What follows belongs to an exercise in optimizing a design on an open flow for small area; a production flow would make more cautious choices. At most, simulation tests tie the RTL to the original design; equivalence was not proved. Some runs may be left out. An edit can pass the tests and still lose a function that they never use. No functional check of the RTL was part of runs 4 to 8.

==> flow/design.v <==
module fp_lane (
	input  logic [3:0]  x,
	input  logic [3:0]  y,
	input  logic        s,
	input  logic [5:0]  d,
	input  logic        e5m2,
	output logic [20:0] term,
	output logic        cin
);
logic [7:0] p;
logic [17:0] v, mag;
logic sticky;
assign p = x * y;
assign v = e5m2 ? {p[5:0], 12'd0} : {2'b00, p, 8'd0};
assign mag = v >> d;
assign sticky = |(v & ~({18{1'b1}} << d));
assign term = {3'b000, mag} ^ {21{s}};
assign cin = s & ~sticky;
endmodule
module fp4_dot (
	input  logic        en,
	input  logic [7:0]  a_mant0, a_mant1, a_mant2, a_mant3,
	input  logic [7:0]  b_mant0, b_mant1, b_mant2, b_mant3,
	input  logic [9:0]  a_exp_in0, a_exp_in1, a_exp_in2, a_exp_in3,
	input  logic [9:0]  b_exp_in0, b_exp_in1, b_exp_in2, b_exp_in3,
	input  logic [3:0]  a_sign_in0, a_sign_in1, a_sign_in2, a_sign_in3,
	input  logic [3:0]  b_sign_in0, b_sign_in1, b_sign_in2, b_sign_in3,
	output logic signed [11:0] sum
);
function automatic [3:0] f4v(input m, input [1:0] ef);
	case (ef)
		2'd0: f4v = {3'b000, m};
		2'd1: f4v = {2'b00, 1'b1, m};
		2'd2: f4v = {1'b0, 1'b1, m, 1'b0};
		default: f4v = {1'b1, m, 2'b00};
	endcase
endfunction
function automatic signed [8:0] term(input en_, input ma, input [1:0] ea, input sa, input mb, input [1:0] eb, input sb);
	logic [7:0] pu;
	logic signed [8:0] p;
	pu = f4v(ma, ea) * f4v(mb, eb);
	p = {1'b0, pu};
	term = (en_ & (sa ^ sb)) ? -p : (en_ ? p : 9'sd0);
endfunction
assign sum = term(en, a_mant0[0], a_exp_in0[1:0], a_sign_in0[0], b_mant0[0], b_exp_in0[1:0], b_sign_in0[0])
           + term(en, a_mant1[0], a_exp_in1[1:0], a_sign_in1[0], b_mant0[2], b_exp_in0[3:2], b_sign_in0[1])
           + term(en, a_mant0[2], a_exp_in0[3:2], a_sign_in0[1], b_mant1[0], b_exp_in1[1:0], b_sign_in1[0])
           + term(en, a_mant1[2], a_exp_in1[3:2], a_sign_in1[1], b_mant1[2], b_exp_in1[3:2], b_sign_in1[1])
           + term(en, a_mant2[4], a_exp_in2[5:4], a_sign_in2[2], b_mant2[4], b_exp_in2[5:4], b_sign_in2[2])
           + term(en, a_mant3[4], a_exp_in3[5:4], a_sign_in3[2], b_mant2[6], b_exp_in2[7:6], b_sign_in2[3])
           + term(en, a_mant2[6], a_exp_in2[7:6], a_sign_in2[3], b_mant3[4], b_exp_in3[5:4], b_sign_in3[2])
           + term(en, a_mant3[6], a_exp_in3[7:6], a_sign_in3[3], b_mant3[6], b_exp_in3[7:6], b_sign_in3[3]);
endmodule
module front_end (
	input  logic [7:0]  a_mant0, a_mant1, a_mant2, a_mant3,
	input  logic [7:0]  b_mant0, b_mant1, b_mant2, b_mant3,
	input  logic [9:0]  a_exp_in0, a_exp_in1, a_exp_in2, a_exp_in3,
	input  logic [9:0]  b_exp_in0, b_exp_in1, b_exp_in2, b_exp_in3,
	input  logic [3:0]  a_sign_in0, a_sign_in1, a_sign_in2, a_sign_in3,
	input  logic [3:0]  b_sign_in0, b_sign_in1, b_sign_in2, b_sign_in3,
	input  logic [1:0]  prec_mode,
	input  logic [1:0]  FP_mode,
	output logic signed [20:0] x_sum,
	output logic        x_sign,
	output logic [7:0]  x_exp
);
logic int8, fp8, fp4, m3, e5m2;
assign int8 = (prec_mode == 2'b00);
assign fp8  = (prec_mode == 2'b01);
assign fp4  = (prec_mode == 2'b11);
assign m3   = ~FP_mode[0];
assign e5m2 = fp8 & (FP_mode == 2'b11);
logic [7:0] a_abs, b_abs;
logic s_int;
assign a_abs = a_mant0[7] ? (~a_mant0 + 8'd1) : a_mant0;
assign b_abs = b_mant0[7] ? (~b_mant0 + 8'd1) : b_mant0;
assign s_int = a_mant0[7] ^ b_mant0[7];
function automatic [3:0] f8m(input [2:0] bits, input [4:0] ef, input m3_);
	f8m = m3_ ? {|ef, bits} : {1'b0, |ef, bits[1:0]};
endfunction
function automatic [4:0] f8e(input [4:0] ef);
	f8e = (ef == 5'd0) ? 5'd1 : ef;
endfunction
logic [3:0] mA0l, mA0h, mA1l, mA1h, mB0l, mB0h, mB1l, mB1h;
assign mA0l = f8m(a_mant0[2:0], a_exp_in0[4:0], m3);
assign mA0h = f8m(a_mant0[6:4], a_exp_in0[9:5], m3);
assign mA1l = f8m(a_mant1[2:0], a_exp_in1[4:0], m3);
assign mA1h = f8m(a_mant1[6:4], a_exp_in1[9:5], m3);
assign mB0l = f8m(b_mant0[2:0], b_exp_in0[4:0], m3);
assign mB0h = f8m(b_mant0[6:4], b_exp_in0[9:5], m3);
assign mB1l = f8m(b_mant1[2:0], b_exp_in1[4:0], m3);
assign mB1h = f8m(b_mant1[6:4], b_exp_in1[9:5], m3);
logic [5:0] e0, e1, e2, e3;
assign e0 = f8e(a_exp_in0[4:0]) + f8e(b_exp_in0[4:0]);
assign e1 = f8e(a_exp_in0[9:5]) + f8e(b_exp_in1[4:0]);
assign e2 = f8e(a_exp_in1[4:0]) + f8e(b_exp_in0[9:5]);
assign e3 = f8e(a_exp_in1[9:5]) + f8e(b_exp_in1[9:5]);
logic [5:0] big01, big23, big;
assign big01 = (e0 >= e1) ? e0 : e1;
assign big23 = (e2 >= e3) ? e2 : e3;
assign big   = (big01 >= big23) ? big01 : big23;
logic [3:0] x0, x1, x2, x3, y0, y1, y2, y3;
logic s0, s1, s2, s3;
logic [5:0] d0, d1, d2, d3;
always_comb begin
	x0 = '0; x1 = '0; x2 = '0; x3 = '0; y0 = '0; y1 = '0; y2 = '0; y3 = '0;
	s0 = 1'b0; s1 = 1'b0; s2 = 1'b0; s3 = 1'b0;
	d0 = big - e0; d1 = big - e1; d2 = big - e2; d3 = big - e3;
	if (int8) begin
		x0 = a_abs[3:0]; y0 = b_abs[3:0];
		x1 = a_abs[7:4]; y1 = b_abs[3:0];
		x2 = a_abs[3:0]; y2 = b_abs[7:4];
		x3 = a_abs[7:4]; y3 = b_abs[7:4];
		s0 = s_int; s1 = s_int; s2 = s_int; s3 = s_int;
		d0 = 6'd8; d1 = 6'd4; d2 = 6'd4; d3 = 6'd0;
	end else if (fp8) begin
		x0 = mA0l; y0 = mB0l; s0 = a_sign_in0[0] ^ b_sign_in0[0];
		x1 = mA0h; y1 = mB1l; s1 = a_sign_in0[1] ^ b_sign_in1[0];
		x2 = mA1l; y2 = mB0h; s2 = a_sign_in1[0] ^ b_sign_in0[1];
		x3 = mA1h; y3 = mB1h; s3 = a_sign_in1[1] ^ b_sign_in1[1];
	end
end
logic [20:0] t0, t1, t2, t3;
logic c0, c1, c2, c3;
fp_lane ln0 (.x(x0), .y(y0), .s(s0), .d(d0), .e5m2(e5m2), .term(t0), .cin(c0));
fp_lane ln1 (.x(x1), .y(y1), .s(s1), .d(d1), .e5m2(e5m2), .term(t1), .cin(c1));
fp_lane ln2 (.x(x2), .y(y2), .s(s2), .d(d2), .e5m2(e5m2), .term(t2), .cin(c2));
fp_lane ln3 (.x(x3), .y(y3), .s(s3), .d(d3), .e5m2(e5m2), .term(t3), .cin(c3));
logic signed [11:0] f4sum;
fp4_dot f4 (.en(fp4),
	.a_mant0(a_mant0), .a_mant1(a_mant1), .a_mant2(a_mant2), .a_mant3(a_mant3),
	.b_mant0(b_mant0), .b_mant1(b_mant1), .b_mant2(b_mant2), .b_mant3(b_mant3),
	.a_exp_in0(a_exp_in0), .a_exp_in1(a_exp_in1), .a_exp_in2(a_exp_in2), .a_exp_in3(a_exp_in3),
	.b_exp_in0(b_exp_in0), .b_exp_in1(b_exp_in1), .b_exp_in2(b_exp_in2), .b_exp_in3(b_exp_in3),
	.a_sign_in0(a_sign_in0), .a_sign_in1(a_sign_in1), .a_sign_in2(a_sign_in2), .a_sign_in3(a_sign_in3),
	.b_sign_in0(b_sign_in0), .b_sign_in1(b_sign_in1), .b_sign_in2(b_sign_in2), .b_sign_in3(b_sign_in3),
	.sum(f4sum));
assign x_sum = t0 + t1 + t2 + t3 + {f4sum[11], f4sum, 8'd0} + c0 + c1 + c2 + c3;
assign x_sign = int8 ? s_int : x_sum[20];
always_comb begin
	case (prec_mode)
		2'b00: x_exp = 8'd134;
		2'b11: x_exp = 8'd136;
		2'b10: x_exp = 8'd127;
		default: case (FP_mode)
			2'b11: x_exp = {2'b00, big} + 8'd100;
			2'b10: x_exp = {2'b00, big} + 8'd118;
			2'b01: x_exp = {2'b00, big} + 8'd128;
			default: x_exp = {2'b00, big} + 8'd126;
		endcase
	endcase
end
endmodule
module accum_norm (
	input  logic signed [20:0] x_sum,
	input  logic        x_sign,
	input  logic [7:0]  x_exp,
	input  logic [7:0]  shared_exp_added,
	input  logic [24:0] accum_FP32,
	output logic [15:0] out_mant,
	output logic [7:0]  out_exp,
	output logic        out_sign
);
logic [15:0] ma;
logic [7:0]  ea;
logic        sa;
assign ma = accum_FP32[15:0];
assign ea = accum_FP32[23:16];
assign sa = accum_FP32[24];
logic [7:0] e_in;
assign e_in = x_exp + shared_exp_added - 8'd127;
logic [8:0] d;           
assign d = {1'b0, ea} - {1'b0, e_in};
logic dneg, case1, case2, case4;
assign dneg  = d[8];
assign case1 = ~dneg & (d < 9'd17);
assign case2 = ~dneg & ~case1;
logic signed [8:0] ds;
assign ds = d;
assign case4 = dneg & (ds <= -9'sd39);
logic [17:0] a18;
assign a18 = sa ? -{1'b0, |ea, ma} : {1'b0, |ea, ma};
logic [5:0] r;
assign r = (dneg ? 6'd2 : 6'd20) - d[5:0];
logic signed [40:0] qw;
logic signed [40:0] aw;
assign aw = {a18, 23'd0};
assign qw = aw >>> r;
logic [38:0] q;
assign q = case4 ? 39'd0 : qw[38:0];
logic [38:0] p;
assign p = case1 ? {{18{x_sign}}, x_sum} : {x_sum, 18'd0};
logic [38:0] y, m;
assign y = p + q;
assign m = y[38] ? -y : y;
logic [38:0] n0, n1, n2, n3, n4, n5;
logic [5:0] lz;
always_comb begin
	n0 = m; lz = 6'd0;
	if (n0[38:7]  == '0) begin n1 = n0 << 32; lz[5] = 1'b1; end else n1 = n0;
	if (n1[38:23] == '0) begin n2 = n1 << 16; lz[4] = 1'b1; end else n2 = n1;
	if (n2[38:31] == '0) begin n3 = n2 << 8;  lz[3] = 1'b1; end else n3 = n2;
	if (n3[38:35] == '0) begin n4 = n3 << 4;  lz[2] = 1'b1; end else n4 = n3;
	if (n4[38:37] == '0) begin n5 = n4 << 2;  lz[1] = 1'b1; end else n5 = n4;
	if (n5[38] == 1'b0)  begin lz[0] = 1'b1; end
end
logic [15:0] nm;
assign nm = lz[0] ? n5[36:21] : n5[37:22];
logic zero;
assign zero = (m == '0);
logic [7:0] en;
assign en = case1 ? ea : e_in;
always_comb begin
	if (case2) begin
		out_mant = ma; out_exp = 8'd1; out_sign = 1'b0;
	end else begin
		out_mant = nm;
		out_exp  = zero ? en + 8'd1 : en - {2'b00, lz} + 8'd1;
		out_sign = case4 ? x_sign : y[38];
	end
end
endmodule
module mac_core (
	input  logic [7:0]  a_mant0, a_mant1, a_mant2, a_mant3,
	input  logic [7:0]  b_mant0, b_mant1, b_mant2, b_mant3,
	input  logic [9:0]  a_exp_in0, a_exp_in1, a_exp_in2, a_exp_in3,
	input  logic [9:0]  b_exp_in0, b_exp_in1, b_exp_in2, b_exp_in3,
	input  logic [3:0]  a_sign_in0, a_sign_in1, a_sign_in2, a_sign_in3,
	input  logic [3:0]  b_sign_in0, b_sign_in1, b_sign_in2, b_sign_in3,
	input  logic [1:0]  prec_mode,
	input  logic [1:0]  FP_mode,
	input  logic [7:0]  shared_exp_added,
	input  logic [24:0] accum_FP32,
	output logic [15:0] out_mant,
	output logic [7:0]  out_exp,
	output logic        out_sign
);
logic signed [20:0] x_sum;    
logic               x_sign;   
logic [7:0]         x_exp;    
front_end fe0 (.a_mant0(a_mant0), .a_mant1(a_mant1), .a_mant2(a_mant2), .a_mant3(a_mant3),
	.b_mant0(b_mant0), .b_mant1(b_mant1), .b_mant2(b_mant2), .b_mant3(b_mant3),
	.a_exp_in0(a_exp_in0), .a_exp_in1(a_exp_in1), .a_exp_in2(a_exp_in2), .a_exp_in3(a_exp_in3),
	.b_exp_in0(b_exp_in0), .b_exp_in1(b_exp_in1), .b_exp_in2(b_exp_in2), .b_exp_in3(b_exp_in3),
	.a_sign_in0(a_sign_in0), .a_sign_in1(a_sign_in1), .a_sign_in2(a_sign_in2), .a_sign_in3(a_sign_in3),
	.b_sign_in0(b_sign_in0), .b_sign_in1(b_sign_in1), .b_sign_in2(b_sign_in2), .b_sign_in3(b_sign_in3),
	.prec_mode(prec_mode), .FP_mode(FP_mode), .x_sum(x_sum), .x_sign(x_sign), .x_exp(x_exp));
accum_norm an0 (.x_sum(x_sum), .x_sign(x_sign), .x_exp(x_exp), .shared_exp_added(shared_exp_added),
	.accum_FP32(accum_FP32), .out_mant(out_mant), .out_exp(out_exp), .out_sign(out_sign));
endmodule
module MX_MAC_hybrid_BPE #(
	parameter M_out_width = 16
)
(
	input  logic        clk_i,
	input  logic        rstn,
	input  logic [7:0]  a_mant0,
	input  logic [7:0]  a_mant1,
	input  logic [7:0]  a_mant2,
	input  logic [7:0]  a_mant3,
	input  logic [7:0]  b_mant0,
	input  logic [7:0]  b_mant1,
	input  logic [7:0]  b_mant2,
	input  logic [7:0]  b_mant3,
	input  logic [9:0]  a_exp_in0,
	input  logic [9:0]  a_exp_in1,
	input  logic [9:0]  a_exp_in2,
	input  logic [9:0]  a_exp_in3,
	input  logic [9:0]  b_exp_in0,
	input  logic [9:0]  b_exp_in1,
	input  logic [9:0]  b_exp_in2,
	input  logic [9:0]  b_exp_in3,
	input  logic [3:0]  a_sign_in0,
	input  logic [3:0]  a_sign_in1,
	input  logic [3:0]  a_sign_in2,
	input  logic [3:0]  a_sign_in3,
	input  logic [3:0]  b_sign_in0,
	input  logic [3:0]  b_sign_in1,
	input  logic [3:0]  b_sign_in2,
	input  logic [3:0]  b_sign_in3,
	input  logic [1:0]  prec_mode,
	input  logic [1:0]  FP_mode,
	input  logic [7:0]  shared_exp_added,
	input  logic        A_valid,
	input  logic        B_valid,
	output logic [M_out_width-1:0] MAC_mant_out,
	output logic [7:0] MAC_exp_out,
	output logic MAC_sign_out
);
logic [15:0] accum_mant;
logic [7:0]  accum_exp;
logic        accum_sign;
logic [15:0] out_mant;
logic [7:0]  out_exp;
logic        out_sign;
mac_core core0 (.a_mant0(a_mant0), .a_mant1(a_mant1), .a_mant2(a_mant2), .a_mant3(a_mant3),
	.b_mant0(b_mant0), .b_mant1(b_mant1), .b_mant2(b_mant2), .b_mant3(b_mant3),
	.a_exp_in0(a_exp_in0), .a_exp_in1(a_exp_in1), .a_exp_in2(a_exp_in2), .a_exp_in3(a_exp_in3),
	.b_exp_in0(b_exp_in0), .b_exp_in1(b_exp_in1), .b_exp_in2(b_exp_in2), .b_exp_in3(b_exp_in3),
	.a_sign_in0(a_sign_in0), .a_sign_in1(a_sign_in1), .a_sign_in2(a_sign_in2), .a_sign_in3(a_sign_in3),
	.b_sign_in0(b_sign_in0), .b_sign_in1(b_sign_in1), .b_sign_in2(b_sign_in2), .b_sign_in3(b_sign_in3),
	.prec_mode(prec_mode), .FP_mode(FP_mode), .shared_exp_added(shared_exp_added),
	.accum_FP32({accum_sign, accum_exp, accum_mant}),
	.out_mant(out_mant), .out_exp(out_exp), .out_sign(out_sign));
always @(posedge clk_i or negedge rstn) begin
	if (~rstn) begin
		accum_mant <= '0; accum_exp <= '0; accum_sign <= '0;
	end else if (A_valid & B_valid) begin
		accum_mant <= out_mant; accum_exp <= out_exp; accum_sign <= out_sign;
	end
end
assign MAC_mant_out = accum_mant;
assign MAC_exp_out = accum_exp;
assign MAC_sign_out = accum_sign;
endmodule
==> flow/run.sh <==
#!/bin/bash
# synth_recipe.tcl (not shown) runs the flow's synth.tcl, then flattens the netlist and writes it again
# the make line also repeats each setting of config.mk as NAME=value (left out here)
make -C /OpenROAD-flow-scripts/flow DESIGN_CONFIG=/design/flow/config.mk WORK_HOME=/design/flow/orfs CLKGATE_MAP_FILE= SYNTH_SCRIPT=/design/flow/synth_recipe.tcl finish
==> flow/config.mk <==
export PLATFORM = sky130hd
export DESIGN_NAME = MX_MAC_hybrid_BPE
export DESIGN_NICKNAME = MX_MAC_hybrid_BPE
export VERILOG_FILES = /design/flow/design.v
export SDC_FILE = /design/flow/constraint.sdc
export NUM_CORES = 4
export LEC_CHECK = 0
export CAP_MARGIN = 20
export CORE_MARGIN = 2
export CORE_UTILIZATION = 40
export SLEW_MARGIN = 20
==> flow/constraint.sdc <==
create_clock -name core_clock -period 30.0 [get_ports {clk_i}]
set_input_delay 6.0000 -clock core_clock [delete_from_list [all_inputs] [get_ports {clk_i}]]
set_output_delay 6.0000 -clock core_clock [all_outputs]
set_load 0.01 [all_outputs]
==> results.txt, run 1 <==
run status=finished clean; crit-path max FO=22; htree depth=1; Async SR Flop Fraction=100%; most common cell in the netlist=nor2_1; MaxCap Viol Count=0; Data buffer area share=5.87%; I/O pin total=217; largest family of logic cells by synthesized area=adder cells; commonest cells after routing, fill and taps aside=nor2_1 (469), nand2_1 (420), ha_1 (338), a21oi_1 (337), inv_1 (318); Min-Delay Path Class=reg2reg; hold_buf cts=0; layer with the highest usage=met2; vias per cell=5.67; multi-input logic area=25,800 um2; Worst Clk Skew=0.00246 ns; Max Fclk=35.2 MHz; startpoint types=input port; Worst Setup SP=a_exp_in1[2]; Synth Cell Area=28,400 um2; Initial Util=40.5%; final hold slack=0.582 ns; Synth Instances=4,093; worst skew pair latency=0.27 ns; final cell count without fillers=5,023
Figure 1. Placed standard cells (run 1).
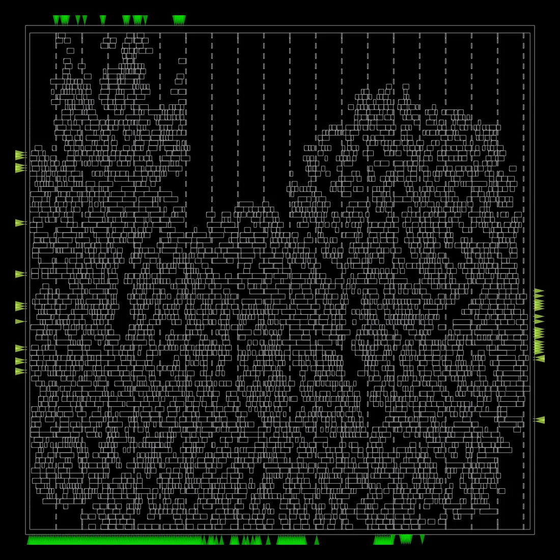
Seq/total area: 2.04%
Finished Core Util: 43.8%
core box area: 70,100 um2

Figure 2. Signal metal coverage by tile (run 1).
Scale bar: 100 um. The die is cut into 27 by 27 equal tiles; dark purple is low, yellow is high, scaled to the fullest tile. Values are wire area over tile area, all layers added.
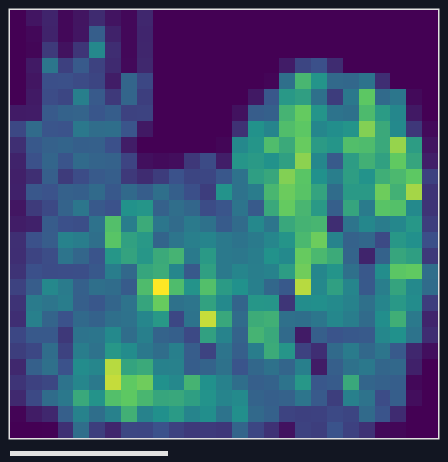
densest ninth of the die: east
nearly empty tiles: 17%
fullest tile: 0.63
tiles over half the peak: 20%
emptiest ninth of the die: north
Detailed Route WL: 89,600 um
WL/cell: 17.8 um
GRT Total Usage: 23.8%

Figure 3. Cell classes on the final placement (run 1).
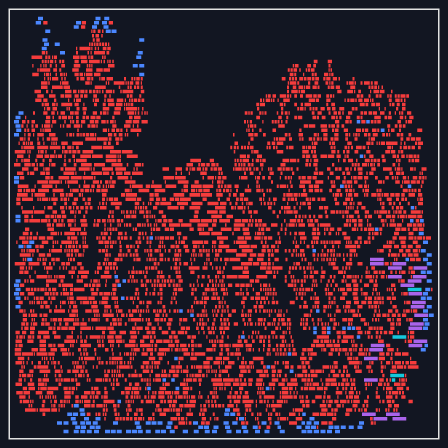
[clock drivers and dummy loads] cyan | cells: 4 | share of their area: 0.28%
[flip-flops] purple | cells: 25 | share of their area: 2.1%
[all other logic] red | cells: 3,862 | share of their area: 91%
[other buffers and delay cells] blue | cells: 191 | share of their area: 6.1%
Finished Cell Area: 30,700 um2
row cnt: 97

--- run 2 (changed files replaced; the others as in run 1) ---
removed: flow/run.sh
==> flow/design.v <==
module mul4x4 (
	input  logic [3:0] x,
	input  logic [3:0] y,
	output logic [7:0] p
);
logic [3:0] r0, r1, r2, r3;
assign r0 = x & {4{y[0]}};
assign r1 = x & {4{y[1]}};
assign r2 = x & {4{y[2]}};
assign r3 = x & {4{y[3]}};
logic [4:0] s1;
logic [3:0] c1;
assign s1[0] = r0[1] ^ r1[0];            assign c1[0] = r0[1] & r1[0];
assign s1[1] = r0[2] ^ r1[1] ^ c1[0];    assign c1[1] = (r0[2] & r1[1]) | (c1[0] & (r0[2] ^ r1[1]));
assign s1[2] = r0[3] ^ r1[2] ^ c1[1];    assign c1[2] = (r0[3] & r1[2]) | (c1[1] & (r0[3] ^ r1[2]));
assign s1[3] = r1[3] ^ c1[2];            assign c1[3] = r1[3] & c1[2];
assign s1[4] = c1[3];
logic [4:0] s2;
logic [3:0] c2;
assign s2[0] = s1[1] ^ r2[0];            assign c2[0] = s1[1] & r2[0];
assign s2[1] = s1[2] ^ r2[1] ^ c2[0];    assign c2[1] = (s1[2] & r2[1]) | (c2[0] & (s1[2] ^ r2[1]));
assign s2[2] = s1[3] ^ r2[2] ^ c2[1];    assign c2[2] = (s1[3] & r2[2]) | (c2[1] & (s1[3] ^ r2[2]));
assign s2[3] = s1[4] ^ r2[3] ^ c2[2];    assign c2[3] = (s1[4] & r2[3]) | (c2[2] & (s1[4] ^ r2[3]));
assign s2[4] = c2[3];
logic [4:0] s3;
logic [3:0] c3;
assign s3[0] = s2[1] ^ r3[0];            assign c3[0] = s2[1] & r3[0];
assign s3[1] = s2[2] ^ r3[1] ^ c3[0];    assign c3[1] = (s2[2] & r3[1]) | (c3[0] & (s2[2] ^ r3[1]));
assign s3[2] = s2[3] ^ r3[2] ^ c3[1];    assign c3[2] = (s2[3] & r3[2]) | (c3[1] & (s2[3] ^ r3[2]));
assign s3[3] = s2[4] ^ r3[3] ^ c3[2];    assign c3[3] = (s2[4] & r3[3]) | (c3[2] & (s2[4] ^ r3[3]));
assign s3[4] = c3[3];
assign p = {s3[4:0], s2[0], s1[0], r0[0]};
endmodule
module add_rc #(
	parameter W = 8
)
(
	input  logic [W-1:0] a,
	input  logic [W-1:0] b,
	input  logic         cin,
	output logic [W-1:0] s
);
logic [W:0] c;
assign c[0] = cin;
genvar i;
generate
	for (i = 0; i < W; i = i + 1) begin : g_bit
		assign s[i] = a[i] ^ b[i] ^ c[i];
		assign c[i+1] = (a[i] & b[i]) | (c[i] & (a[i] ^ b[i]));
	end
endgenerate
endmodule
module fp_lane (
	input  logic [3:0]  x,
	input  logic [3:0]  y,
	input  logic        s,
	input  logic [6:0]  d,
	output logic [18:0] term,
	output logic        cin
);
logic [7:0] p;
mul4x4 mul0 (.x(x), .y(y), .p(p));
logic signed [8:0] ps;
assign ps = ({1'b0, p} ^ {9{s}}) + {8'd0, s};
logic signed [20:0] v, sh;
assign v = {ps, 12'd0};
assign sh = v >>> d;
assign term = {~sh[18], sh[17:0]};
assign cin = 1'b0;
endmodule
module fp4_prod (
	input  logic       ma,
	input  logic [1:0] ea,
	input  logic       sa,
	input  logic       mb,
	input  logic [1:0] eb,
	input  logic       sb,
	output logic [7:0] mag,
	output logic       s
);
logic ha, hb;
assign ha = |ea;
assign hb = |eb;
logic [3:0] q;
assign q[0] = ma & mb;
assign q[1] = (ha & mb) ^ (ma & hb);
assign q[2] = (ha & hb) & ~(ma & mb);
assign q[3] = ha & hb & ma & mb;
logic [5:0] qa;
always_comb begin
	case (ea)
		2'd3: qa = {q, 2'b00};
		2'd2: qa = {1'b0, q, 1'b0};
		default: qa = {2'b00, q};
	endcase
	case (eb)
		2'd3: mag = {qa, 2'b00};
		2'd2: mag = {1'b0, qa, 1'b0};
		default: mag = {2'b00, qa};
	endcase
end
assign s = sa ^ sb;
endmodule
module add_bk #(
	parameter W = 8
)
(
	input  logic [W-1:0] a,
	input  logic [W-1:0] b,
	input  logic         cin,
	output logic [W-1:0] s
);
logic [W-1:0] g, p, G, P;
integer l, i;
always_comb begin
	g = a & b;
	p = a ^ b;
	G = g;
	P = p;
	G[0] = g[0] | (p[0] & cin);
	for (l = 0; (1 << l) < W; l = l + 1)
		for (i = (2 << l) - 1; i < W; i = i + (2 << l)) begin
			G[i] = G[i] | (P[i] & G[i - (1 << l)]);
			P[i] = P[i] & P[i - (1 << l)];
		end
	for (l = 5; l >= 0; l = l - 1)
		for (i = (3 << l) - 1; i < W; i = i + (2 << l)) begin
			G[i] = G[i] | (P[i] & G[i - (1 << l)]);
			P[i] = P[i] & P[i - (1 << l)];
		end
end
assign s = p ^ {G[W-2:0], cin};
endmodule
module prefix_or #(
	parameter W = 8
)
(
	input  logic [W-1:0] a,
	output logic [W-1:0] o
);
integer l, i;
always_comb begin
	o = a;
	for (l = 0; (1 << l) < W; l = l + 1)
		for (i = (2 << l) - 1; i < W; i = i + (2 << l))
			o[i] = o[i] | o[i - (1 << l)];
	for (l = 5; l >= 0; l = l - 1)
		for (i = (3 << l) - 1; i < W; i = i + (2 << l))
			o[i] = o[i] | o[i - (1 << l)];
end
endmodule
module front_end (
	input  logic [7:0]  a_mant0, a_mant1, a_mant2, a_mant3,
	input  logic [7:0]  b_mant0, b_mant1, b_mant2, b_mant3,
	input  logic [9:0]  a_exp_in0, a_exp_in1, a_exp_in2, a_exp_in3,
	input  logic [9:0]  b_exp_in0, b_exp_in1, b_exp_in2, b_exp_in3,
	input  logic [3:0]  a_sign_in0, a_sign_in1, a_sign_in2, a_sign_in3,
	input  logic [3:0]  b_sign_in0, b_sign_in1, b_sign_in2, b_sign_in3,
	input  logic [1:0]  prec_mode,
	input  logic [1:0]  FP_mode,
	input  logic [7:0]  shared_exp_added,
	output logic [20:0] x_sum,
	output logic        x_sign,
	output logic [7:0]  e_in
);
logic int8, fp8, fp4, m3, e5m2;
assign int8 = (prec_mode == 2'b00);
assign fp8  = (prec_mode == 2'b01);
assign fp4  = (prec_mode == 2'b11);
assign m3   = ~FP_mode[0];
assign e5m2 = (FP_mode == 2'b11);
logic [7:0] a_abs, b_abs;
logic s_int;
assign a_abs = a_mant0[7] ? (~a_mant0 + 8'd1) : a_mant0;
assign b_abs = b_mant0[7] ? (~b_mant0 + 8'd1) : b_mant0;
assign s_int = a_mant0[7] ^ b_mant0[7];
function automatic [3:0] f8m(input [2:0] bits, input [4:0] ef, input m3_);
	f8m = m3_ ? {|ef, bits} : {1'b0, |ef, bits[1:0]};
endfunction
function automatic [4:0] f8e(input [4:0] ef);
	f8e = {ef[4:1], ef[0] | ~(|ef[4:1])};
endfunction
function automatic [3:0] f4v(input m, input [1:0] ef);
	case (ef)
		2'd0: f4v = {3'b000, m};
		2'd1: f4v = {2'b00, 1'b1, m};
		2'd2: f4v = {1'b0, 1'b1, m, 1'b0};
		default: f4v = {1'b1, m, 2'b00};
	endcase
endfunction
logic [5:0] f0, f1, f2, f3, e0, e1, e2, e3;
assign f0 = f8e(a_exp_in0[4:0]) + f8e(b_exp_in0[4:0]);
assign f1 = f8e(a_exp_in0[9:5]) + f8e(b_exp_in1[4:0]);
assign f2 = f8e(a_exp_in1[4:0]) + f8e(b_exp_in0[9:5]);
assign f3 = f8e(a_exp_in1[9:5]) + f8e(b_exp_in1[9:5]);
assign e0 = fp8 ? f0 : 6'd0;
assign e1 = fp8 ? f1 : {3'd0, int8, 2'd0};
assign e2 = fp8 ? f2 : {3'd0, int8, 2'd0};
assign e3 = fp8 ? f3 : {2'd0, int8, 3'd0};
logic [5:0] big01, big23, big;
assign big01 = (e0 >= e1) ? e0 : e1;
assign big23 = (e2 >= e3) ? e2 : e3;
assign big   = (big01 >= big23) ? big01 : big23;
logic [3:0] x0, x1, x2, x3, y0, y1, y2, y3;
logic s0, s1, s2, s3;
logic [6:0] d0, d1, d2, d3, bigp;
assign bigp = {1'b0, big} + {4'd0, ~(fp8 & e5m2), 2'b00};
assign d0 = bigp - {1'b0, e0};
assign d1 = bigp - {1'b0, e1};
assign d2 = bigp - {1'b0, e2};
assign d3 = bigp - {1'b0, e3};
always_comb begin
	x0 = '0; x1 = '0; x2 = '0; x3 = '0; y0 = '0; y1 = '0; y2 = '0; y3 = '0;
	s0 = 1'b0; s1 = 1'b0; s2 = 1'b0; s3 = 1'b0;
	if (int8) begin
		x0 = a_abs[3:0]; y0 = b_abs[3:0];
		x1 = a_abs[7:4]; y1 = b_abs[3:0];
		x2 = a_abs[3:0]; y2 = b_abs[7:4];
		x3 = a_abs[7:4]; y3 = b_abs[7:4];
		s0 = s_int; s1 = s_int; s2 = s_int; s3 = s_int;
	end else if (fp8) begin
		x0 = f8m(a_mant0[2:0], a_exp_in0[4:0], m3); y0 = f8m(b_mant0[2:0], b_exp_in0[4:0], m3);
		x1 = f8m(a_mant0[6:4], a_exp_in0[9:5], m3); y1 = f8m(b_mant1[2:0], b_exp_in1[4:0], m3);
		x2 = f8m(a_mant1[2:0], a_exp_in1[4:0], m3); y2 = f8m(b_mant0[6:4], b_exp_in0[9:5], m3);
		x3 = f8m(a_mant1[6:4], a_exp_in1[9:5], m3); y3 = f8m(b_mant1[6:4], b_exp_in1[9:5], m3);
		s0 = a_sign_in0[0] ^ b_sign_in0[0];
		s1 = a_sign_in0[1] ^ b_sign_in1[0];
		s2 = a_sign_in1[0] ^ b_sign_in0[1];
		s3 = a_sign_in1[1] ^ b_sign_in1[1];
	end else if (fp4) begin
		x0 = f4v(a_mant0[0], a_exp_in0[1:0]); y0 = f4v(b_mant0[0], b_exp_in0[1:0]);
		x1 = f4v(a_mant1[0], a_exp_in1[1:0]); y1 = f4v(b_mant0[2], b_exp_in0[3:2]);
		x2 = f4v(a_mant0[2], a_exp_in0[3:2]); y2 = f4v(b_mant1[0], b_exp_in1[1:0]);
		x3 = f4v(a_mant1[2], a_exp_in1[3:2]); y3 = f4v(b_mant1[2], b_exp_in1[3:2]);
		s0 = a_sign_in0[0] ^ b_sign_in0[0];
		s1 = a_sign_in1[0] ^ b_sign_in0[1];
		s2 = a_sign_in0[1] ^ b_sign_in1[0];
		s3 = a_sign_in1[1] ^ b_sign_in1[1];
	end
end
logic [18:0] t0, t1, t2, t3;
logic c0, c1, c2, c3;
fp_lane ln0 (.x(x0), .y(y0), .s(s0), .d(d0), .term(t0), .cin(c0));
fp_lane ln1 (.x(x1), .y(y1), .s(s1), .d(d1), .term(t1), .cin(c1));
fp_lane ln2 (.x(x2), .y(y2), .s(s2), .d(d2), .term(t2), .cin(c2));
fp_lane ln3 (.x(x3), .y(y3), .s(s3), .d(d3), .term(t3), .cin(c3));
logic [7:0] u0, u1, u2, u3;
logic us0, us1, us2, us3;
fp4_prod fq0 (.ma(fp4 & a_mant2[4]), .ea(a_exp_in2[5:4] & {2{fp4}}), .sa(fp4 & a_sign_in2[2]), .mb(b_mant2[4]), .eb(b_exp_in2[5:4]), .sb(fp4 & b_sign_in2[2]), .mag(u0), .s(us0));
fp4_prod fq1 (.ma(fp4 & a_mant3[4]), .ea(a_exp_in3[5:4] & {2{fp4}}), .sa(fp4 & a_sign_in3[2]), .mb(b_mant2[6]), .eb(b_exp_in2[7:6]), .sb(fp4 & b_sign_in2[3]), .mag(u1), .s(us1));
fp4_prod fq2 (.ma(fp4 & a_mant2[6]), .ea(a_exp_in2[7:6] & {2{fp4}}), .sa(fp4 & a_sign_in2[3]), .mb(b_mant3[4]), .eb(b_exp_in3[5:4]), .sb(fp4 & b_sign_in3[2]), .mag(u2), .s(us2));
fp4_prod fq3 (.ma(fp4 & a_mant3[6]), .ea(a_exp_in3[7:6] & {2{fp4}}), .sa(fp4 & a_sign_in3[3]), .mb(b_mant3[6]), .eb(b_exp_in3[7:6]), .sb(fp4 & b_sign_in3[3]), .mag(u3), .s(us3));
logic [8:0] v0, v1, v2, v3;
assign v0 = {~us0, u0 ^ {8{us0}}};
assign v1 = {~us1, u1 ^ {8{us1}}};
assign v2 = {~us2, u2 ^ {8{us2}}};
assign v3 = {~us3, u3 ^ {8{us3}}};
xsum xs0 (.t0(t0), .t1(t1), .t2(t2), .t3(t3), .v0(v0), .v1(v1), .v2(v2), .v3(v3),
	.c0(c0), .c1(c1), .c2(c2), .c3(c3),
	.u0(us0), .u1(us1), .u2(us2), .u3(us3), .s(x_sum));
assign x_sign = int8 ? s_int : x_sum[20];
logic [7:0] ebias;
always_comb begin
	case (prec_mode)
		2'b00: ebias = 8'd255;    
		2'b11: ebias = 8'd9;
		2'b10: ebias = 8'd0;
		default: case (FP_mode)
			2'b11: ebias = 8'd229;
			2'b10: ebias = 8'd247;
			2'b01: ebias = 8'd1;
			default: ebias = 8'd255;
		endcase
	endcase
end
assign e_in = shared_exp_added + ebias + {2'b00, big};
endmodule
module xsum (
	input  logic [18:0] t0, t1, t2, t3,
	input  logic [8:0]  v0, v1, v2, v3,
	input  logic        c0, c1, c2, c3,
	input  logic        u0, u1, u2, u3,
	output logic [20:0] s
);
logic n1, n2, n3, n4, n5, n6, n7, n8, n9, n10, n11, n12, n13, n14, n15, n16, n17, n18, n19, n20, n21, n22, n23, n24, n25, n26, n27, n28, n29, n30, n31, n32, n33, n34, n35, n36, n37, n38, n39, n40, n41, n42, n43, n44, n45, n46, n47, n48, n49, n50, n51, n52, n53, n54, n55, n56, n57, n58, n59, n60, n61, n62, n63, n64, n65, n66, n67, n68, n69, n70, n71, n72, n73, n74, n75, n76, n77, n78, n79, n80, n81, n82, n83, n84, n85, n86, n87, n88, n89, n90, n91, n92, n93, n94, n95, n96, n97, n98, n99, n100, n101, n102, n103, n104, n105, n106, n107, n108, n109, n110, n111, n112, n113, n114, n115, n116, n117, n118, n119, n120, n121, n122, n123, n124, n125, n126, n127, n128, n129, n130, n131, n132, n133, n134, n135, n136, n137, n138, n139, n140, n141, n142, n143, n144, n145, n146, n147, n148, n149, n150, n151, n152, n153, n154, n155, n156, n157, n158, n159, n160, n161, n162, n163, n164, n165, n166, n167, n168, n169, n170, n171, n172, n173, n174, n175, n176, n177, n178, n179, n180, n181, n182, n183, n184, n185, n186, n187, n188, n189, n190, n191, n192, n193, n194, n195, n196, n197, n198, n199, n200, n201, n202;
assign n1 = t0[8] ^ v0[0] ^ u0;
assign n2 = (t0[8] & v0[0]) | (u0 & (t0[8] ^ v0[0]));
assign n3 = t1[8] ^ v1[0];
assign n4 = t1[8] & v1[0];
assign n5 = t0[9] ^ v0[1];
assign n6 = t0[9] & v0[1];
assign n7 = t0[0] ^ c0 ^ t1[0];
assign n8 = (t0[0] & c0) | (t1[0] & (t0[0] ^ c0));
assign n9 = u1 ^ t2[8] ^ v2[0];
assign n10 = (u1 & t2[8]) | (v2[0] & (u1 ^ t2[8]));
assign n11 = u2 ^ t3[8];
assign n12 = u2 & t3[8];
assign n13 = t1[9] ^ v1[1] ^ t2[9];
assign n14 = (t1[9] & v1[1]) | (t2[9] & (t1[9] ^ v1[1]));
assign n15 = v2[1] ^ t3[9] ^ v3[1];
assign n16 = (v2[1] & t3[9]) | (v3[1] & (v2[1] ^ t3[9]));
assign n17 = n5 ^ n2;
assign n18 = n5 & n2;
assign n19 = t0[10] ^ v0[2] ^ t1[10];
assign n20 = (t0[10] & v0[2]) | (t1[10] & (t0[10] ^ v0[2]));
assign n21 = v1[2] ^ t2[10] ^ v2[2];
assign n22 = (v1[2] & t2[10]) | (v2[2] & (v1[2] ^ t2[10]));
assign n23 = t3[10] ^ v3[2] ^ n6;
assign n24 = (t3[10] & v3[2]) | (n6 & (t3[10] ^ v3[2]));
assign n25 = t0[11] ^ v0[3] ^ t1[11];
assign n26 = (t0[11] & v0[3]) | (t1[11] & (t0[11] ^ v0[3]));
assign n27 = v1[3] ^ t2[11] ^ v2[3];
assign n28 = (v1[3] & t2[11]) | (v2[3] & (v1[3] ^ t2[11]));
assign n29 = t3[11] ^ v3[3];
assign n30 = t3[11] & v3[3];
assign n31 = t0[12] ^ v0[4] ^ t1[12];
assign n32 = (t0[12] & v0[4]) | (t1[12] & (t0[12] ^ v0[4]));
assign n33 = v1[4] ^ t2[12] ^ v2[4];
assign n34 = (v1[4] & t2[12]) | (v2[4] & (v1[4] ^ t2[12]));
assign n35 = t3[12] ^ v3[4];
assign n36 = t3[12] & v3[4];
assign n37 = t0[13] ^ v0[5] ^ t1[13];
assign n38 = (t0[13] & v0[5]) | (t1[13] & (t0[13] ^ v0[5]));
assign n39 = v1[5] ^ t2[13] ^ v2[5];
assign n40 = (v1[5] & t2[13]) | (v2[5] & (v1[5] ^ t2[13]));
assign n41 = t3[13] ^ v3[5];
assign n42 = t3[13] & v3[5];
assign n43 = t0[14] ^ v0[6] ^ t1[14];
assign n44 = (t0[14] & v0[6]) | (t1[14] & (t0[14] ^ v0[6]));
assign n45 = v1[6] ^ t2[14] ^ v2[6];
assign n46 = (v1[6] & t2[14]) | (v2[6] & (v1[6] ^ t2[14]));
assign n47 = t3[14] ^ v3[6];
assign n48 = t3[14] & v3[6];
assign n49 = t0[15] ^ v0[7] ^ t1[15];
assign n50 = (t0[15] & v0[7]) | (t1[15] & (t0[15] ^ v0[7]));
assign n51 = v1[7] ^ t2[15] ^ v2[7];
assign n52 = (v1[7] & t2[15]) | (v2[7] & (v1[7] ^ t2[15]));
assign n53 = t3[15] ^ v3[7];
assign n54 = t3[15] & v3[7];
assign n55 = t0[16] ^ v0[8] ^ t1[16];
assign n56 = (t0[16] & v0[8]) | (t1[16] & (t0[16] ^ v0[8]));
assign n57 = v1[8] ^ t2[16] ^ v2[8];
assign n58 = (v1[8] & t2[16]) | (v2[8] & (v1[8] ^ t2[16]));
assign n59 = t3[16] ^ v3[8];
assign n60 = t3[16] & v3[8];
assign n61 = t0[17] ^ t1[17];
assign n62 = t0[17] & t1[17];
assign n63 = c1 ^ t2[0] ^ c2;
assign n64 = (c1 & t2[0]) | (c2 & (c1 ^ t2[0]));
assign n65 = t0[1] ^ t1[1] ^ t2[1];
assign n66 = (t0[1] & t1[1]) | (t2[1] & (t0[1] ^ t1[1]));
assign n67 = t0[2] ^ t1[2];
assign n68 = t0[2] & t1[2];
assign n69 = t0[3] ^ t1[3];
assign n70 = t0[3] & t1[3];
assign n71 = t0[4] ^ t1[4];
assign n72 = t0[4] & t1[4];
assign n73 = t0[5] ^ t1[5];
assign n74 = t0[5] & t1[5];
assign n75 = t0[6] ^ t1[6];
assign n76 = t0[6] & t1[6];
assign n77 = t0[7] ^ t1[7];
assign n78 = t0[7] & t1[7];
assign n79 = v3[0] ^ u3 ^ n1;
assign n80 = (v3[0] & u3) | (n1 & (v3[0] ^ u3));
assign n81 = n3 ^ n9;
assign n82 = n3 & n9;
assign n83 = n4 ^ n13 ^ n15;
assign n84 = (n4 & n13) | (n15 & (n4 ^ n13));
assign n85 = n17 ^ n10 ^ n12;
assign n86 = (n17 & n10) | (n12 & (n17 ^ n10));
assign n87 = n19 ^ n21 ^ n23;
assign n88 = (n19 & n21) | (n23 & (n19 ^ n21));
assign n89 = n14 ^ n16 ^ n18;
assign n90 = (n14 & n16) | (n18 & (n14 ^ n16));
assign n91 = n25 ^ n27 ^ n29;
assign n92 = (n25 & n27) | (n29 & (n25 ^ n27));
assign n93 = n20 ^ n22 ^ n24;
assign n94 = (n20 & n22) | (n24 & (n20 ^ n22));
assign n95 = n31 ^ n33 ^ n35;
assign n96 = (n31 & n33) | (n35 & (n31 ^ n33));
assign n97 = n26 ^ n28 ^ n30;
assign n98 = (n26 & n28) | (n30 & (n26 ^ n28));
assign n99 = n37 ^ n39 ^ n41;
assign n100 = (n37 & n39) | (n41 & (n37 ^ n39));
assign n101 = n32 ^ n34 ^ n36;
assign n102 = (n32 & n34) | (n36 & (n32 ^ n34));
assign n103 = n43 ^ n45 ^ n47;
assign n104 = (n43 & n45) | (n47 & (n43 ^ n45));
assign n105 = n38 ^ n40 ^ n42;
assign n106 = (n38 & n40) | (n42 & (n38 ^ n40));
assign n107 = n49 ^ n51 ^ n53;
assign n108 = (n49 & n51) | (n53 & (n49 ^ n51));
assign n109 = n44 ^ n46 ^ n48;
assign n110 = (n44 & n46) | (n48 & (n44 ^ n46));
assign n111 = n55 ^ n57 ^ n59;
assign n112 = (n55 & n57) | (n59 & (n55 ^ n57));
assign n113 = n50 ^ n52 ^ n54;
assign n114 = (n50 & n52) | (n54 & (n50 ^ n52));
assign n115 = t2[17] ^ t3[17] ^ n61;
assign n116 = (t2[17] & t3[17]) | (n61 & (t2[17] ^ t3[17]));
assign n117 = n56 ^ n58 ^ n60;
assign n118 = (n56 & n58) | (n60 & (n56 ^ n58));
assign n119 = t0[18] ^ t1[18] ^ t2[18];
assign n120 = (t0[18] & t1[18]) | (t2[18] & (t0[18] ^ t1[18]));
assign n121 = t3[18] ^ 1'b1 ^ n62;
assign n122 = (t3[18] & 1'b1) | (n62 & (t3[18] ^ 1'b1));
assign n123 = t3[0] ^ c3;
assign n124 = t3[0] & c3;
assign n125 = t3[1] ^ n8 ^ n65;
assign n126 = (t3[1] & n8) | (n65 & (t3[1] ^ n8));
assign n127 = t2[2] ^ t3[2] ^ n67;
assign n128 = (t2[2] & t3[2]) | (n67 & (t2[2] ^ t3[2]));
assign n129 = t2[3] ^ t3[3] ^ n69;
assign n130 = (t2[3] & t3[3]) | (n69 & (t2[3] ^ t3[3]));
assign n131 = t2[4] ^ t3[4] ^ n71;
assign n132 = (t2[4] & t3[4]) | (n71 & (t2[4] ^ t3[4]));
assign n133 = t2[5] ^ t3[5] ^ n73;
assign n134 = (t2[5] & t3[5]) | (n73 & (t2[5] ^ t3[5]));
assign n135 = t2[6] ^ t3[6] ^ n75;
assign n136 = (t2[6] & t3[6]) | (n75 & (t2[6] ^ t3[6]));
assign n137 = t2[7] ^ t3[7] ^ n77;
assign n138 = (t2[7] & t3[7]) | (n77 & (t2[7] ^ t3[7]));
assign n139 = n11 ^ n79 ^ n81;
assign n140 = (n11 & n79) | (n81 & (n11 ^ n79));
assign n141 = n83 ^ n85 ^ n80;
assign n142 = (n83 & n85) | (n80 & (n83 ^ n85));
assign n143 = n87 ^ n89 ^ n84;
assign n144 = (n87 & n89) | (n84 & (n87 ^ n89));
assign n145 = n91 ^ n93 ^ n88;
assign n146 = (n91 & n93) | (n88 & (n91 ^ n93));
assign n147 = n95 ^ n97 ^ n92;
assign n148 = (n95 & n97) | (n92 & (n95 ^ n97));
assign n149 = n99 ^ n101 ^ n96;
assign n150 = (n99 & n101) | (n96 & (n99 ^ n101));
assign n151 = n103 ^ n105 ^ n100;
assign n152 = (n103 & n105) | (n100 & (n103 ^ n105));
assign n153 = n107 ^ n109 ^ n104;
assign n154 = (n107 & n109) | (n104 & (n107 ^ n109));
assign n155 = n111 ^ n113 ^ n108;
assign n156 = (n111 & n113) | (n108 & (n111 ^ n113));
assign n157 = n115 ^ n117 ^ n112;
assign n158 = (n115 & n117) | (n112 & (n115 ^ n117));
assign n159 = n119 ^ n121 ^ n116;
assign n160 = (n119 & n121) | (n116 & (n119 ^ n121));
assign n161 = 1'b1 ^ n120;
assign n162 = 1'b1 & n120;
assign n163 = n7 ^ n63;
assign n164 = n7 & n63;
assign n165 = n64 ^ n125 ^ n124;
assign n166 = (n64 & n125) | (n124 & (n64 ^ n125));
assign n167 = n66 ^ n127 ^ n126;
assign n168 = (n66 & n127) | (n126 & (n66 ^ n127));
assign n169 = n68 ^ n129 ^ n128;
assign n170 = (n68 & n129) | (n128 & (n68 ^ n129));
assign n171 = n70 ^ n131 ^ n130;
assign n172 = (n70 & n131) | (n130 & (n70 ^ n131));
assign n173 = n72 ^ n133 ^ n132;
assign n174 = (n72 & n133) | (n132 & (n72 ^ n133));
assign n175 = n74 ^ n135 ^ n134;
assign n176 = (n74 & n135) | (n134 & (n74 ^ n135));
assign n177 = n76 ^ n137 ^ n136;
assign n178 = (n76 & n137) | (n136 & (n76 ^ n137));
assign n179 = n78 ^ n139 ^ n138;
assign n180 = (n78 & n139) | (n138 & (n78 ^ n139));
assign n181 = n82 ^ n141 ^ n140;
assign n182 = (n82 & n141) | (n140 & (n82 ^ n141));
assign n183 = n86 ^ n143 ^ n142;
assign n184 = (n86 & n143) | (n142 & (n86 ^ n143));
assign n185 = n90 ^ n145 ^ n144;
assign n186 = (n90 & n145) | (n144 & (n90 ^ n145));
assign n187 = n94 ^ n147 ^ n146;
assign n188 = (n94 & n147) | (n146 & (n94 ^ n147));
assign n189 = n98 ^ n149 ^ n148;
assign n190 = (n98 & n149) | (n148 & (n98 ^ n149));
assign n191 = n102 ^ n151 ^ n150;
assign n192 = (n102 & n151) | (n150 & (n102 ^ n151));
assign n193 = n106 ^ n153 ^ n152;
assign n194 = (n106 & n153) | (n152 & (n106 ^ n153));
assign n195 = n110 ^ n155 ^ n154;
assign n196 = (n110 & n155) | (n154 & (n110 ^ n155));
assign n197 = n114 ^ n157 ^ n156;
assign n198 = (n114 & n157) | (n156 & (n114 ^ n157));
assign n199 = n118 ^ n159 ^ n158;
assign n200 = (n118 & n159) | (n158 & (n118 ^ n159));
assign n201 = n122 ^ n161 ^ n160;
assign n202 = (n122 & n161) | (n160 & (n122 ^ n161));
logic [20:0] ra, rb;
assign ra[0] = n123;
assign rb[0] = n163;
assign ra[1] = n165;
assign rb[1] = n164;
assign ra[2] = n167;
assign rb[2] = n166;
assign ra[3] = n169;
assign rb[3] = n168;
assign ra[4] = n171;
assign rb[4] = n170;
assign ra[5] = n173;
assign rb[5] = n172;
assign ra[6] = n175;
assign rb[6] = n174;
assign ra[7] = n177;
assign rb[7] = n176;
assign ra[8] = n179;
assign rb[8] = n178;
assign ra[9] = n181;
assign rb[9] = n180;
assign ra[10] = n183;
assign rb[10] = n182;
assign ra[11] = n185;
assign rb[11] = n184;
assign ra[12] = n187;
assign rb[12] = n186;
assign ra[13] = n189;
assign rb[13] = n188;
assign ra[14] = n191;
assign rb[14] = n190;
assign ra[15] = n193;
assign rb[15] = n192;
assign ra[16] = n195;
assign rb[16] = n194;
assign ra[17] = n197;
assign rb[17] = n196;
assign ra[18] = n199;
assign rb[18] = n198;
assign ra[19] = n201;
assign rb[19] = n200;
assign ra[20] = n162;
assign rb[20] = n202;
add_bk #(.W(21)) cpa (.a(ra), .b(rb), .cin(1'b0), .s(s));
endmodule
module accum_norm (
	input  logic [20:0] x_sum,
	input  logic        x_sign,
	input  logic [7:0]  e_in,
	input  logic [24:0] accum_FP32,
	output logic [15:0] out_mant,    
	output logic [7:0]  out_exp,
	output logic        out_sign,
	output logic        keep_mant    
);
logic [15:0] ma;
logic [7:0]  ea;
logic        sa;
assign ma = accum_FP32[15:0];
assign ea = accum_FP32[23:16];
assign sa = accum_FP32[24];
logic [8:0] d;           
assign d = {1'b0, ea} - {1'b0, e_in};
logic dneg, case1, case2, case4;
assign dneg  = d[8];
assign case1 = ~dneg & (d[7:0] < 8'd17);
assign case2 = ~dneg & ~case1;
assign case4 = dneg & (d[7:0] <= 8'd217);    
logic [5:0] r;
assign r = (dneg ? 6'd2 : 6'd20) - d[5:0];
logic [39:0] fw, qs, qmask;
assign fw = {|ea, ma, 23'd0};
assign qs = fw >> r;
assign qmask = ~({40{1'b1}} << r);
logic q_sticky;
assign q_sticky = |(fw & qmask);
logic [38:0] q;
logic qcin;
assign q = case4 ? 39'd0 : (qs[38:0] ^ {39{sa}});
assign qcin = ~case4 & sa & ~q_sticky;
logic [38:0] p;
assign p = case1 ? {{18{x_sign}}, x_sum} : {x_sum, 18'd0};
logic [38:0] y, m;
add_bk #(.W(39)) yadd (.a(p), .b(q), .cin(qcin), .s(y));
logic [38:0] ylow;    
prefix_or #(.W(39)) por (.a({y[37:0], 1'b0}), .o(ylow));
assign m = y ^ (ylow & {39{y[38]}});
logic [38:0] n1, n2, n3, n4, n5;
logic [5:0] lz;
always_comb begin
	lz = 6'd0;
	if (m[38:7]   == '0) begin n1 = m << 32;  lz[5] = 1'b1; end else n1 = m;
	if (n1[38:23] == '0) begin n2 = n1 << 16; lz[4] = 1'b1; end else n2 = n1;
	if (n2[38:31] == '0) begin n3 = n2 << 8;  lz[3] = 1'b1; end else n3 = n2;
	if (n3[38:35] == '0) begin n4 = n3 << 4;  lz[2] = 1'b1; end else n4 = n3;
	if (n4[38:37] == '0) begin n5 = n4 << 2;  lz[1] = 1'b1; end else n5 = n4;
	if (n5[38] == 1'b0)  begin lz[0] = 1'b1; end
end
logic [15:0] nm;
assign nm = lz[0] ? n5[36:21] : n5[37:22];
logic zero;
assign zero = ~(|m);
logic [7:0] en;
assign en = case1 ? ea : e_in;
assign keep_mant = case2;
assign out_mant = nm;
always_comb begin
	if (case2) begin
		out_exp = 8'd1; out_sign = 1'b0;
	end else begin
		out_exp  = zero ? en + 8'd1 : en - {2'b00, lz} + 8'd1;
		out_sign = case4 ? x_sign : y[38];
	end
end
endmodule
module mac_core (
	input  logic [7:0]  a_mant0, a_mant1, a_mant2, a_mant3,
	input  logic [7:0]  b_mant0, b_mant1, b_mant2, b_mant3,
	input  logic [9:0]  a_exp_in0, a_exp_in1, a_exp_in2, a_exp_in3,
	input  logic [9:0]  b_exp_in0, b_exp_in1, b_exp_in2, b_exp_in3,
	input  logic [3:0]  a_sign_in0, a_sign_in1, a_sign_in2, a_sign_in3,
	input  logic [3:0]  b_sign_in0, b_sign_in1, b_sign_in2, b_sign_in3,
	input  logic [1:0]  prec_mode,
	input  logic [1:0]  FP_mode,
	input  logic [7:0]  shared_exp_added,
	input  logic [24:0] accum_FP32,
	output logic [15:0] out_mant,
	output logic [7:0]  out_exp,
	output logic        out_sign,
	output logic        keep_mant
);
logic [20:0] x_sum;    
logic        x_sign;   
logic [7:0]  e_in;     
front_end fe0 (.a_mant0(a_mant0), .a_mant1(a_mant1), .a_mant2(a_mant2), .a_mant3(a_mant3),
	.b_mant0(b_mant0), .b_mant1(b_mant1), .b_mant2(b_mant2), .b_mant3(b_mant3),
	.a_exp_in0(a_exp_in0), .a_exp_in1(a_exp_in1), .a_exp_in2(a_exp_in2), .a_exp_in3(a_exp_in3),
	.b_exp_in0(b_exp_in0), .b_exp_in1(b_exp_in1), .b_exp_in2(b_exp_in2), .b_exp_in3(b_exp_in3),
	.a_sign_in0(a_sign_in0), .a_sign_in1(a_sign_in1), .a_sign_in2(a_sign_in2), .a_sign_in3(a_sign_in3),
	.b_sign_in0(b_sign_in0), .b_sign_in1(b_sign_in1), .b_sign_in2(b_sign_in2), .b_sign_in3(b_sign_in3),
	.prec_mode(prec_mode), .FP_mode(FP_mode), .shared_exp_added(shared_exp_added),
	.x_sum(x_sum), .x_sign(x_sign), .e_in(e_in));
accum_norm an0 (.x_sum(x_sum), .x_sign(x_sign), .e_in(e_in),
	.accum_FP32(accum_FP32), .out_mant(out_mant), .out_exp(out_exp), .out_sign(out_sign), .keep_mant(keep_mant));
endmodule
module MX_MAC_hybrid_BPE #(
	parameter M_out_width = 16
)
(
	input  logic        clk_i,
	input  logic        rstn,
	input  logic [7:0]  a_mant0,
	input  logic [7:0]  a_mant1,
	input  logic [7:0]  a_mant2,
	input  logic [7:0]  a_mant3,
	input  logic [7:0]  b_mant0,
	input  logic [7:0]  b_mant1,
	input  logic [7:0]  b_mant2,
	input  logic [7:0]  b_mant3,
	input  logic [9:0]  a_exp_in0,
	input  logic [9:0]  a_exp_in1,
	input  logic [9:0]  a_exp_in2,
	input  logic [9:0]  a_exp_in3,
	input  logic [9:0]  b_exp_in0,
	input  logic [9:0]  b_exp_in1,
	input  logic [9:0]  b_exp_in2,
	input  logic [9:0]  b_exp_in3,
	input  logic [3:0]  a_sign_in0,
	input  logic [3:0]  a_sign_in1,
	input  logic [3:0]  a_sign_in2,
	input  logic [3:0]  a_sign_in3,
	input  logic [3:0]  b_sign_in0,
	input  logic [3:0]  b_sign_in1,
	input  logic [3:0]  b_sign_in2,
	input  logic [3:0]  b_sign_in3,
	input  logic [1:0]  prec_mode,
	input  logic [1:0]  FP_mode,
	input  logic [7:0]  shared_exp_added,
	input  logic        A_valid,
	input  logic        B_valid,
	output logic [M_out_width-1:0] MAC_mant_out,
	output logic [7:0] MAC_exp_out,
	output logic MAC_sign_out
);
logic [15:0] accum_mant;
logic [7:0]  accum_exp;
logic        accum_sign;
logic [15:0] out_mant;
logic [7:0]  out_exp;
logic        out_sign;
logic        keep_mant;
mac_core core0 (.a_mant0(a_mant0), .a_mant1(a_mant1), .a_mant2(a_mant2), .a_mant3(a_mant3),
	.b_mant0(b_mant0), .b_mant1(b_mant1), .b_mant2(b_mant2), .b_mant3(b_mant3),
	.a_exp_in0(a_exp_in0), .a_exp_in1(a_exp_in1), .a_exp_in2(a_exp_in2), .a_exp_in3(a_exp_in3),
	.b_exp_in0(b_exp_in0), .b_exp_in1(b_exp_in1), .b_exp_in2(b_exp_in2), .b_exp_in3(b_exp_in3),
	.a_sign_in0(a_sign_in0), .a_sign_in1(a_sign_in1), .a_sign_in2(a_sign_in2), .a_sign_in3(a_sign_in3),
	.b_sign_in0(b_sign_in0), .b_sign_in1(b_sign_in1), .b_sign_in2(b_sign_in2), .b_sign_in3(b_sign_in3),
	.prec_mode(prec_mode), .FP_mode(FP_mode), .shared_exp_added(shared_exp_added),
	.accum_FP32({accum_sign, accum_exp, accum_mant}),
	.out_mant(out_mant), .out_exp(out_exp), .out_sign(out_sign), .keep_mant(keep_mant));
always @(posedge clk_i or negedge rstn) begin
	if (~rstn) begin
		accum_mant <= '0; accum_exp <= '0; accum_sign <= '0;
	end else if (A_valid & B_valid) begin
		if (~keep_mant) accum_mant <= out_mant;
		accum_exp <= out_exp; accum_sign <= out_sign;
	end
end
assign MAC_mant_out = accum_mant;
assign MAC_exp_out = accum_exp;
assign MAC_sign_out = accum_sign;
endmodule
==> flow/flow/run.sh <==
#!/bin/bash
# Standard layout (standard.sh) with these changes to how it is made:
#  - ABC's area script replaced by flow/abc_area.script (choice computation
#    and area-oriented mapping); synthesis is otherwise unchanged;
#  - no full/half-adder cell extraction before ABC (ADDER_MAP_FILE empty);
#  - port buffers made from the smallest buffer cell.
set -e
rm -rf scripts_mod
cp -r "$FLOW_HOME/scripts" scripts_mod
cp flow/abc_area.script scripts_mod/abc_area.script
export SCRIPTS_DIR="$PWD/scripts_mod"
export ADDER_MAP_FILE=
export BUFFER_PORTS_ARGS="-buffer_cell sky130_fd_sc_hd__buf_1"
bash standard.sh > standard.log 2>&1
==> flow/flow/abc_area.script <==
strash
&get -n
&dch -f
&nf -R 1000 -p
&st
&dch -f
&nf -R 1000 -p
&put
topo
stime -c
buffer -c
upsize -c
dnsize -c
==> flow/standard.sh <==
#!/bin/bash
# synth_recipe.tcl (not shown) runs the flow's synth.tcl, then flattens the netlist and writes it again
# the make line also repeats each setting of config.mk as NAME=value (left out here)
make -C /OpenROAD-flow-scripts/flow DESIGN_CONFIG=/design/flow/config.mk WORK_HOME=/design/flow/orfs CLKGATE_MAP_FILE= SYNTH_SCRIPT=/design/flow/synth_recipe.tcl "${@:-finish}"
==> flow/config.mk <==
export PLATFORM = sky130hd
export DESIGN_NAME = MX_MAC_hybrid_BPE
export DESIGN_NICKNAME = MX_MAC_hybrid_BPE
export VERILOG_FILES = /design/flow/design.v
export SDC_FILE = /design/flow/constraint.sdc
export NUM_CORES = 4
export LEC_CHECK = 0
export ABC_AREA = 1
export CAP_MARGIN = 20
export CORE_MARGIN = 2
export CORE_UTILIZATION = 40
export SLEW_MARGIN = 20
Figure 4. Gate-type map (run 2).
Scale bar: 50 um.
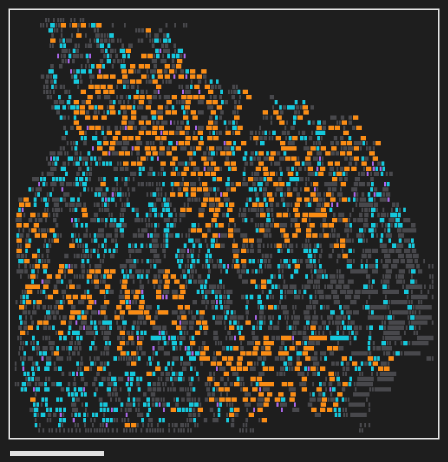
[inverting AOI/OAI gates] cyan | cells: 718 | where: all over the die
[inverters] purple | cells: 92 | where: all over the die
[XOR/XNOR gates] orange | cells: 566
most common cell after layout, fill and taps aside: nand2_1
final cell count without fillers: 3,910
fraction of area in multi-input gates: 86.7%

Figure 5. Placed standard cells (run 2).
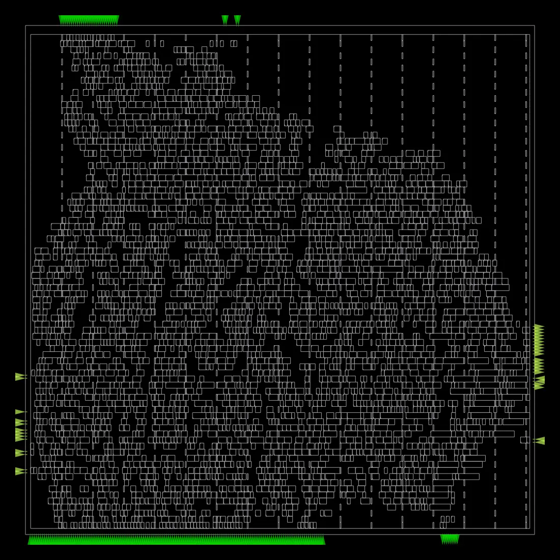
row cnt: 81
Fillers: 5,387

==> results.txt, run 2 <==
htree depth=1 (unchanged); layer with the highest usage=met2; Worst Clk Skew=0.00604 ns (+0.00358 ns); commonest cells after routing, fill and taps aside=nand2_1 (419), nor2_1 (385), xnor2_1 (343), o21ai_0 (246), a21oi_1 (241); Largest regs=accum_mant x16, accum_exp x8, accum_sign x1; largest family of logic cells by synthesized area=simple AND/OR/NAND/NOR gates; port buffer count=148; worst skew pair latency=0.26 ns (about the same); Synth Instances=3,170 (-23%); met2 WL=31,100 um; Async SR Flop Fraction=100% (unchanged); startpoint types=input port; sequential share of the synthesized area=3.14%; final worst slack=1.73 ns; Worst Setup SP=a_exp_in0[3]; Finished Core Util=43.6% (-0.22 points); Max Fclk=35.4 MHz (+0.45%); crit-path max FO=36 (+64%); Synth Cell Area=19,900 um2 (-30%); R2R cell count=80; final worst path period share=94.2%; Min-Delay Path Class=reg2reg; Initial Util=40.6% (+0.066 points); Finished Cell Area=21,400 um2 (-30%); WP data required=30.15 ns; WL/cell=16.2 um (-9.3%); most common cell in the netlist=nand2_1; run status=finished clean; hold_buf cts=0 (unchanged); I/O pin total=217 (unchanged); final hold slack=0.591 ns (+0.00945 ns); MaxCap Viol Count=0 (unchanged)
Figure 6. Signal metal coverage by tile (run 2).
Scale bar: 50 um. The die is cut into 23 by 23 equal tiles; dark purple is low, yellow is high, scaled to the fullest tile. Values are wire area over tile area, all layers added.
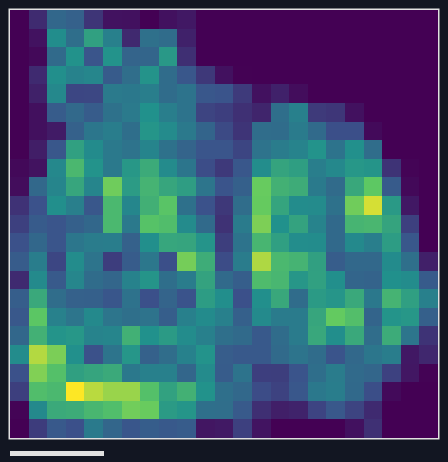
nearly empty tiles: 18%
emptiest ninth of the die: north-east
mean over tiles: 0.19
fullest tile: 0.60
tiles over half the peak: 21%
via count: 21,600
Detailed Route WL: 63,300 um
GRT Total Usage: 23.6%

## Run 3: what changed since run 2
==> flow/flow/abc_area.script (replaced) <==
strash
&get -n
&dch -f
&nf -R 1000 -p -C 32
&st
&dch -f
&nf -R 1000 -p -C 32
&put
topo
stime -c
buffer -c
upsize -c
dnsize -c
Figure 7. Cell classes on the final placement (run 3).
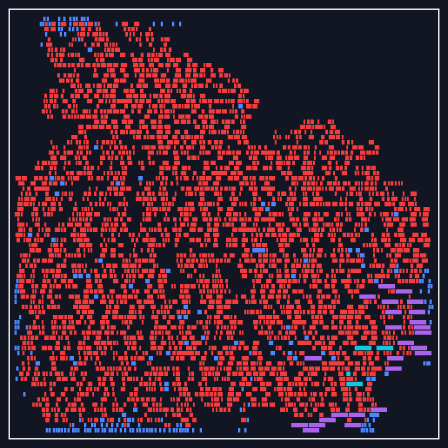
[other buffers and delay cells] blue | cells: 214 | share of their area: 5.2%
[clock drivers and dummy loads] cyan | cells: 4 | share of their area: 0.40%
[flip-flops] purple | cells: 25 | share of their area: 3.0%
[all other logic] red | cells: 2,959 | share of their area: 91%
Seq/total area: 2.93%
core box area: 48,800 um2
Finished Cell Area: 21,400 um2

Figure 8. Signal metal coverage by tile (run 3).
Scale bar: 50 um. The die is cut into 23 by 23 equal tiles; dark purple is low, yellow is high, scaled to the fullest tile. Values are wire area over tile area, all layers added.
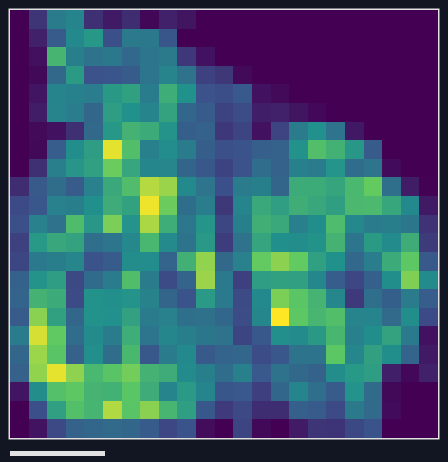
mean over tiles: 0.20
fullest tile: 0.58
nearly empty tiles: 18%
densest ninth of the die: south-west
emptiest ninth of the die: north-east
tiles over half the peak: 26%
GRT Total Usage: 24.2%
via count: 21,500

==> results.txt, run 3 <==
final cell count without fillers=3,866 (-1.1%); sequential share of the synthesized area=3.16% (+0.020 points); R2R cell count=75 (-6.3%); commonest cells after routing, fill and taps aside=nor2_1 (378), nand2_1 (376), xnor2_1 (358), o21ai_0 (279), a21oi_1 (214); Placed Area=21,200 um2; htree depth=1 (unchanged); met2 WL=30,600 um (-1.6%); most common cell in the netlist=nor2_1; Worst Clk Skew=0.00748 ns (+0.00144 ns); WL/cell=16.5 um (+2.2%); worst skew pair latency=0.27 ns (about the same); final worst path period share=94.5% (+0.32 points); port buffer count=148 (unchanged); tap cells=664; fraction of area in multi-input gates=86.5% (-0.17 points); Met3 Wirelength=2670 um; first-iteration detailed-routing DRC count=1,454; crit-path max FO=28 (-22%); layer with the highest usage=met2; Async SR Flop Fraction=100% (unchanged); WP data required=30.21 ns (+0.06 ns); Max Fclk=35.3 MHz (-0.33%); Worst Setup SP=a_exp_in0[3]; run status=finished clean; die width=226 um; I/O pin total=217 (unchanged); final hold slack=0.583 ns (-0.00823 ns); Initial Util=40.5% (-0.088 points); Fillers=5,350 (-0.69%); Detailed Route WL=63,900 um (+1.0%); final worst slack=1.64 ns (-0.0951 ns); hold_buf cts=0 (unchanged); Synth Instances=3,104 (-2.1%); startpoint types=input port
Figure 9. Where the registers sit (run 3).
Other sequential cells in the stronger gray, the rest of the logic in the fainter gray.
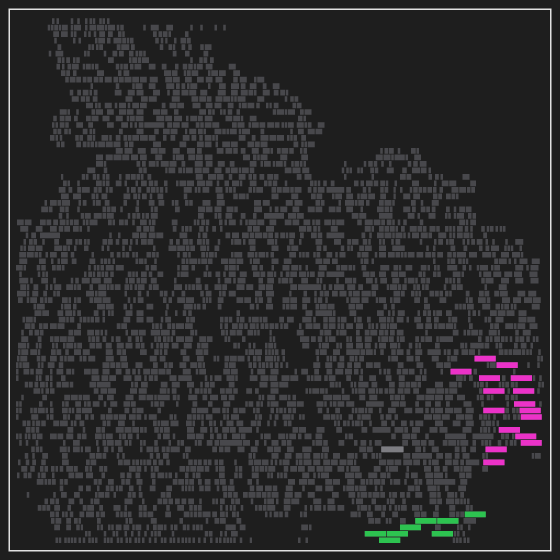
[`accum_exp`] green | sequential cells: 8 | where: south-east
[`accum_mant`] magenta | sequential cells: 16 | where: south-east
Finished Core Util: 43.8%

## Run 4: what changed since run 3
--- a/flow/design.v
+++ b/flow/design.v
@@ -199,6 +199,16 @@
 assign e3 = fp8 ? f3 : {2'd0, int8, 3'd0};
-logic [5:0] big01, big23, big;
-assign big01 = (e0 >= e1) ? e0 : e1;
-assign big23 = (e2 >= e3) ? e2 : e3;
-assign big   = (big01 >= big23) ? big01 : big23;
+logic g01, g02, g03, g12, g13, g23;
+assign g01 = (e0 >= e1);
+assign g02 = (e0 >= e2);
+assign g03 = (e0 >= e3);
+assign g12 = (e1 >= e2);
+assign g13 = (e1 >= e3);
+assign g23 = (e2 >= e3);
+logic w0, w1, w2, w3;
+assign w0 = g01 & g02 & g03;
+assign w1 = ~g01 & g12 & g13;
+assign w2 = ~g02 & ~g12 & g23;
+assign w3 = ~g03 & ~g13 & ~g23;
+logic [5:0] big;
+assign big = ({6{w0}} & e0) | ({6{w1 & ~w0}} & e1) | ({6{w2 & ~w0 & ~w1}} & e2) | ({6{w3 & ~w0 & ~w1 & ~w2}} & e3);
 logic [3:0] x0, x1, x2, x3, y0, y1, y2, y3;
@@ -589,4 +599,6 @@
 assign zero = ~(|m);
-logic [7:0] en;
+logic [7:0] en, en1, en_lz1;
 assign en = case1 ? ea : e_in;
+assign en1 = en + 8'd1;
+assign en_lz1 = en1 - {2'b00, lz[5:1], 1'b0};
 assign keep_mant = case2;
@@ -597,3 +609,3 @@
 	end else begin
-		out_exp  = zero ? en + 8'd1 : en - {2'b00, lz} + 8'd1;
+		out_exp  = zero ? en1 : (lz[0] ? en_lz1 - 8'd1 : en_lz1);
 		out_sign = case4 ? x_sign : y[38];
==> flow/flow/abc_area.script (replaced) <==
strash
&get -n
&dch -f
&nf -R 1000 -p
&st
&dch -f
&nf -R 1000 -p
&put
topo
stime -c
Figure 10. Cell classes on the final placement (run 4).
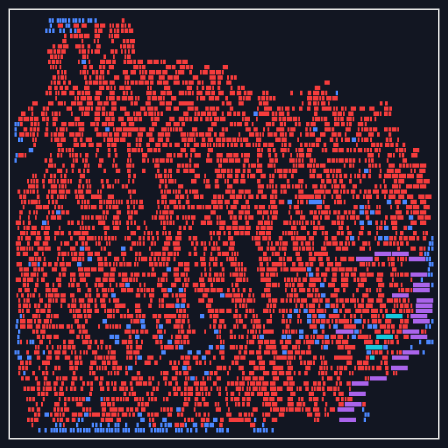
[all other logic] red | cells: 3,023 | share of their area: 90%
[flip-flops] purple | cells: 25 | share of their area: 2.9%
[other buffers and delay cells] blue | cells: 255 | share of their area: 6.5%
[clock drivers and dummy loads] cyan | cells: 4 | share of their area: 0.39%
Seq/total area: 2.85%
Finished Cell Area: 22,000 um2

Figure 11. Where the registers sit (run 4).
Other sequential cells in the stronger gray, the rest of the logic in the fainter gray.
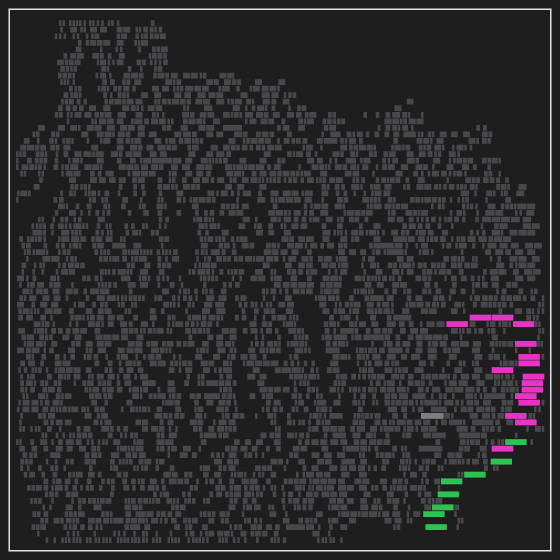
[`accum_exp`] green | sequential cells: 8 | where: south-east
[`accum_mant`] magenta | sequential cells: 16
Finished Core Util: 46.0%
FF/Latch Area: 627 um2

==> results.txt, run 4 <==
initial antenna violation count=0; port buffer count=148 (unchanged); worst skew pair latency=0.26 ns (about the same); final worst path period share=96.0% (+1.4 points); commonest cells after routing, fill and taps aside=nand2_1 (391), nor2_1 (383), xnor2_1 (347), o21ai_0 (246), a21oi_1 (244); final worst slack=1.21 ns (-0.423 ns); I/O pin total=217 (unchanged); Synth area leader=xnor2_1; R2R cell count=80 (+6.7%); hold_buf cts=0 (unchanged); htree depth=1 (unchanged); Worst Clk Skew=0.00163 ns (-0.00584 ns); tap cells=615 (-7.4%); first-iteration detailed-routing DRC count=1,378 (-5.2%); CTS buffer count=3; Synth Instances=3,046 (-1.9%); CTS tree=built; met2 WL=32,900 um (+7.4%); Initial Util=40.6% (+0.14 points); DRT antenna net count=0; startpoint types=input port; Async SR Flop Fraction=100% (unchanged); WP data required=30.15 ns (-0.06 ns); top post-synthesis cells by count=nand2_1 (394), nor2_1 (386), xnor2_1 (355), o21ai_0 (250), a21oi_1 (246); multi-input logic area=18,800 um2; fraction of area in multi-input gates=85.5% (-0.96 points); max reg flops=16; Worst Hold Launch=accum_mant[4]; Placed Area=21,600 um2 (+2.0%); hold path depth=2; run status=finished clean; crit-path max FO=31 (+11%); Detailed Route WL=67,900 um (+6.2%); CTS max path bufs=2; sequential share of the synthesized area=3.22% (+0.056 points); die width=224 um (-0.85%); Max Fclk=34.7 MHz (-1.5%); layer with the highest usage=met2
Figure 12. Signal metal coverage by tile (run 4).
Scale bar: 50 um. The die is cut into 22 by 22 equal tiles; dark purple is low, yellow is high, scaled to the fullest tile. Values are wire area over tile area, all layers added.
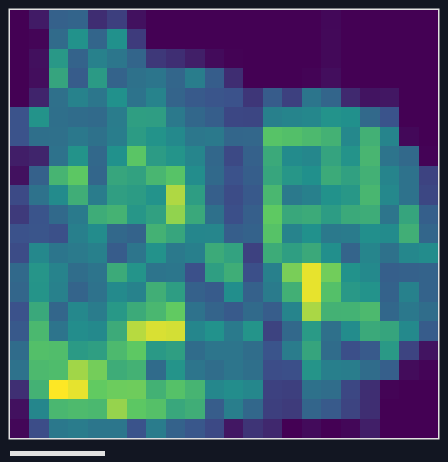
densest ninth of the die: south-west
nearly empty tiles: 15%
mean over tiles: 0.21
via count: 22,200
WL/cell: 17.3 um
GRT Total Usage: 25.9%

## Run 5: what changed since run 4
==> flow/flow/abc_area.script (replaced) <==
strash
&get -n
&dch -f
&nf -R 1000 -p
&st
&dch -f
&nf -R 1000 -p
&put
topo
stime -c
buffer -c
upsize -c
dnsize -c
Figure 13. Cell classes on the final placement (run 5).
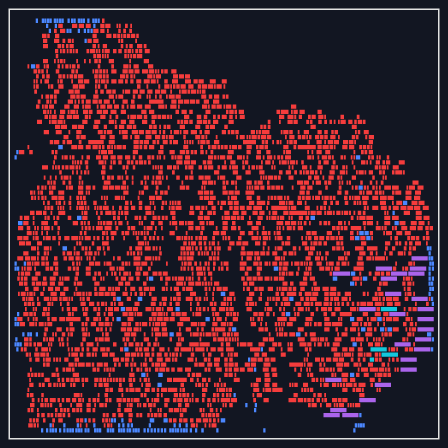
[flip-flops] purple | cells: 25 | share of their area: 3.0%
[clock drivers and dummy loads] cyan | cells: 4 | share of their area: 0.40%
[other buffers and delay cells] blue | cells: 195 | share of their area: 4.4%
[all other logic] red | cells: 3,022 | share of their area: 92%
core box area: 50,400 um2
Finished Core Util: 43.1%

Figure 14. Signal metal coverage by tile (run 5).
Scale bar: 50 um. The die is cut into 23 by 23 equal tiles; dark purple is low, yellow is high, scaled to the fullest tile. Values are wire area over tile area, all layers added.
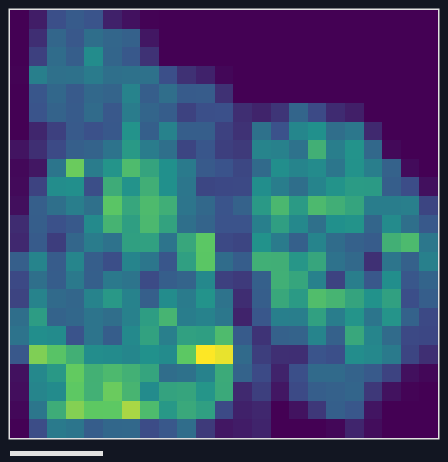
emptiest ninth of the die: north-east
mean over tiles: 0.20
tiles over half the peak: 18%
GRT Total Usage: 24.1%
via count: 22,100
WL/cell: 17.1 um

==> results.txt, run 5 <==
FF/Latch Area=627 um2 (unchanged); Finished Cell Area=21,700 um2 (-1.3%); startpoint types=input port; CTS buffer count=3 (unchanged); CTS max path bufs=2 (unchanged); CTS tree=built; Placed Area=21,600 um2 (-0.10%); R2R cell count=81 (+1.3%); Min-Delay Endpoint=accum_mant[10]; max reg flops=16 (unchanged); dominant class by area=multi-input gates; Placed Cells=3,913; R2R Path End=accum_exp[7]; DRT antenna net count=0 (unchanged); layer with the highest usage=met2; final worst slack=1.54 ns (+0.330 ns); clk sinks=25; cell family with most CP delay=simple AND/OR/NAND/NOR gates; port buffer count=148 (unchanged); Max Fclk=35.1 MHz (+1.2%); I/O pin total=217 (unchanged); commonest cells after routing, fill and taps aside=nand2_1 (393), nor2_1 (377), xnor2_1 (348), a21oi_1 (243), o21ai_0 (232); Multi-Input Combinational=2,936; fraction of area in multi-input gates=87.2% (+1.7 points); Async SR Flop Fraction=100% (unchanged); sequential share of the synthesized area=3.06% (-0.16 points); die height=230 um; Worst Clk Skew=0.00285 ns (+0.00121 ns); final worst path period share=94.9% (-1.1 points); worst skew pair latency=0.26 ns (about the same); clock-pin slew on the worst setup and hold paths=0.07 ns; hold_buf cts=0 (unchanged); hold path depth=2 (unchanged); Initial Util=40.6% (about the same); WP data required=30.15 ns (about the same); Hold Fails Final Rpt=0; first-iteration detailed-routing DRC count=1,777 (+29%); run status=finished clean; top post-synthesis cells by count=nand2_1 (393), nor2_1 (378), xnor2_1 (353), a21oi_1 (244), o21ai_0 (232); Worst Hold Launch=accum_mant[10]; die width=230 um (+2.6%); M1 GR Usage=31.8%; final cell count without fillers=3,918; Synth area leader=xnor2_1; met2 WL=32,100 um (-2.4%); htree depth=1 (unchanged); initial antenna violation count=0 (unchanged)
Figure 15. Placed standard cells (run 5).
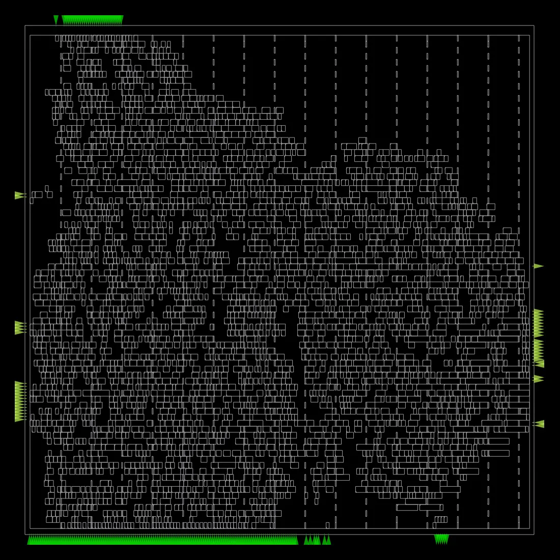
row cnt: 82
tap cells: 672
Seq/total area: 2.89%

## Run 6: what changed since run 5
--- a/flow/design.v
+++ b/flow/design.v
@@ -62,9 +62,8 @@
 mul4x4 mul0 (.x(x), .y(y), .p(p));
-logic signed [8:0] ps;
-assign ps = ({1'b0, p} ^ {9{s}}) + {8'd0, s};
-logic signed [20:0] v, sh;
-assign v = {ps, 12'd0};
-assign sh = v >>> d;
-assign term = {~sh[18], sh[17:0]};
-assign cin = 1'b0;
+logic [19:0] v, sh, mask;
+assign v = {p, 12'd0};
+assign sh = v >> d;
+assign mask = ~({20{1'b1}} << d);
+assign term = {~s, sh[17:0] ^ {18{s}}};
+assign cin = s & ~(|(v & mask));
 endmodule
Figure 16. Signal metal coverage by tile (run 6).
Scale bar: 50 um. The die is cut into 23 by 23 equal tiles; dark purple is low, yellow is high, scaled to the fullest tile. Values are wire area over tile area, all layers added.
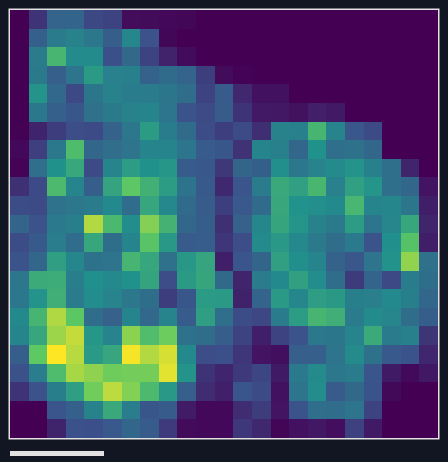
emptiest ninth of the die: north-east
densest ninth of the die: south-west
fullest tile: 0.63
Detailed Route WL: 65,000 um
via count: 21,600
GRT Total Usage: 24.0%
WL/cell: 16.7 um

Figure 17. Gate-type map (run 6).
Scale bar: 50 um.
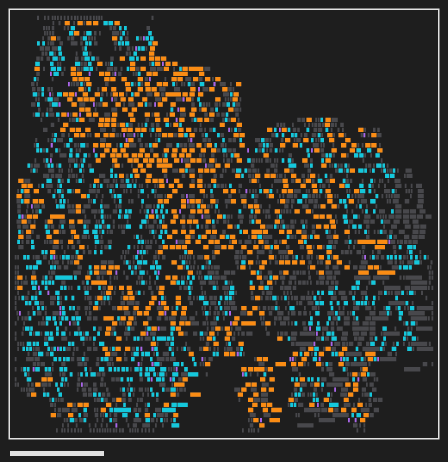
[inverting AOI/OAI gates] cyan | cells: 727 | where: all over the die
[XOR/XNOR gates] orange | cells: 612
[inverters] purple | cells: 92 | where: all over the die
final cell count without fillers: 3,895
fraction of area in multi-input gates: 87.2%
most common cell after layout, fill and taps aside: nor2_1

==> results.txt, run 6 <==
Initial Util=40.4% (-0.22 points); Hold Fails Final Rpt=0 (unchanged); tap cells=672 (unchanged); first-iteration detailed-routing DRC count=1,587 (-11%); final worst path period share=92.3% (-2.6 points); hold_buf cts=0 (unchanged); R2R cell count=77 (-4.9%); met2 WL=30,700 um (-4.3%); die width=229 um (-0.66%); die height=229 um (-0.66%); cell family with most CP delay=simple AND/OR/NAND/NOR gates; Multi-Input Combinational=2,914 (-0.75%); Placed Cells=3,889 (-0.61%); hold path depth=2 (unchanged); startpoint types=input port; M1 GR Usage=32.3% (+0.56 points); top post-synthesis cells by count=nor2_1 (406), nand2_1 (390), xnor2_1 (368), a21oi_1 (240), xor2_1 (226); layer with the highest usage=met2; dominant class by area=multi-input gates; CTS tree=built; run status=finished clean; worst skew pair latency=0.27 ns (about the same); commonest cells after routing, fill and taps aside=nor2_1 (405), nand2_1 (390), xnor2_1 (368), a21oi_1 (238), xor2_1 (223); R2R Path End=accum_exp[7]; WP data required=30.21 ns (+0.06 ns); Placed Area=21,400 um2 (-0.90%); port buffer count=148 (unchanged)
Figure 18. Cell classes on the final placement (run 6).
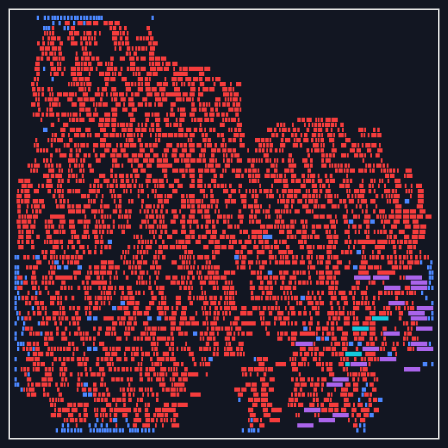
[other buffers and delay cells] blue | cells: 188 | share of their area: 4.2%
[clock drivers and dummy loads] cyan | cells: 4 | share of their area: 0.40%
[flip-flops] purple | cells: 25 | share of their area: 3.0%
[all other logic] red | cells: 3,006 | share of their area: 92%
Finished Core Util: 43.0%
core box area: 50,000 um2
Finished Cell Area: 21,500 um2
Seq/total area: 2.92%

## Run 7: what changed since run 6
--- a/flow/design.v
+++ b/flow/design.v
@@ -160,4 +160,5 @@
 	input  logic [7:0]  shared_exp_added,
-	output logic [20:0] x_sum,
-	output logic        x_sign,
+	output logic [21:0] x_ra,       
+	output logic [21:0] x_rb,
+	output logic        x_z,        
 	output logic [7:0]  e_in
@@ -198,16 +199,6 @@
 assign e3 = fp8 ? f3 : {2'd0, int8, 3'd0};
-logic g01, g02, g03, g12, g13, g23;
-assign g01 = (e0 >= e1);
-assign g02 = (e0 >= e2);
-assign g03 = (e0 >= e3);
-assign g12 = (e1 >= e2);
-assign g13 = (e1 >= e3);
-assign g23 = (e2 >= e3);
-logic w0, w1, w2, w3;
-assign w0 = g01 & g02 & g03;
-assign w1 = ~g01 & g12 & g13;
-assign w2 = ~g02 & ~g12 & g23;
-assign w3 = ~g03 & ~g13 & ~g23;
-logic [5:0] big;
-assign big = ({6{w0}} & e0) | ({6{w1 & ~w0}} & e1) | ({6{w2 & ~w0 & ~w1}} & e2) | ({6{w3 & ~w0 & ~w1 & ~w2}} & e3);
+logic [5:0] big01, big23, big;
+assign big01 = (e0 >= e1) ? e0 : e1;
+assign big23 = (e2 >= e3) ? e2 : e3;
+assign big   = (big01 >= big23) ? big01 : big23;
 logic [3:0] x0, x1, x2, x3, y0, y1, y2, y3;
@@ -266,6 +257,6 @@
 assign v3 = {~us3, u3 ^ {8{us3}}};
-xsum xs0 (.t0(t0), .t1(t1), .t2(t2), .t3(t3), .v0(v0), .v1(v1), .v2(v2), .v3(v3),
+xrows xr0 (.t0(t0), .t1(t1), .t2(t2), .t3(t3), .v0(v0), .v1(v1), .v2(v2), .v3(v3),
 	.c0(c0), .c1(c1), .c2(c2), .c3(c3),
-	.u0(us0), .u1(us1), .u2(us2), .u3(us3), .s(x_sum));
-assign x_sign = int8 ? s_int : x_sum[20];
+	.u0(us0), .u1(us1), .u2(us2), .u3(us3), .ra(x_ra), .rb(x_rb));
+assign x_z = int8 & s_int & ((a_mant0 == 8'd0) | (b_mant0 == 8'd0));
 logic [7:0] ebias;
@@ -286,3 +277,3 @@
 endmodule
-module xsum (
+module xrows (
 	input  logic [18:0] t0, t1, t2, t3,
@@ -291,5 +282,5 @@
 	input  logic        u0, u1, u2, u3,
-	output logic [20:0] s
+	output logic [21:0] ra, rb
 );
-logic n1, n2, n3, n4, n5, n6, n7, n8, n9, n10, n11, n12, n13, n14, n15, n16, n17, n18, n19, n20, n21, n22, n23, n24, n25, n26, n27, n28, n29, n30, n31, n32, n33, n34, n35, n36, n37, n38, n39, n40, n41, n42, n43, n44, n45, n46, n47, n48, n49, n50, n51, n52, n53, n54, n55, n56, n57, n58, n59, n60, n61, n62, n63, n64, n65, n66, n67, n68, n69, n70, n71, n72, n73, n74, n75, n76, n77, n78, n79, n80, n81, n82, n83, n84, n85, n86, n87, n88, n89, n90, n91, n92, n93, n94, n95, n96, n97, n98, n99, n100, n101, n102, n103, n104, n105, n106, n107, n108, n109, n110, n111, n112, n113, n114, n115, n116, n117, n118, n119, n120, n121, n122, n123, n124, n125, n126, n127, n128, n129, n130, n131, n132, n133, n134, n135, n136, n137, n138, n139, n140, n141, n142, n143, n144, n145, n146, n147, n148, n149, n150, n151, n152, n153, n154, n155, n156, n157, n158, n159, n160, n161, n162, n163, n164, n165, n166, n167, n168, n169, n170, n171, n172, n173, n174, n175, n176, n177, n178, n179, n180, n181, n182, n183, n184, n185, n186, n187, n188, n189, n190, n191, n192, n193, n194, n195, n196, n197, n198, n199, n200, n201, n202;
+logic n1, n2, n3, n4, n5, n6, n7, n8, n9, n10, n11, n12, n13, n14, n15, n16, n17, n18, n19, n20, n21, n22, n23, n24, n25, n26, n27, n28, n29, n30, n31, n32, n33, n34, n35, n36, n37, n38, n39, n40, n41, n42, n43, n44, n45, n46, n47, n48, n49, n50, n51, n52, n53, n54, n55, n56, n57, n58, n59, n60, n61, n62, n63, n64, n65, n66, n67, n68, n69, n70, n71, n72, n73, n74, n75, n76, n77, n78, n79, n80, n81, n82, n83, n84, n85, n86, n87, n88, n89, n90, n91, n92, n93, n94, n95, n96, n97, n98, n99, n100, n101, n102, n103, n104, n105, n106, n107, n108, n109, n110, n111, n112, n113, n114, n115, n116, n117, n118, n119, n120, n121, n122, n123, n124, n125, n126, n127, n128, n129, n130, n131, n132, n133, n134, n135, n136, n137, n138, n139, n140, n141, n142, n143, n144, n145, n146, n147, n148, n149, n150, n151, n152, n153, n154, n155, n156, n157, n158, n159, n160, n161, n162, n163, n164, n165, n166, n167, n168, n169, n170, n171, n172, n173, n174, n175, n176, n177, n178, n179, n180, n181, n182, n183, n184, n185, n186, n187, n188, n189, n190, n191, n192, n193, n194, n195, n196, n197, n198, n199, n200;
 assign n1 = t0[8] ^ v0[0] ^ u0;
@@ -414,4 +405,4 @@
 assign n120 = (t0[18] & t1[18]) | (t2[18] & (t0[18] ^ t1[18]));
-assign n121 = t3[18] ^ 1'b1 ^ n62;
-assign n122 = (t3[18] & 1'b1) | (n62 & (t3[18] ^ 1'b1));
+assign n121 = t3[18] ^ n62;
+assign n122 = t3[18] & n62;
 assign n123 = t3[0] ^ c3;
@@ -454,92 +445,91 @@
 assign n160 = (n119 & n121) | (n116 & (n119 ^ n121));
-assign n161 = 1'b1 ^ n120;
-assign n162 = 1'b1 & n120;
-assign n163 = n7 ^ n63;
-assign n164 = n7 & n63;
-assign n165 = n64 ^ n125 ^ n124;
-assign n166 = (n64 & n125) | (n124 & (n64 ^ n125));
-assign n167 = n66 ^ n127 ^ n126;
-assign n168 = (n66 & n127) | (n126 & (n66 ^ n127));
-assign n169 = n68 ^ n129 ^ n128;
-assign n170 = (n68 & n129) | (n128 & (n68 ^ n129));
-assign n171 = n70 ^ n131 ^ n130;
-assign n172 = (n70 & n131) | (n130 & (n70 ^ n131));
-assign n173 = n72 ^ n133 ^ n132;
-assign n174 = (n72 & n133) | (n132 & (n72 ^ n133));
-assign n175 = n74 ^ n135 ^ n134;
-assign n176 = (n74 & n135) | (n134 & (n74 ^ n135));
-assign n177 = n76 ^ n137 ^ n136;
-assign n178 = (n76 & n137) | (n136 & (n76 ^ n137));
-assign n179 = n78 ^ n139 ^ n138;
-assign n180 = (n78 & n139) | (n138 & (n78 ^ n139));
-assign n181 = n82 ^ n141 ^ n140;
-assign n182 = (n82 & n141) | (n140 & (n82 ^ n141));
-assign n183 = n86 ^ n143 ^ n142;
-assign n184 = (n86 & n143) | (n142 & (n86 ^ n143));
-assign n185 = n90 ^ n145 ^ n144;
-assign n186 = (n90 & n145) | (n144 & (n90 ^ n145));
-assign n187 = n94 ^ n147 ^ n146;
-assign n188 = (n94 & n147) | (n146 & (n94 ^ n147));
-assign n189 = n98 ^ n149 ^ n148;
-assign n190 = (n98 & n149) | (n148 & (n98 ^ n149));
-assign n191 = n102 ^ n151 ^ n150;
-assign n192 = (n102 & n151) | (n150 & (n102 ^ n151));
-assign n193 = n106 ^ n153 ^ n152;
-assign n194 = (n106 & n153) | (n152 & (n106 ^ n153));
-assign n195 = n110 ^ n155 ^ n154;
-assign n196 = (n110 & n155) | (n154 & (n110 ^ n155));
-assign n197 = n114 ^ n157 ^ n156;
-assign n198 = (n114 & n157) | (n156 & (n114 ^ n157));
-assign n199 = n118 ^ n159 ^ n158;
-assign n200 = (n118 & n159) | (n158 & (n118 ^ n159));
-assign n201 = n122 ^ n161 ^ n160;
-assign n202 = (n122 & n161) | (n160 & (n122 ^ n161));
-logic [20:0] ra, rb;
+assign n161 = n7 ^ n63;
+assign n162 = n7 & n63;
+assign n163 = n64 ^ n125 ^ n124;
+assign n164 = (n64 & n125) | (n124 & (n64 ^ n125));
+assign n165 = n66 ^ n127 ^ n126;
+assign n166 = (n66 & n127) | (n126 & (n66 ^ n127));
+assign n167 = n68 ^ n129 ^ n128;
+assign n168 = (n68 & n129) | (n128 & (n68 ^ n129));
+assign n169 = n70 ^ n131 ^ n130;
+assign n170 = (n70 & n131) | (n130 & (n70 ^ n131));
+assign n171 = n72 ^ n133 ^ n132;
+assign n172 = (n72 & n133) | (n132 & (n72 ^ n133));
+assign n173 = n74 ^ n135 ^ n134;
+assign n174 = (n74 & n135) | (n134 & (n74 ^ n135));
+assign n175 = n76 ^ n137 ^ n136;
+assign n176 = (n76 & n137) | (n136 & (n76 ^ n137));
+assign n177 = n78 ^ n139 ^ n138;
+assign n178 = (n78 & n139) | (n138 & (n78 ^ n139));
+assign n179 = n82 ^ n141 ^ n140;
+assign n180 = (n82 & n141) | (n140 & (n82 ^ n141));
+assign n181 = n86 ^ n143 ^ n142;
+assign n182 = (n86 & n143) | (n142 & (n86 ^ n143));
+assign n183 = n90 ^ n145 ^ n144;
+assign n184 = (n90 & n145) | (n144 & (n90 ^ n145));
+assign n185 = n94 ^ n147 ^ n146;
+assign n186 = (n94 & n147) | (n146 & (n94 ^ n147));
+assign n187 = n98 ^ n149 ^ n148;
+assign n188 = (n98 & n149) | (n148 & (n98 ^ n149));
+assign n189 = n102 ^ n151 ^ n150;
+assign n190 = (n102 & n151) | (n150 & (n102 ^ n151));
+assign n191 = n106 ^ n153 ^ n152;
+assign n192 = (n106 & n153) | (n152 & (n106 ^ n153));
+assign n193 = n110 ^ n155 ^ n154;
+assign n194 = (n110 & n155) | (n154 & (n110 ^ n155));
+assign n195 = n114 ^ n157 ^ n156;
+assign n196 = (n114 & n157) | (n156 & (n114 ^ n157));
+assign n197 = n118 ^ n159 ^ n158;
+assign n198 = (n118 & n159) | (n158 & (n118 ^ n159));
+assign n199 = n120 ^ n122 ^ n160;
+assign n200 = (n120 & n122) | (n160 & (n120 ^ n122));
 assign ra[0] = n123;
-assign rb[0] = n163;
-assign ra[1] = n165;
-assign rb[1] = n164;
-assign ra[2] = n167;
-assign rb[2] = n166;
-assign ra[3] = n169;
-assign rb[3] = n168;
-assign ra[4] = n171;
-assign rb[4] = n170;
-assign ra[5] = n173;
-assign rb[5] = n172;
-assign ra[6] = n175;
-assign rb[6] = n174;
-assign ra[7] = n177;
-assign rb[7] = n176;
-assign ra[8] = n179;
-assign rb[8] = n178;
-assign ra[9] = n181;
-assign rb[9] = n180;
-assign ra[10] = n183;
-assign rb[10] = n182;
-assign ra[11] = n185;
-assign rb[11] = n184;
-assign ra[12] = n187;
-assign rb[12] = n186;
-assign ra[13] = n189;
-assign rb[13] = n188;
-assign ra[14] = n191;
-assign rb[14] = n190;
-assign ra[15] = n193;
-assign rb[15] = n192;
-assign ra[16] = n195;
-assign rb[16] = n194;
-assign ra[17] = n197;
-assign rb[17] = n196;
-assign ra[18] = n199;
-assign rb[18] = n198;
-assign ra[19] = n201;
-assign rb[19] = n200;
-assign ra[20] = n162;
-assign rb[20] = n202;
-add_bk #(.W(21)) cpa (.a(ra), .b(rb), .cin(1'b0), .s(s));
+assign rb[0] = n161;
+assign ra[1] = n163;
+assign rb[1] = n162;
+assign ra[2] = n165;
+assign rb[2] = n164;
+assign ra[3] = n167;
+assign rb[3] = n166;
+assign ra[4] = n169;
+assign rb[4] = n168;
+assign ra[5] = n171;
+assign rb[5] = n170;
+assign ra[6] = n173;
+assign rb[6] = n172;
+assign ra[7] = n175;
+assign rb[7] = n174;
+assign ra[8] = n177;
+assign rb[8] = n176;
+assign ra[9] = n179;
+assign rb[9] = n178;
+assign ra[10] = n181;
+assign rb[10] = n180;
+assign ra[11] = n183;
+assign rb[11] = n182;
+assign ra[12] = n185;
+assign rb[12] = n184;
+assign ra[13] = n187;
+assign rb[13] = n186;
+assign ra[14] = n189;
+assign rb[14] = n188;
+assign ra[15] = n191;
+assign rb[15] = n190;
+assign ra[16] = n193;
+assign rb[16] = n192;
+assign ra[17] = n195;
+assign rb[17] = n194;
+assign ra[18] = n197;
+assign rb[18] = n196;
+assign ra[19] = n199;
+assign rb[19] = n198;
+assign ra[20] = n200;
+assign rb[20] = 1'b0;
+assign ra[21] = 1'b0;
+assign rb[21] = 1'b0;
 endmodule
 module accum_norm (
-	input  logic [20:0] x_sum,
-	input  logic        x_sign,
+	input  logic [21:0] x_ra,
+	input  logic [21:0] x_rb,
+	input  logic        x_z,
 	input  logic [7:0]  e_in,
@@ -576,6 +566,12 @@
 assign qcin = ~case4 & sa & ~q_sticky;
-logic [38:0] p;
-assign p = case1 ? {{18{x_sign}}, x_sum} : {x_sum, 18'd0};
-logic [38:0] y, m;
-add_bk #(.W(39)) yadd (.a(p), .b(q), .cin(qcin), .s(y));
+logic [38:0] pa, pb, kc;
+assign pa = case1 ? {17'd0, x_ra} : {x_ra[20:0], 18'd0};
+assign pb = case1 ? {17'd0, x_rb} : {x_rb[20:0], 18'd0};
+assign kc = case1 ? (x_z ? 39'h7FFFCC0000 : 39'h7FFFEC0000) : 39'h3000000000;
+logic [38:0] s1, c1, s2, c2, y, m;
+assign s1 = pa ^ pb ^ q;
+assign c1 = {((pa[37:0] & pb[37:0]) | (pa[37:0] & q[37:0]) | (pb[37:0] & q[37:0])), 1'b0};
+assign s2 = s1 ^ c1 ^ kc;
+assign c2 = {((s1[37:0] & c1[37:0]) | (s1[37:0] & kc[37:0]) | (c1[37:0] & kc[37:0])), 1'b0};
+add_bk #(.W(39)) yadd (.a(s2), .b(c2), .cin(qcin), .s(y));
 logic [38:0] ylow;    
@@ -598,6 +594,4 @@
 assign zero = ~(|m);
-logic [7:0] en, en1, en_lz1;
+logic [7:0] en;
 assign en = case1 ? ea : e_in;
-assign en1 = en + 8'd1;
-assign en_lz1 = en1 - {2'b00, lz[5:1], 1'b0};
 assign keep_mant = case2;
@@ -608,4 +602,4 @@
 	end else begin
-		out_exp  = zero ? en1 : (lz[0] ? en_lz1 - 8'd1 : en_lz1);
-		out_sign = case4 ? x_sign : y[38];
+		out_exp  = zero ? en + 8'd1 : en - {2'b00, lz} + 8'd1;
+		out_sign = y[38] | (case4 & x_z);
 	end
@@ -629,4 +623,4 @@
 );
-logic [20:0] x_sum;    
-logic        x_sign;   
+logic [21:0] x_ra, x_rb;   
+logic        x_z;          
 logic [7:0]  e_in;     
@@ -639,4 +633,4 @@
 	.prec_mode(prec_mode), .FP_mode(FP_mode), .shared_exp_added(shared_exp_added),
-	.x_sum(x_sum), .x_sign(x_sign), .e_in(e_in));
-accum_norm an0 (.x_sum(x_sum), .x_sign(x_sign), .e_in(e_in),
+	.x_ra(x_ra), .x_rb(x_rb), .x_z(x_z), .e_in(e_in));
+accum_norm an0 (.x_ra(x_ra), .x_rb(x_rb), .x_z(x_z), .e_in(e_in),
 	.accum_FP32(accum_FP32), .out_mant(out_mant), .out_exp(out_exp), .out_sign(out_sign), .keep_mant(keep_mant));
Figure 19. Cell classes on the final placement (run 7).
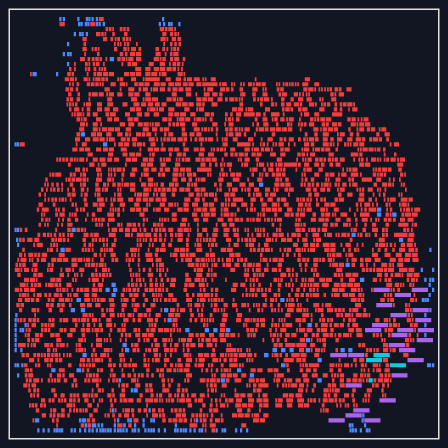
[all other logic] red | cells: 3,150 | share of their area: 92%
[flip-flops] purple | cells: 25 | share of their area: 2.9%
[clock drivers and dummy loads] cyan | cells: 4 | share of their area: 0.39%
[other buffers and delay cells] blue | cells: 201 | share of their area: 4.5%
core box area: 51,400 um2
Finished Cell Area: 22,200 um2

Figure 20. Signal metal coverage by tile (run 7).
Scale bar: 50 um. The die is cut into 23 by 23 equal tiles; dark purple is low, yellow is high, scaled to the fullest tile. Values are wire area over tile area, all layers added.
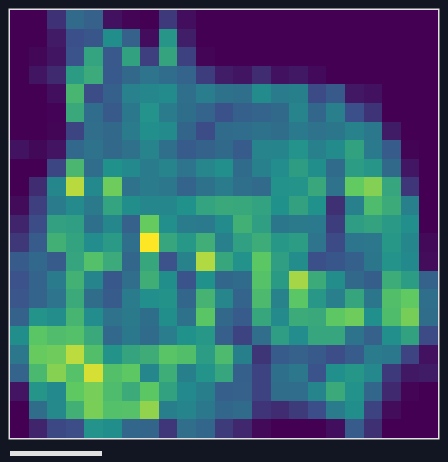
mean over tiles: 0.19
fullest tile: 0.56
tiles over half the peak: 26%
nearly empty tiles: 17%
emptiest ninth of the die: north-east
GRT Total Usage: 23.8%
WL/cell: 16.2 um
Detailed Route WL: 65,900 um
via count: 22,200

==> results.txt, run 7 <==
Finished Core Util=43.1% (+0.097 points); dominant class by area=multi-input gates; sequential share of the synthesized area=3.01%; Post-Synth Adder-Cell Area=4.20%; Compound-Gate Fraction of Synth Area=22.6%; die width=232 um (+1.5%); top post-synthesis cells by count=nor2_1 (446), nand2_1 (434), xnor2_1 (396), o21ai_0 (251), xor2_1 (248); crit end category=flip-flop; Multi-Input Combinational=3,071 (+5.4%); run status=finished clean; port buffer count=148 (unchanged); WP data required=30.15 ns (-0.06 ns); FF/Latch Area=627 um2; tap cells=680 (+1.2%); first-iteration detailed-routing DRC count=1,560 (-1.7%); Seq/total area=2.83% (-0.088 points); Hold Fails Final Rpt=0 (unchanged); MaxCap Viol Count=0; most common cell after layout, fill and taps aside=nor2_1; multi-input logic area=19,400 um2; R2R Path End=accum_exp[6]; hold_buf cts=0 (unchanged); R2R cell count=78 (+1.3%); worst skew pair latency=0.26 ns (about the same); Placed Cells=4,055 (+4.3%); final worst path period share=93.7% (+1.4 points); layer with the highest usage=met2; CTS tree=built; largest family of logic cells by synthesized area=simple AND/OR/NAND/NOR gates; row cnt=83; met2 WL=31,700 um (+3.2%); Placed Area=22,100 um2 (+3.2%); commonest cells after routing, fill and taps aside=nor2_1 (444), nand2_1 (434), xnor2_1 (395), o21ai_0 (251), xor2_1 (248); M1 GR Usage=31.3% (-1.0 points); Min-Delay Endpoint=accum_mant[11]; cell family with most CP delay=simple AND/OR/NAND/NOR gates; Initial Util=40.5% (+0.053 points); clock-pin slew on the worst setup and hold paths=0.07 ns; Synth area leader=xnor2_1; startpoint types=input port
Figure 21. Gate-type map (run 7).
Scale bar: 50 um.
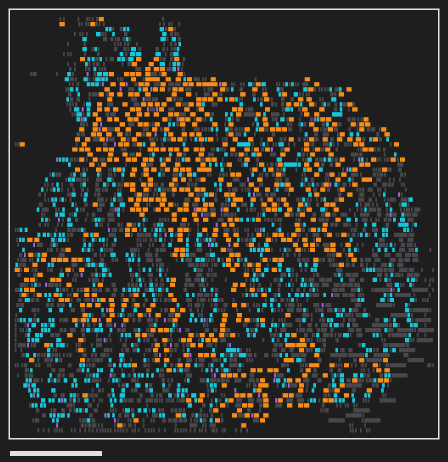
[inverting AOI/OAI gates] cyan | cells: 729 | where: all over the die
[XOR/XNOR gates] orange | cells: 653
[inverters] purple | cells: 79 | where: all over the die
final cell count without fillers: 4,060
fraction of area in multi-input gates: 87.3%

## Run 8: what changed since run 7
--- a/flow/flow/run.sh
+++ b/flow/flow/run.sh
@@ -2,4 +2,5 @@
 # Standard layout (standard.sh) with these changes to how it is made:
-#  - ABC's area script replaced by flow/abc_area.script (choice computation
-#    and area-oriented mapping); synthesis is otherwise unchanged;
+#  - ABC's area script replaced by flow/abc_area.script (AIG optimisation
+#    with &deepsyn, choice computation and area-oriented mapping);
+#    synthesis is otherwise unchanged;
 #  - no full/half-adder cell extraction before ABC (ADDER_MAP_FILE empty);
--- a/flow/flow/abc_area.script
+++ b/flow/flow/abc_area.script
@@ -2,2 +2,3 @@
 &get -n
+&deepsyn -T 90
 &dch -f
Figure 22. Gate-type map (run 8).
Scale bar: 50 um.
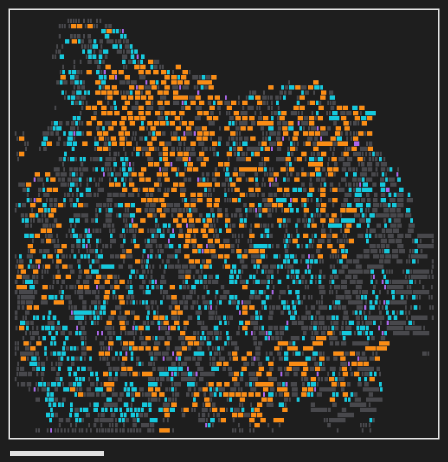
[inverters] purple | cells: 90 | where: all over the die
[XOR/XNOR gates] orange | cells: 606
[inverting AOI/OAI gates] cyan | cells: 710 | where: all over the die
fraction of area in multi-input gates: 83.9%
most common cell after layout, fill and taps aside: nand2_1
final cell count without fillers: 3,890

Figure 23. Placed standard cells (run 8).
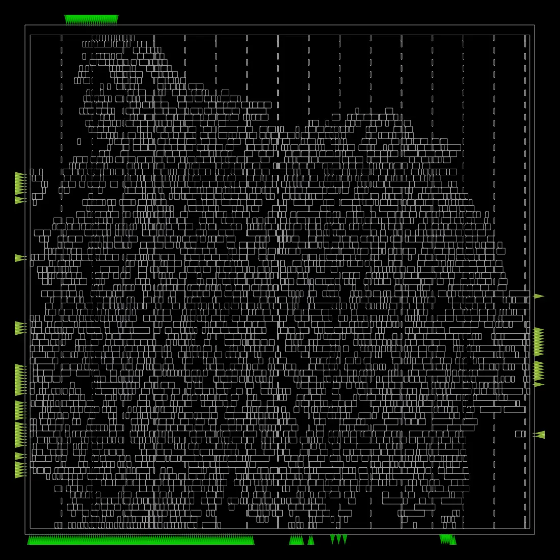
Finished Core Util: 45.7%
row cnt: 81

==> results.txt, run 8 <==
run status=finished clean; FF/Latch Area=626 um2 (-0.20%); hold_buf cts=0 (unchanged); GRT Total Usage=24.3% (+0.48 points); Compound-Gate Fraction of Synth Area=24.2% (+1.6 points); MaxCap Viol Count=0 (unchanged); tap cells=664 (-2.4%); Initial Util=40.6% (+0.19 points); crit end category=flip-flop; Multi-Input Combinational=2,809 (-8.5%); R2R cell count=106 (+36%); via count=21,200 (-4.6%); top post-synthesis cells by count=xnor2_1 (386), nand2_1 (381), nor2_1 (349), a21oi_1 (233), o21ai_0 (209); commonest cells after routing, fill and taps aside=nand2_1 (378), xnor2_1 (377), nor2_1 (341), a21oi_1 (224), o21ai_0 (207); largest family of logic cells by synthesized area=simple AND/OR/NAND/NOR gates; Detailed Route WL=64,500 um (-2.1%); dominant class by area=multi-input gates; die width=227 um (-2.0%); worst skew pair latency=0.27 ns (about the same); met2 WL=30,300 um (-4.3%); CTS tree=built; cell family with most CP delay=adder cells; M1 GR Usage=31.9% (+0.62 points); sequential share of the synthesized area=3.13% (+0.12 points); R2R Path End=accum_exp[7]
Figure 24. Cell classes on the final placement (run 8).
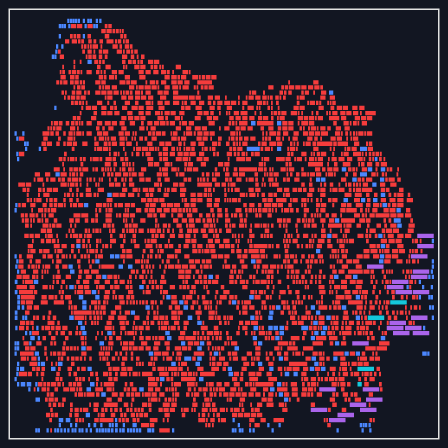
[flip-flops] purple | cells: 25 | share of their area: 2.9%
[clock drivers and dummy loads] cyan | cells: 4 | share of their area: 0.38%
[other buffers and delay cells] blue | cells: 298 | share of their area: 8.0%
[all other logic] red | cells: 2,899 | share of their area: 89%
Seq/total area: 2.78%
Finished Cell Area: 22,500 um2
core box area: 49,200 um2

==> afterwards: timing with drivers on the ports <==
The flow's constraints put no driver on any port. The routed layouts listed below were extracted and timed again, unchanged, in two steps.
Step 1: set_driving_cell puts a clkbuf_16 on clk_i and a buf_2 on each other input, an assumption about the parent block.
Step 2 moves the port delays by t, midway between the first and last clock arrival at a register: inputs arrive t later, outputs are due t later. That takes back most of the time a late clock gives input paths.
Slacks: ideal / step 1 / step 2; pairs: ideal / step 1.
run | t, ns | setup slack, ns | worst hold slack (ns) | slew at the worst register clock pin (ns)
run 1 | 0.295 | 1.604 / 1.607 / 1.312 | 0.582 / 0.582 / 0.582 | 0.07 / 0.07
run 2 | 0.288 | 1.732 / 1.742 / 1.453 | 0.591 / 0.591 / 0.591 | 0.07 / 0.07
run 3 | 0.293 | 1.636 / 1.648 / 1.355 | 0.583 / 0.583 / 0.583 | 0.07 / 0.07
run 4 | 0.283 | 1.213 / 1.221 / 0.938 | 0.606 / 0.606 / 0.606 | 0.06 / 0.06
run 5 | 0.286 | 1.544 / 1.551 / 1.264 | 0.582 / 0.582 / 0.582 | 0.07 / 0.07
run 6 | 0.296 | 2.314 / 2.326 / 2.030 | 0.600 / 0.600 / 0.600 | 0.07 / 0.07
run 7 | 0.284 | 1.901 / 1.909 / 1.625 | 0.558 / 0.558 / 0.558 | 0.07 / 0.07
run 8 | 0.296 | 1.235 / 1.239 / 0.943 | 0.628 / 0.628 / 0.628 | 0.07 / 0.07
After both steps setup and hold are still met in every run listed.
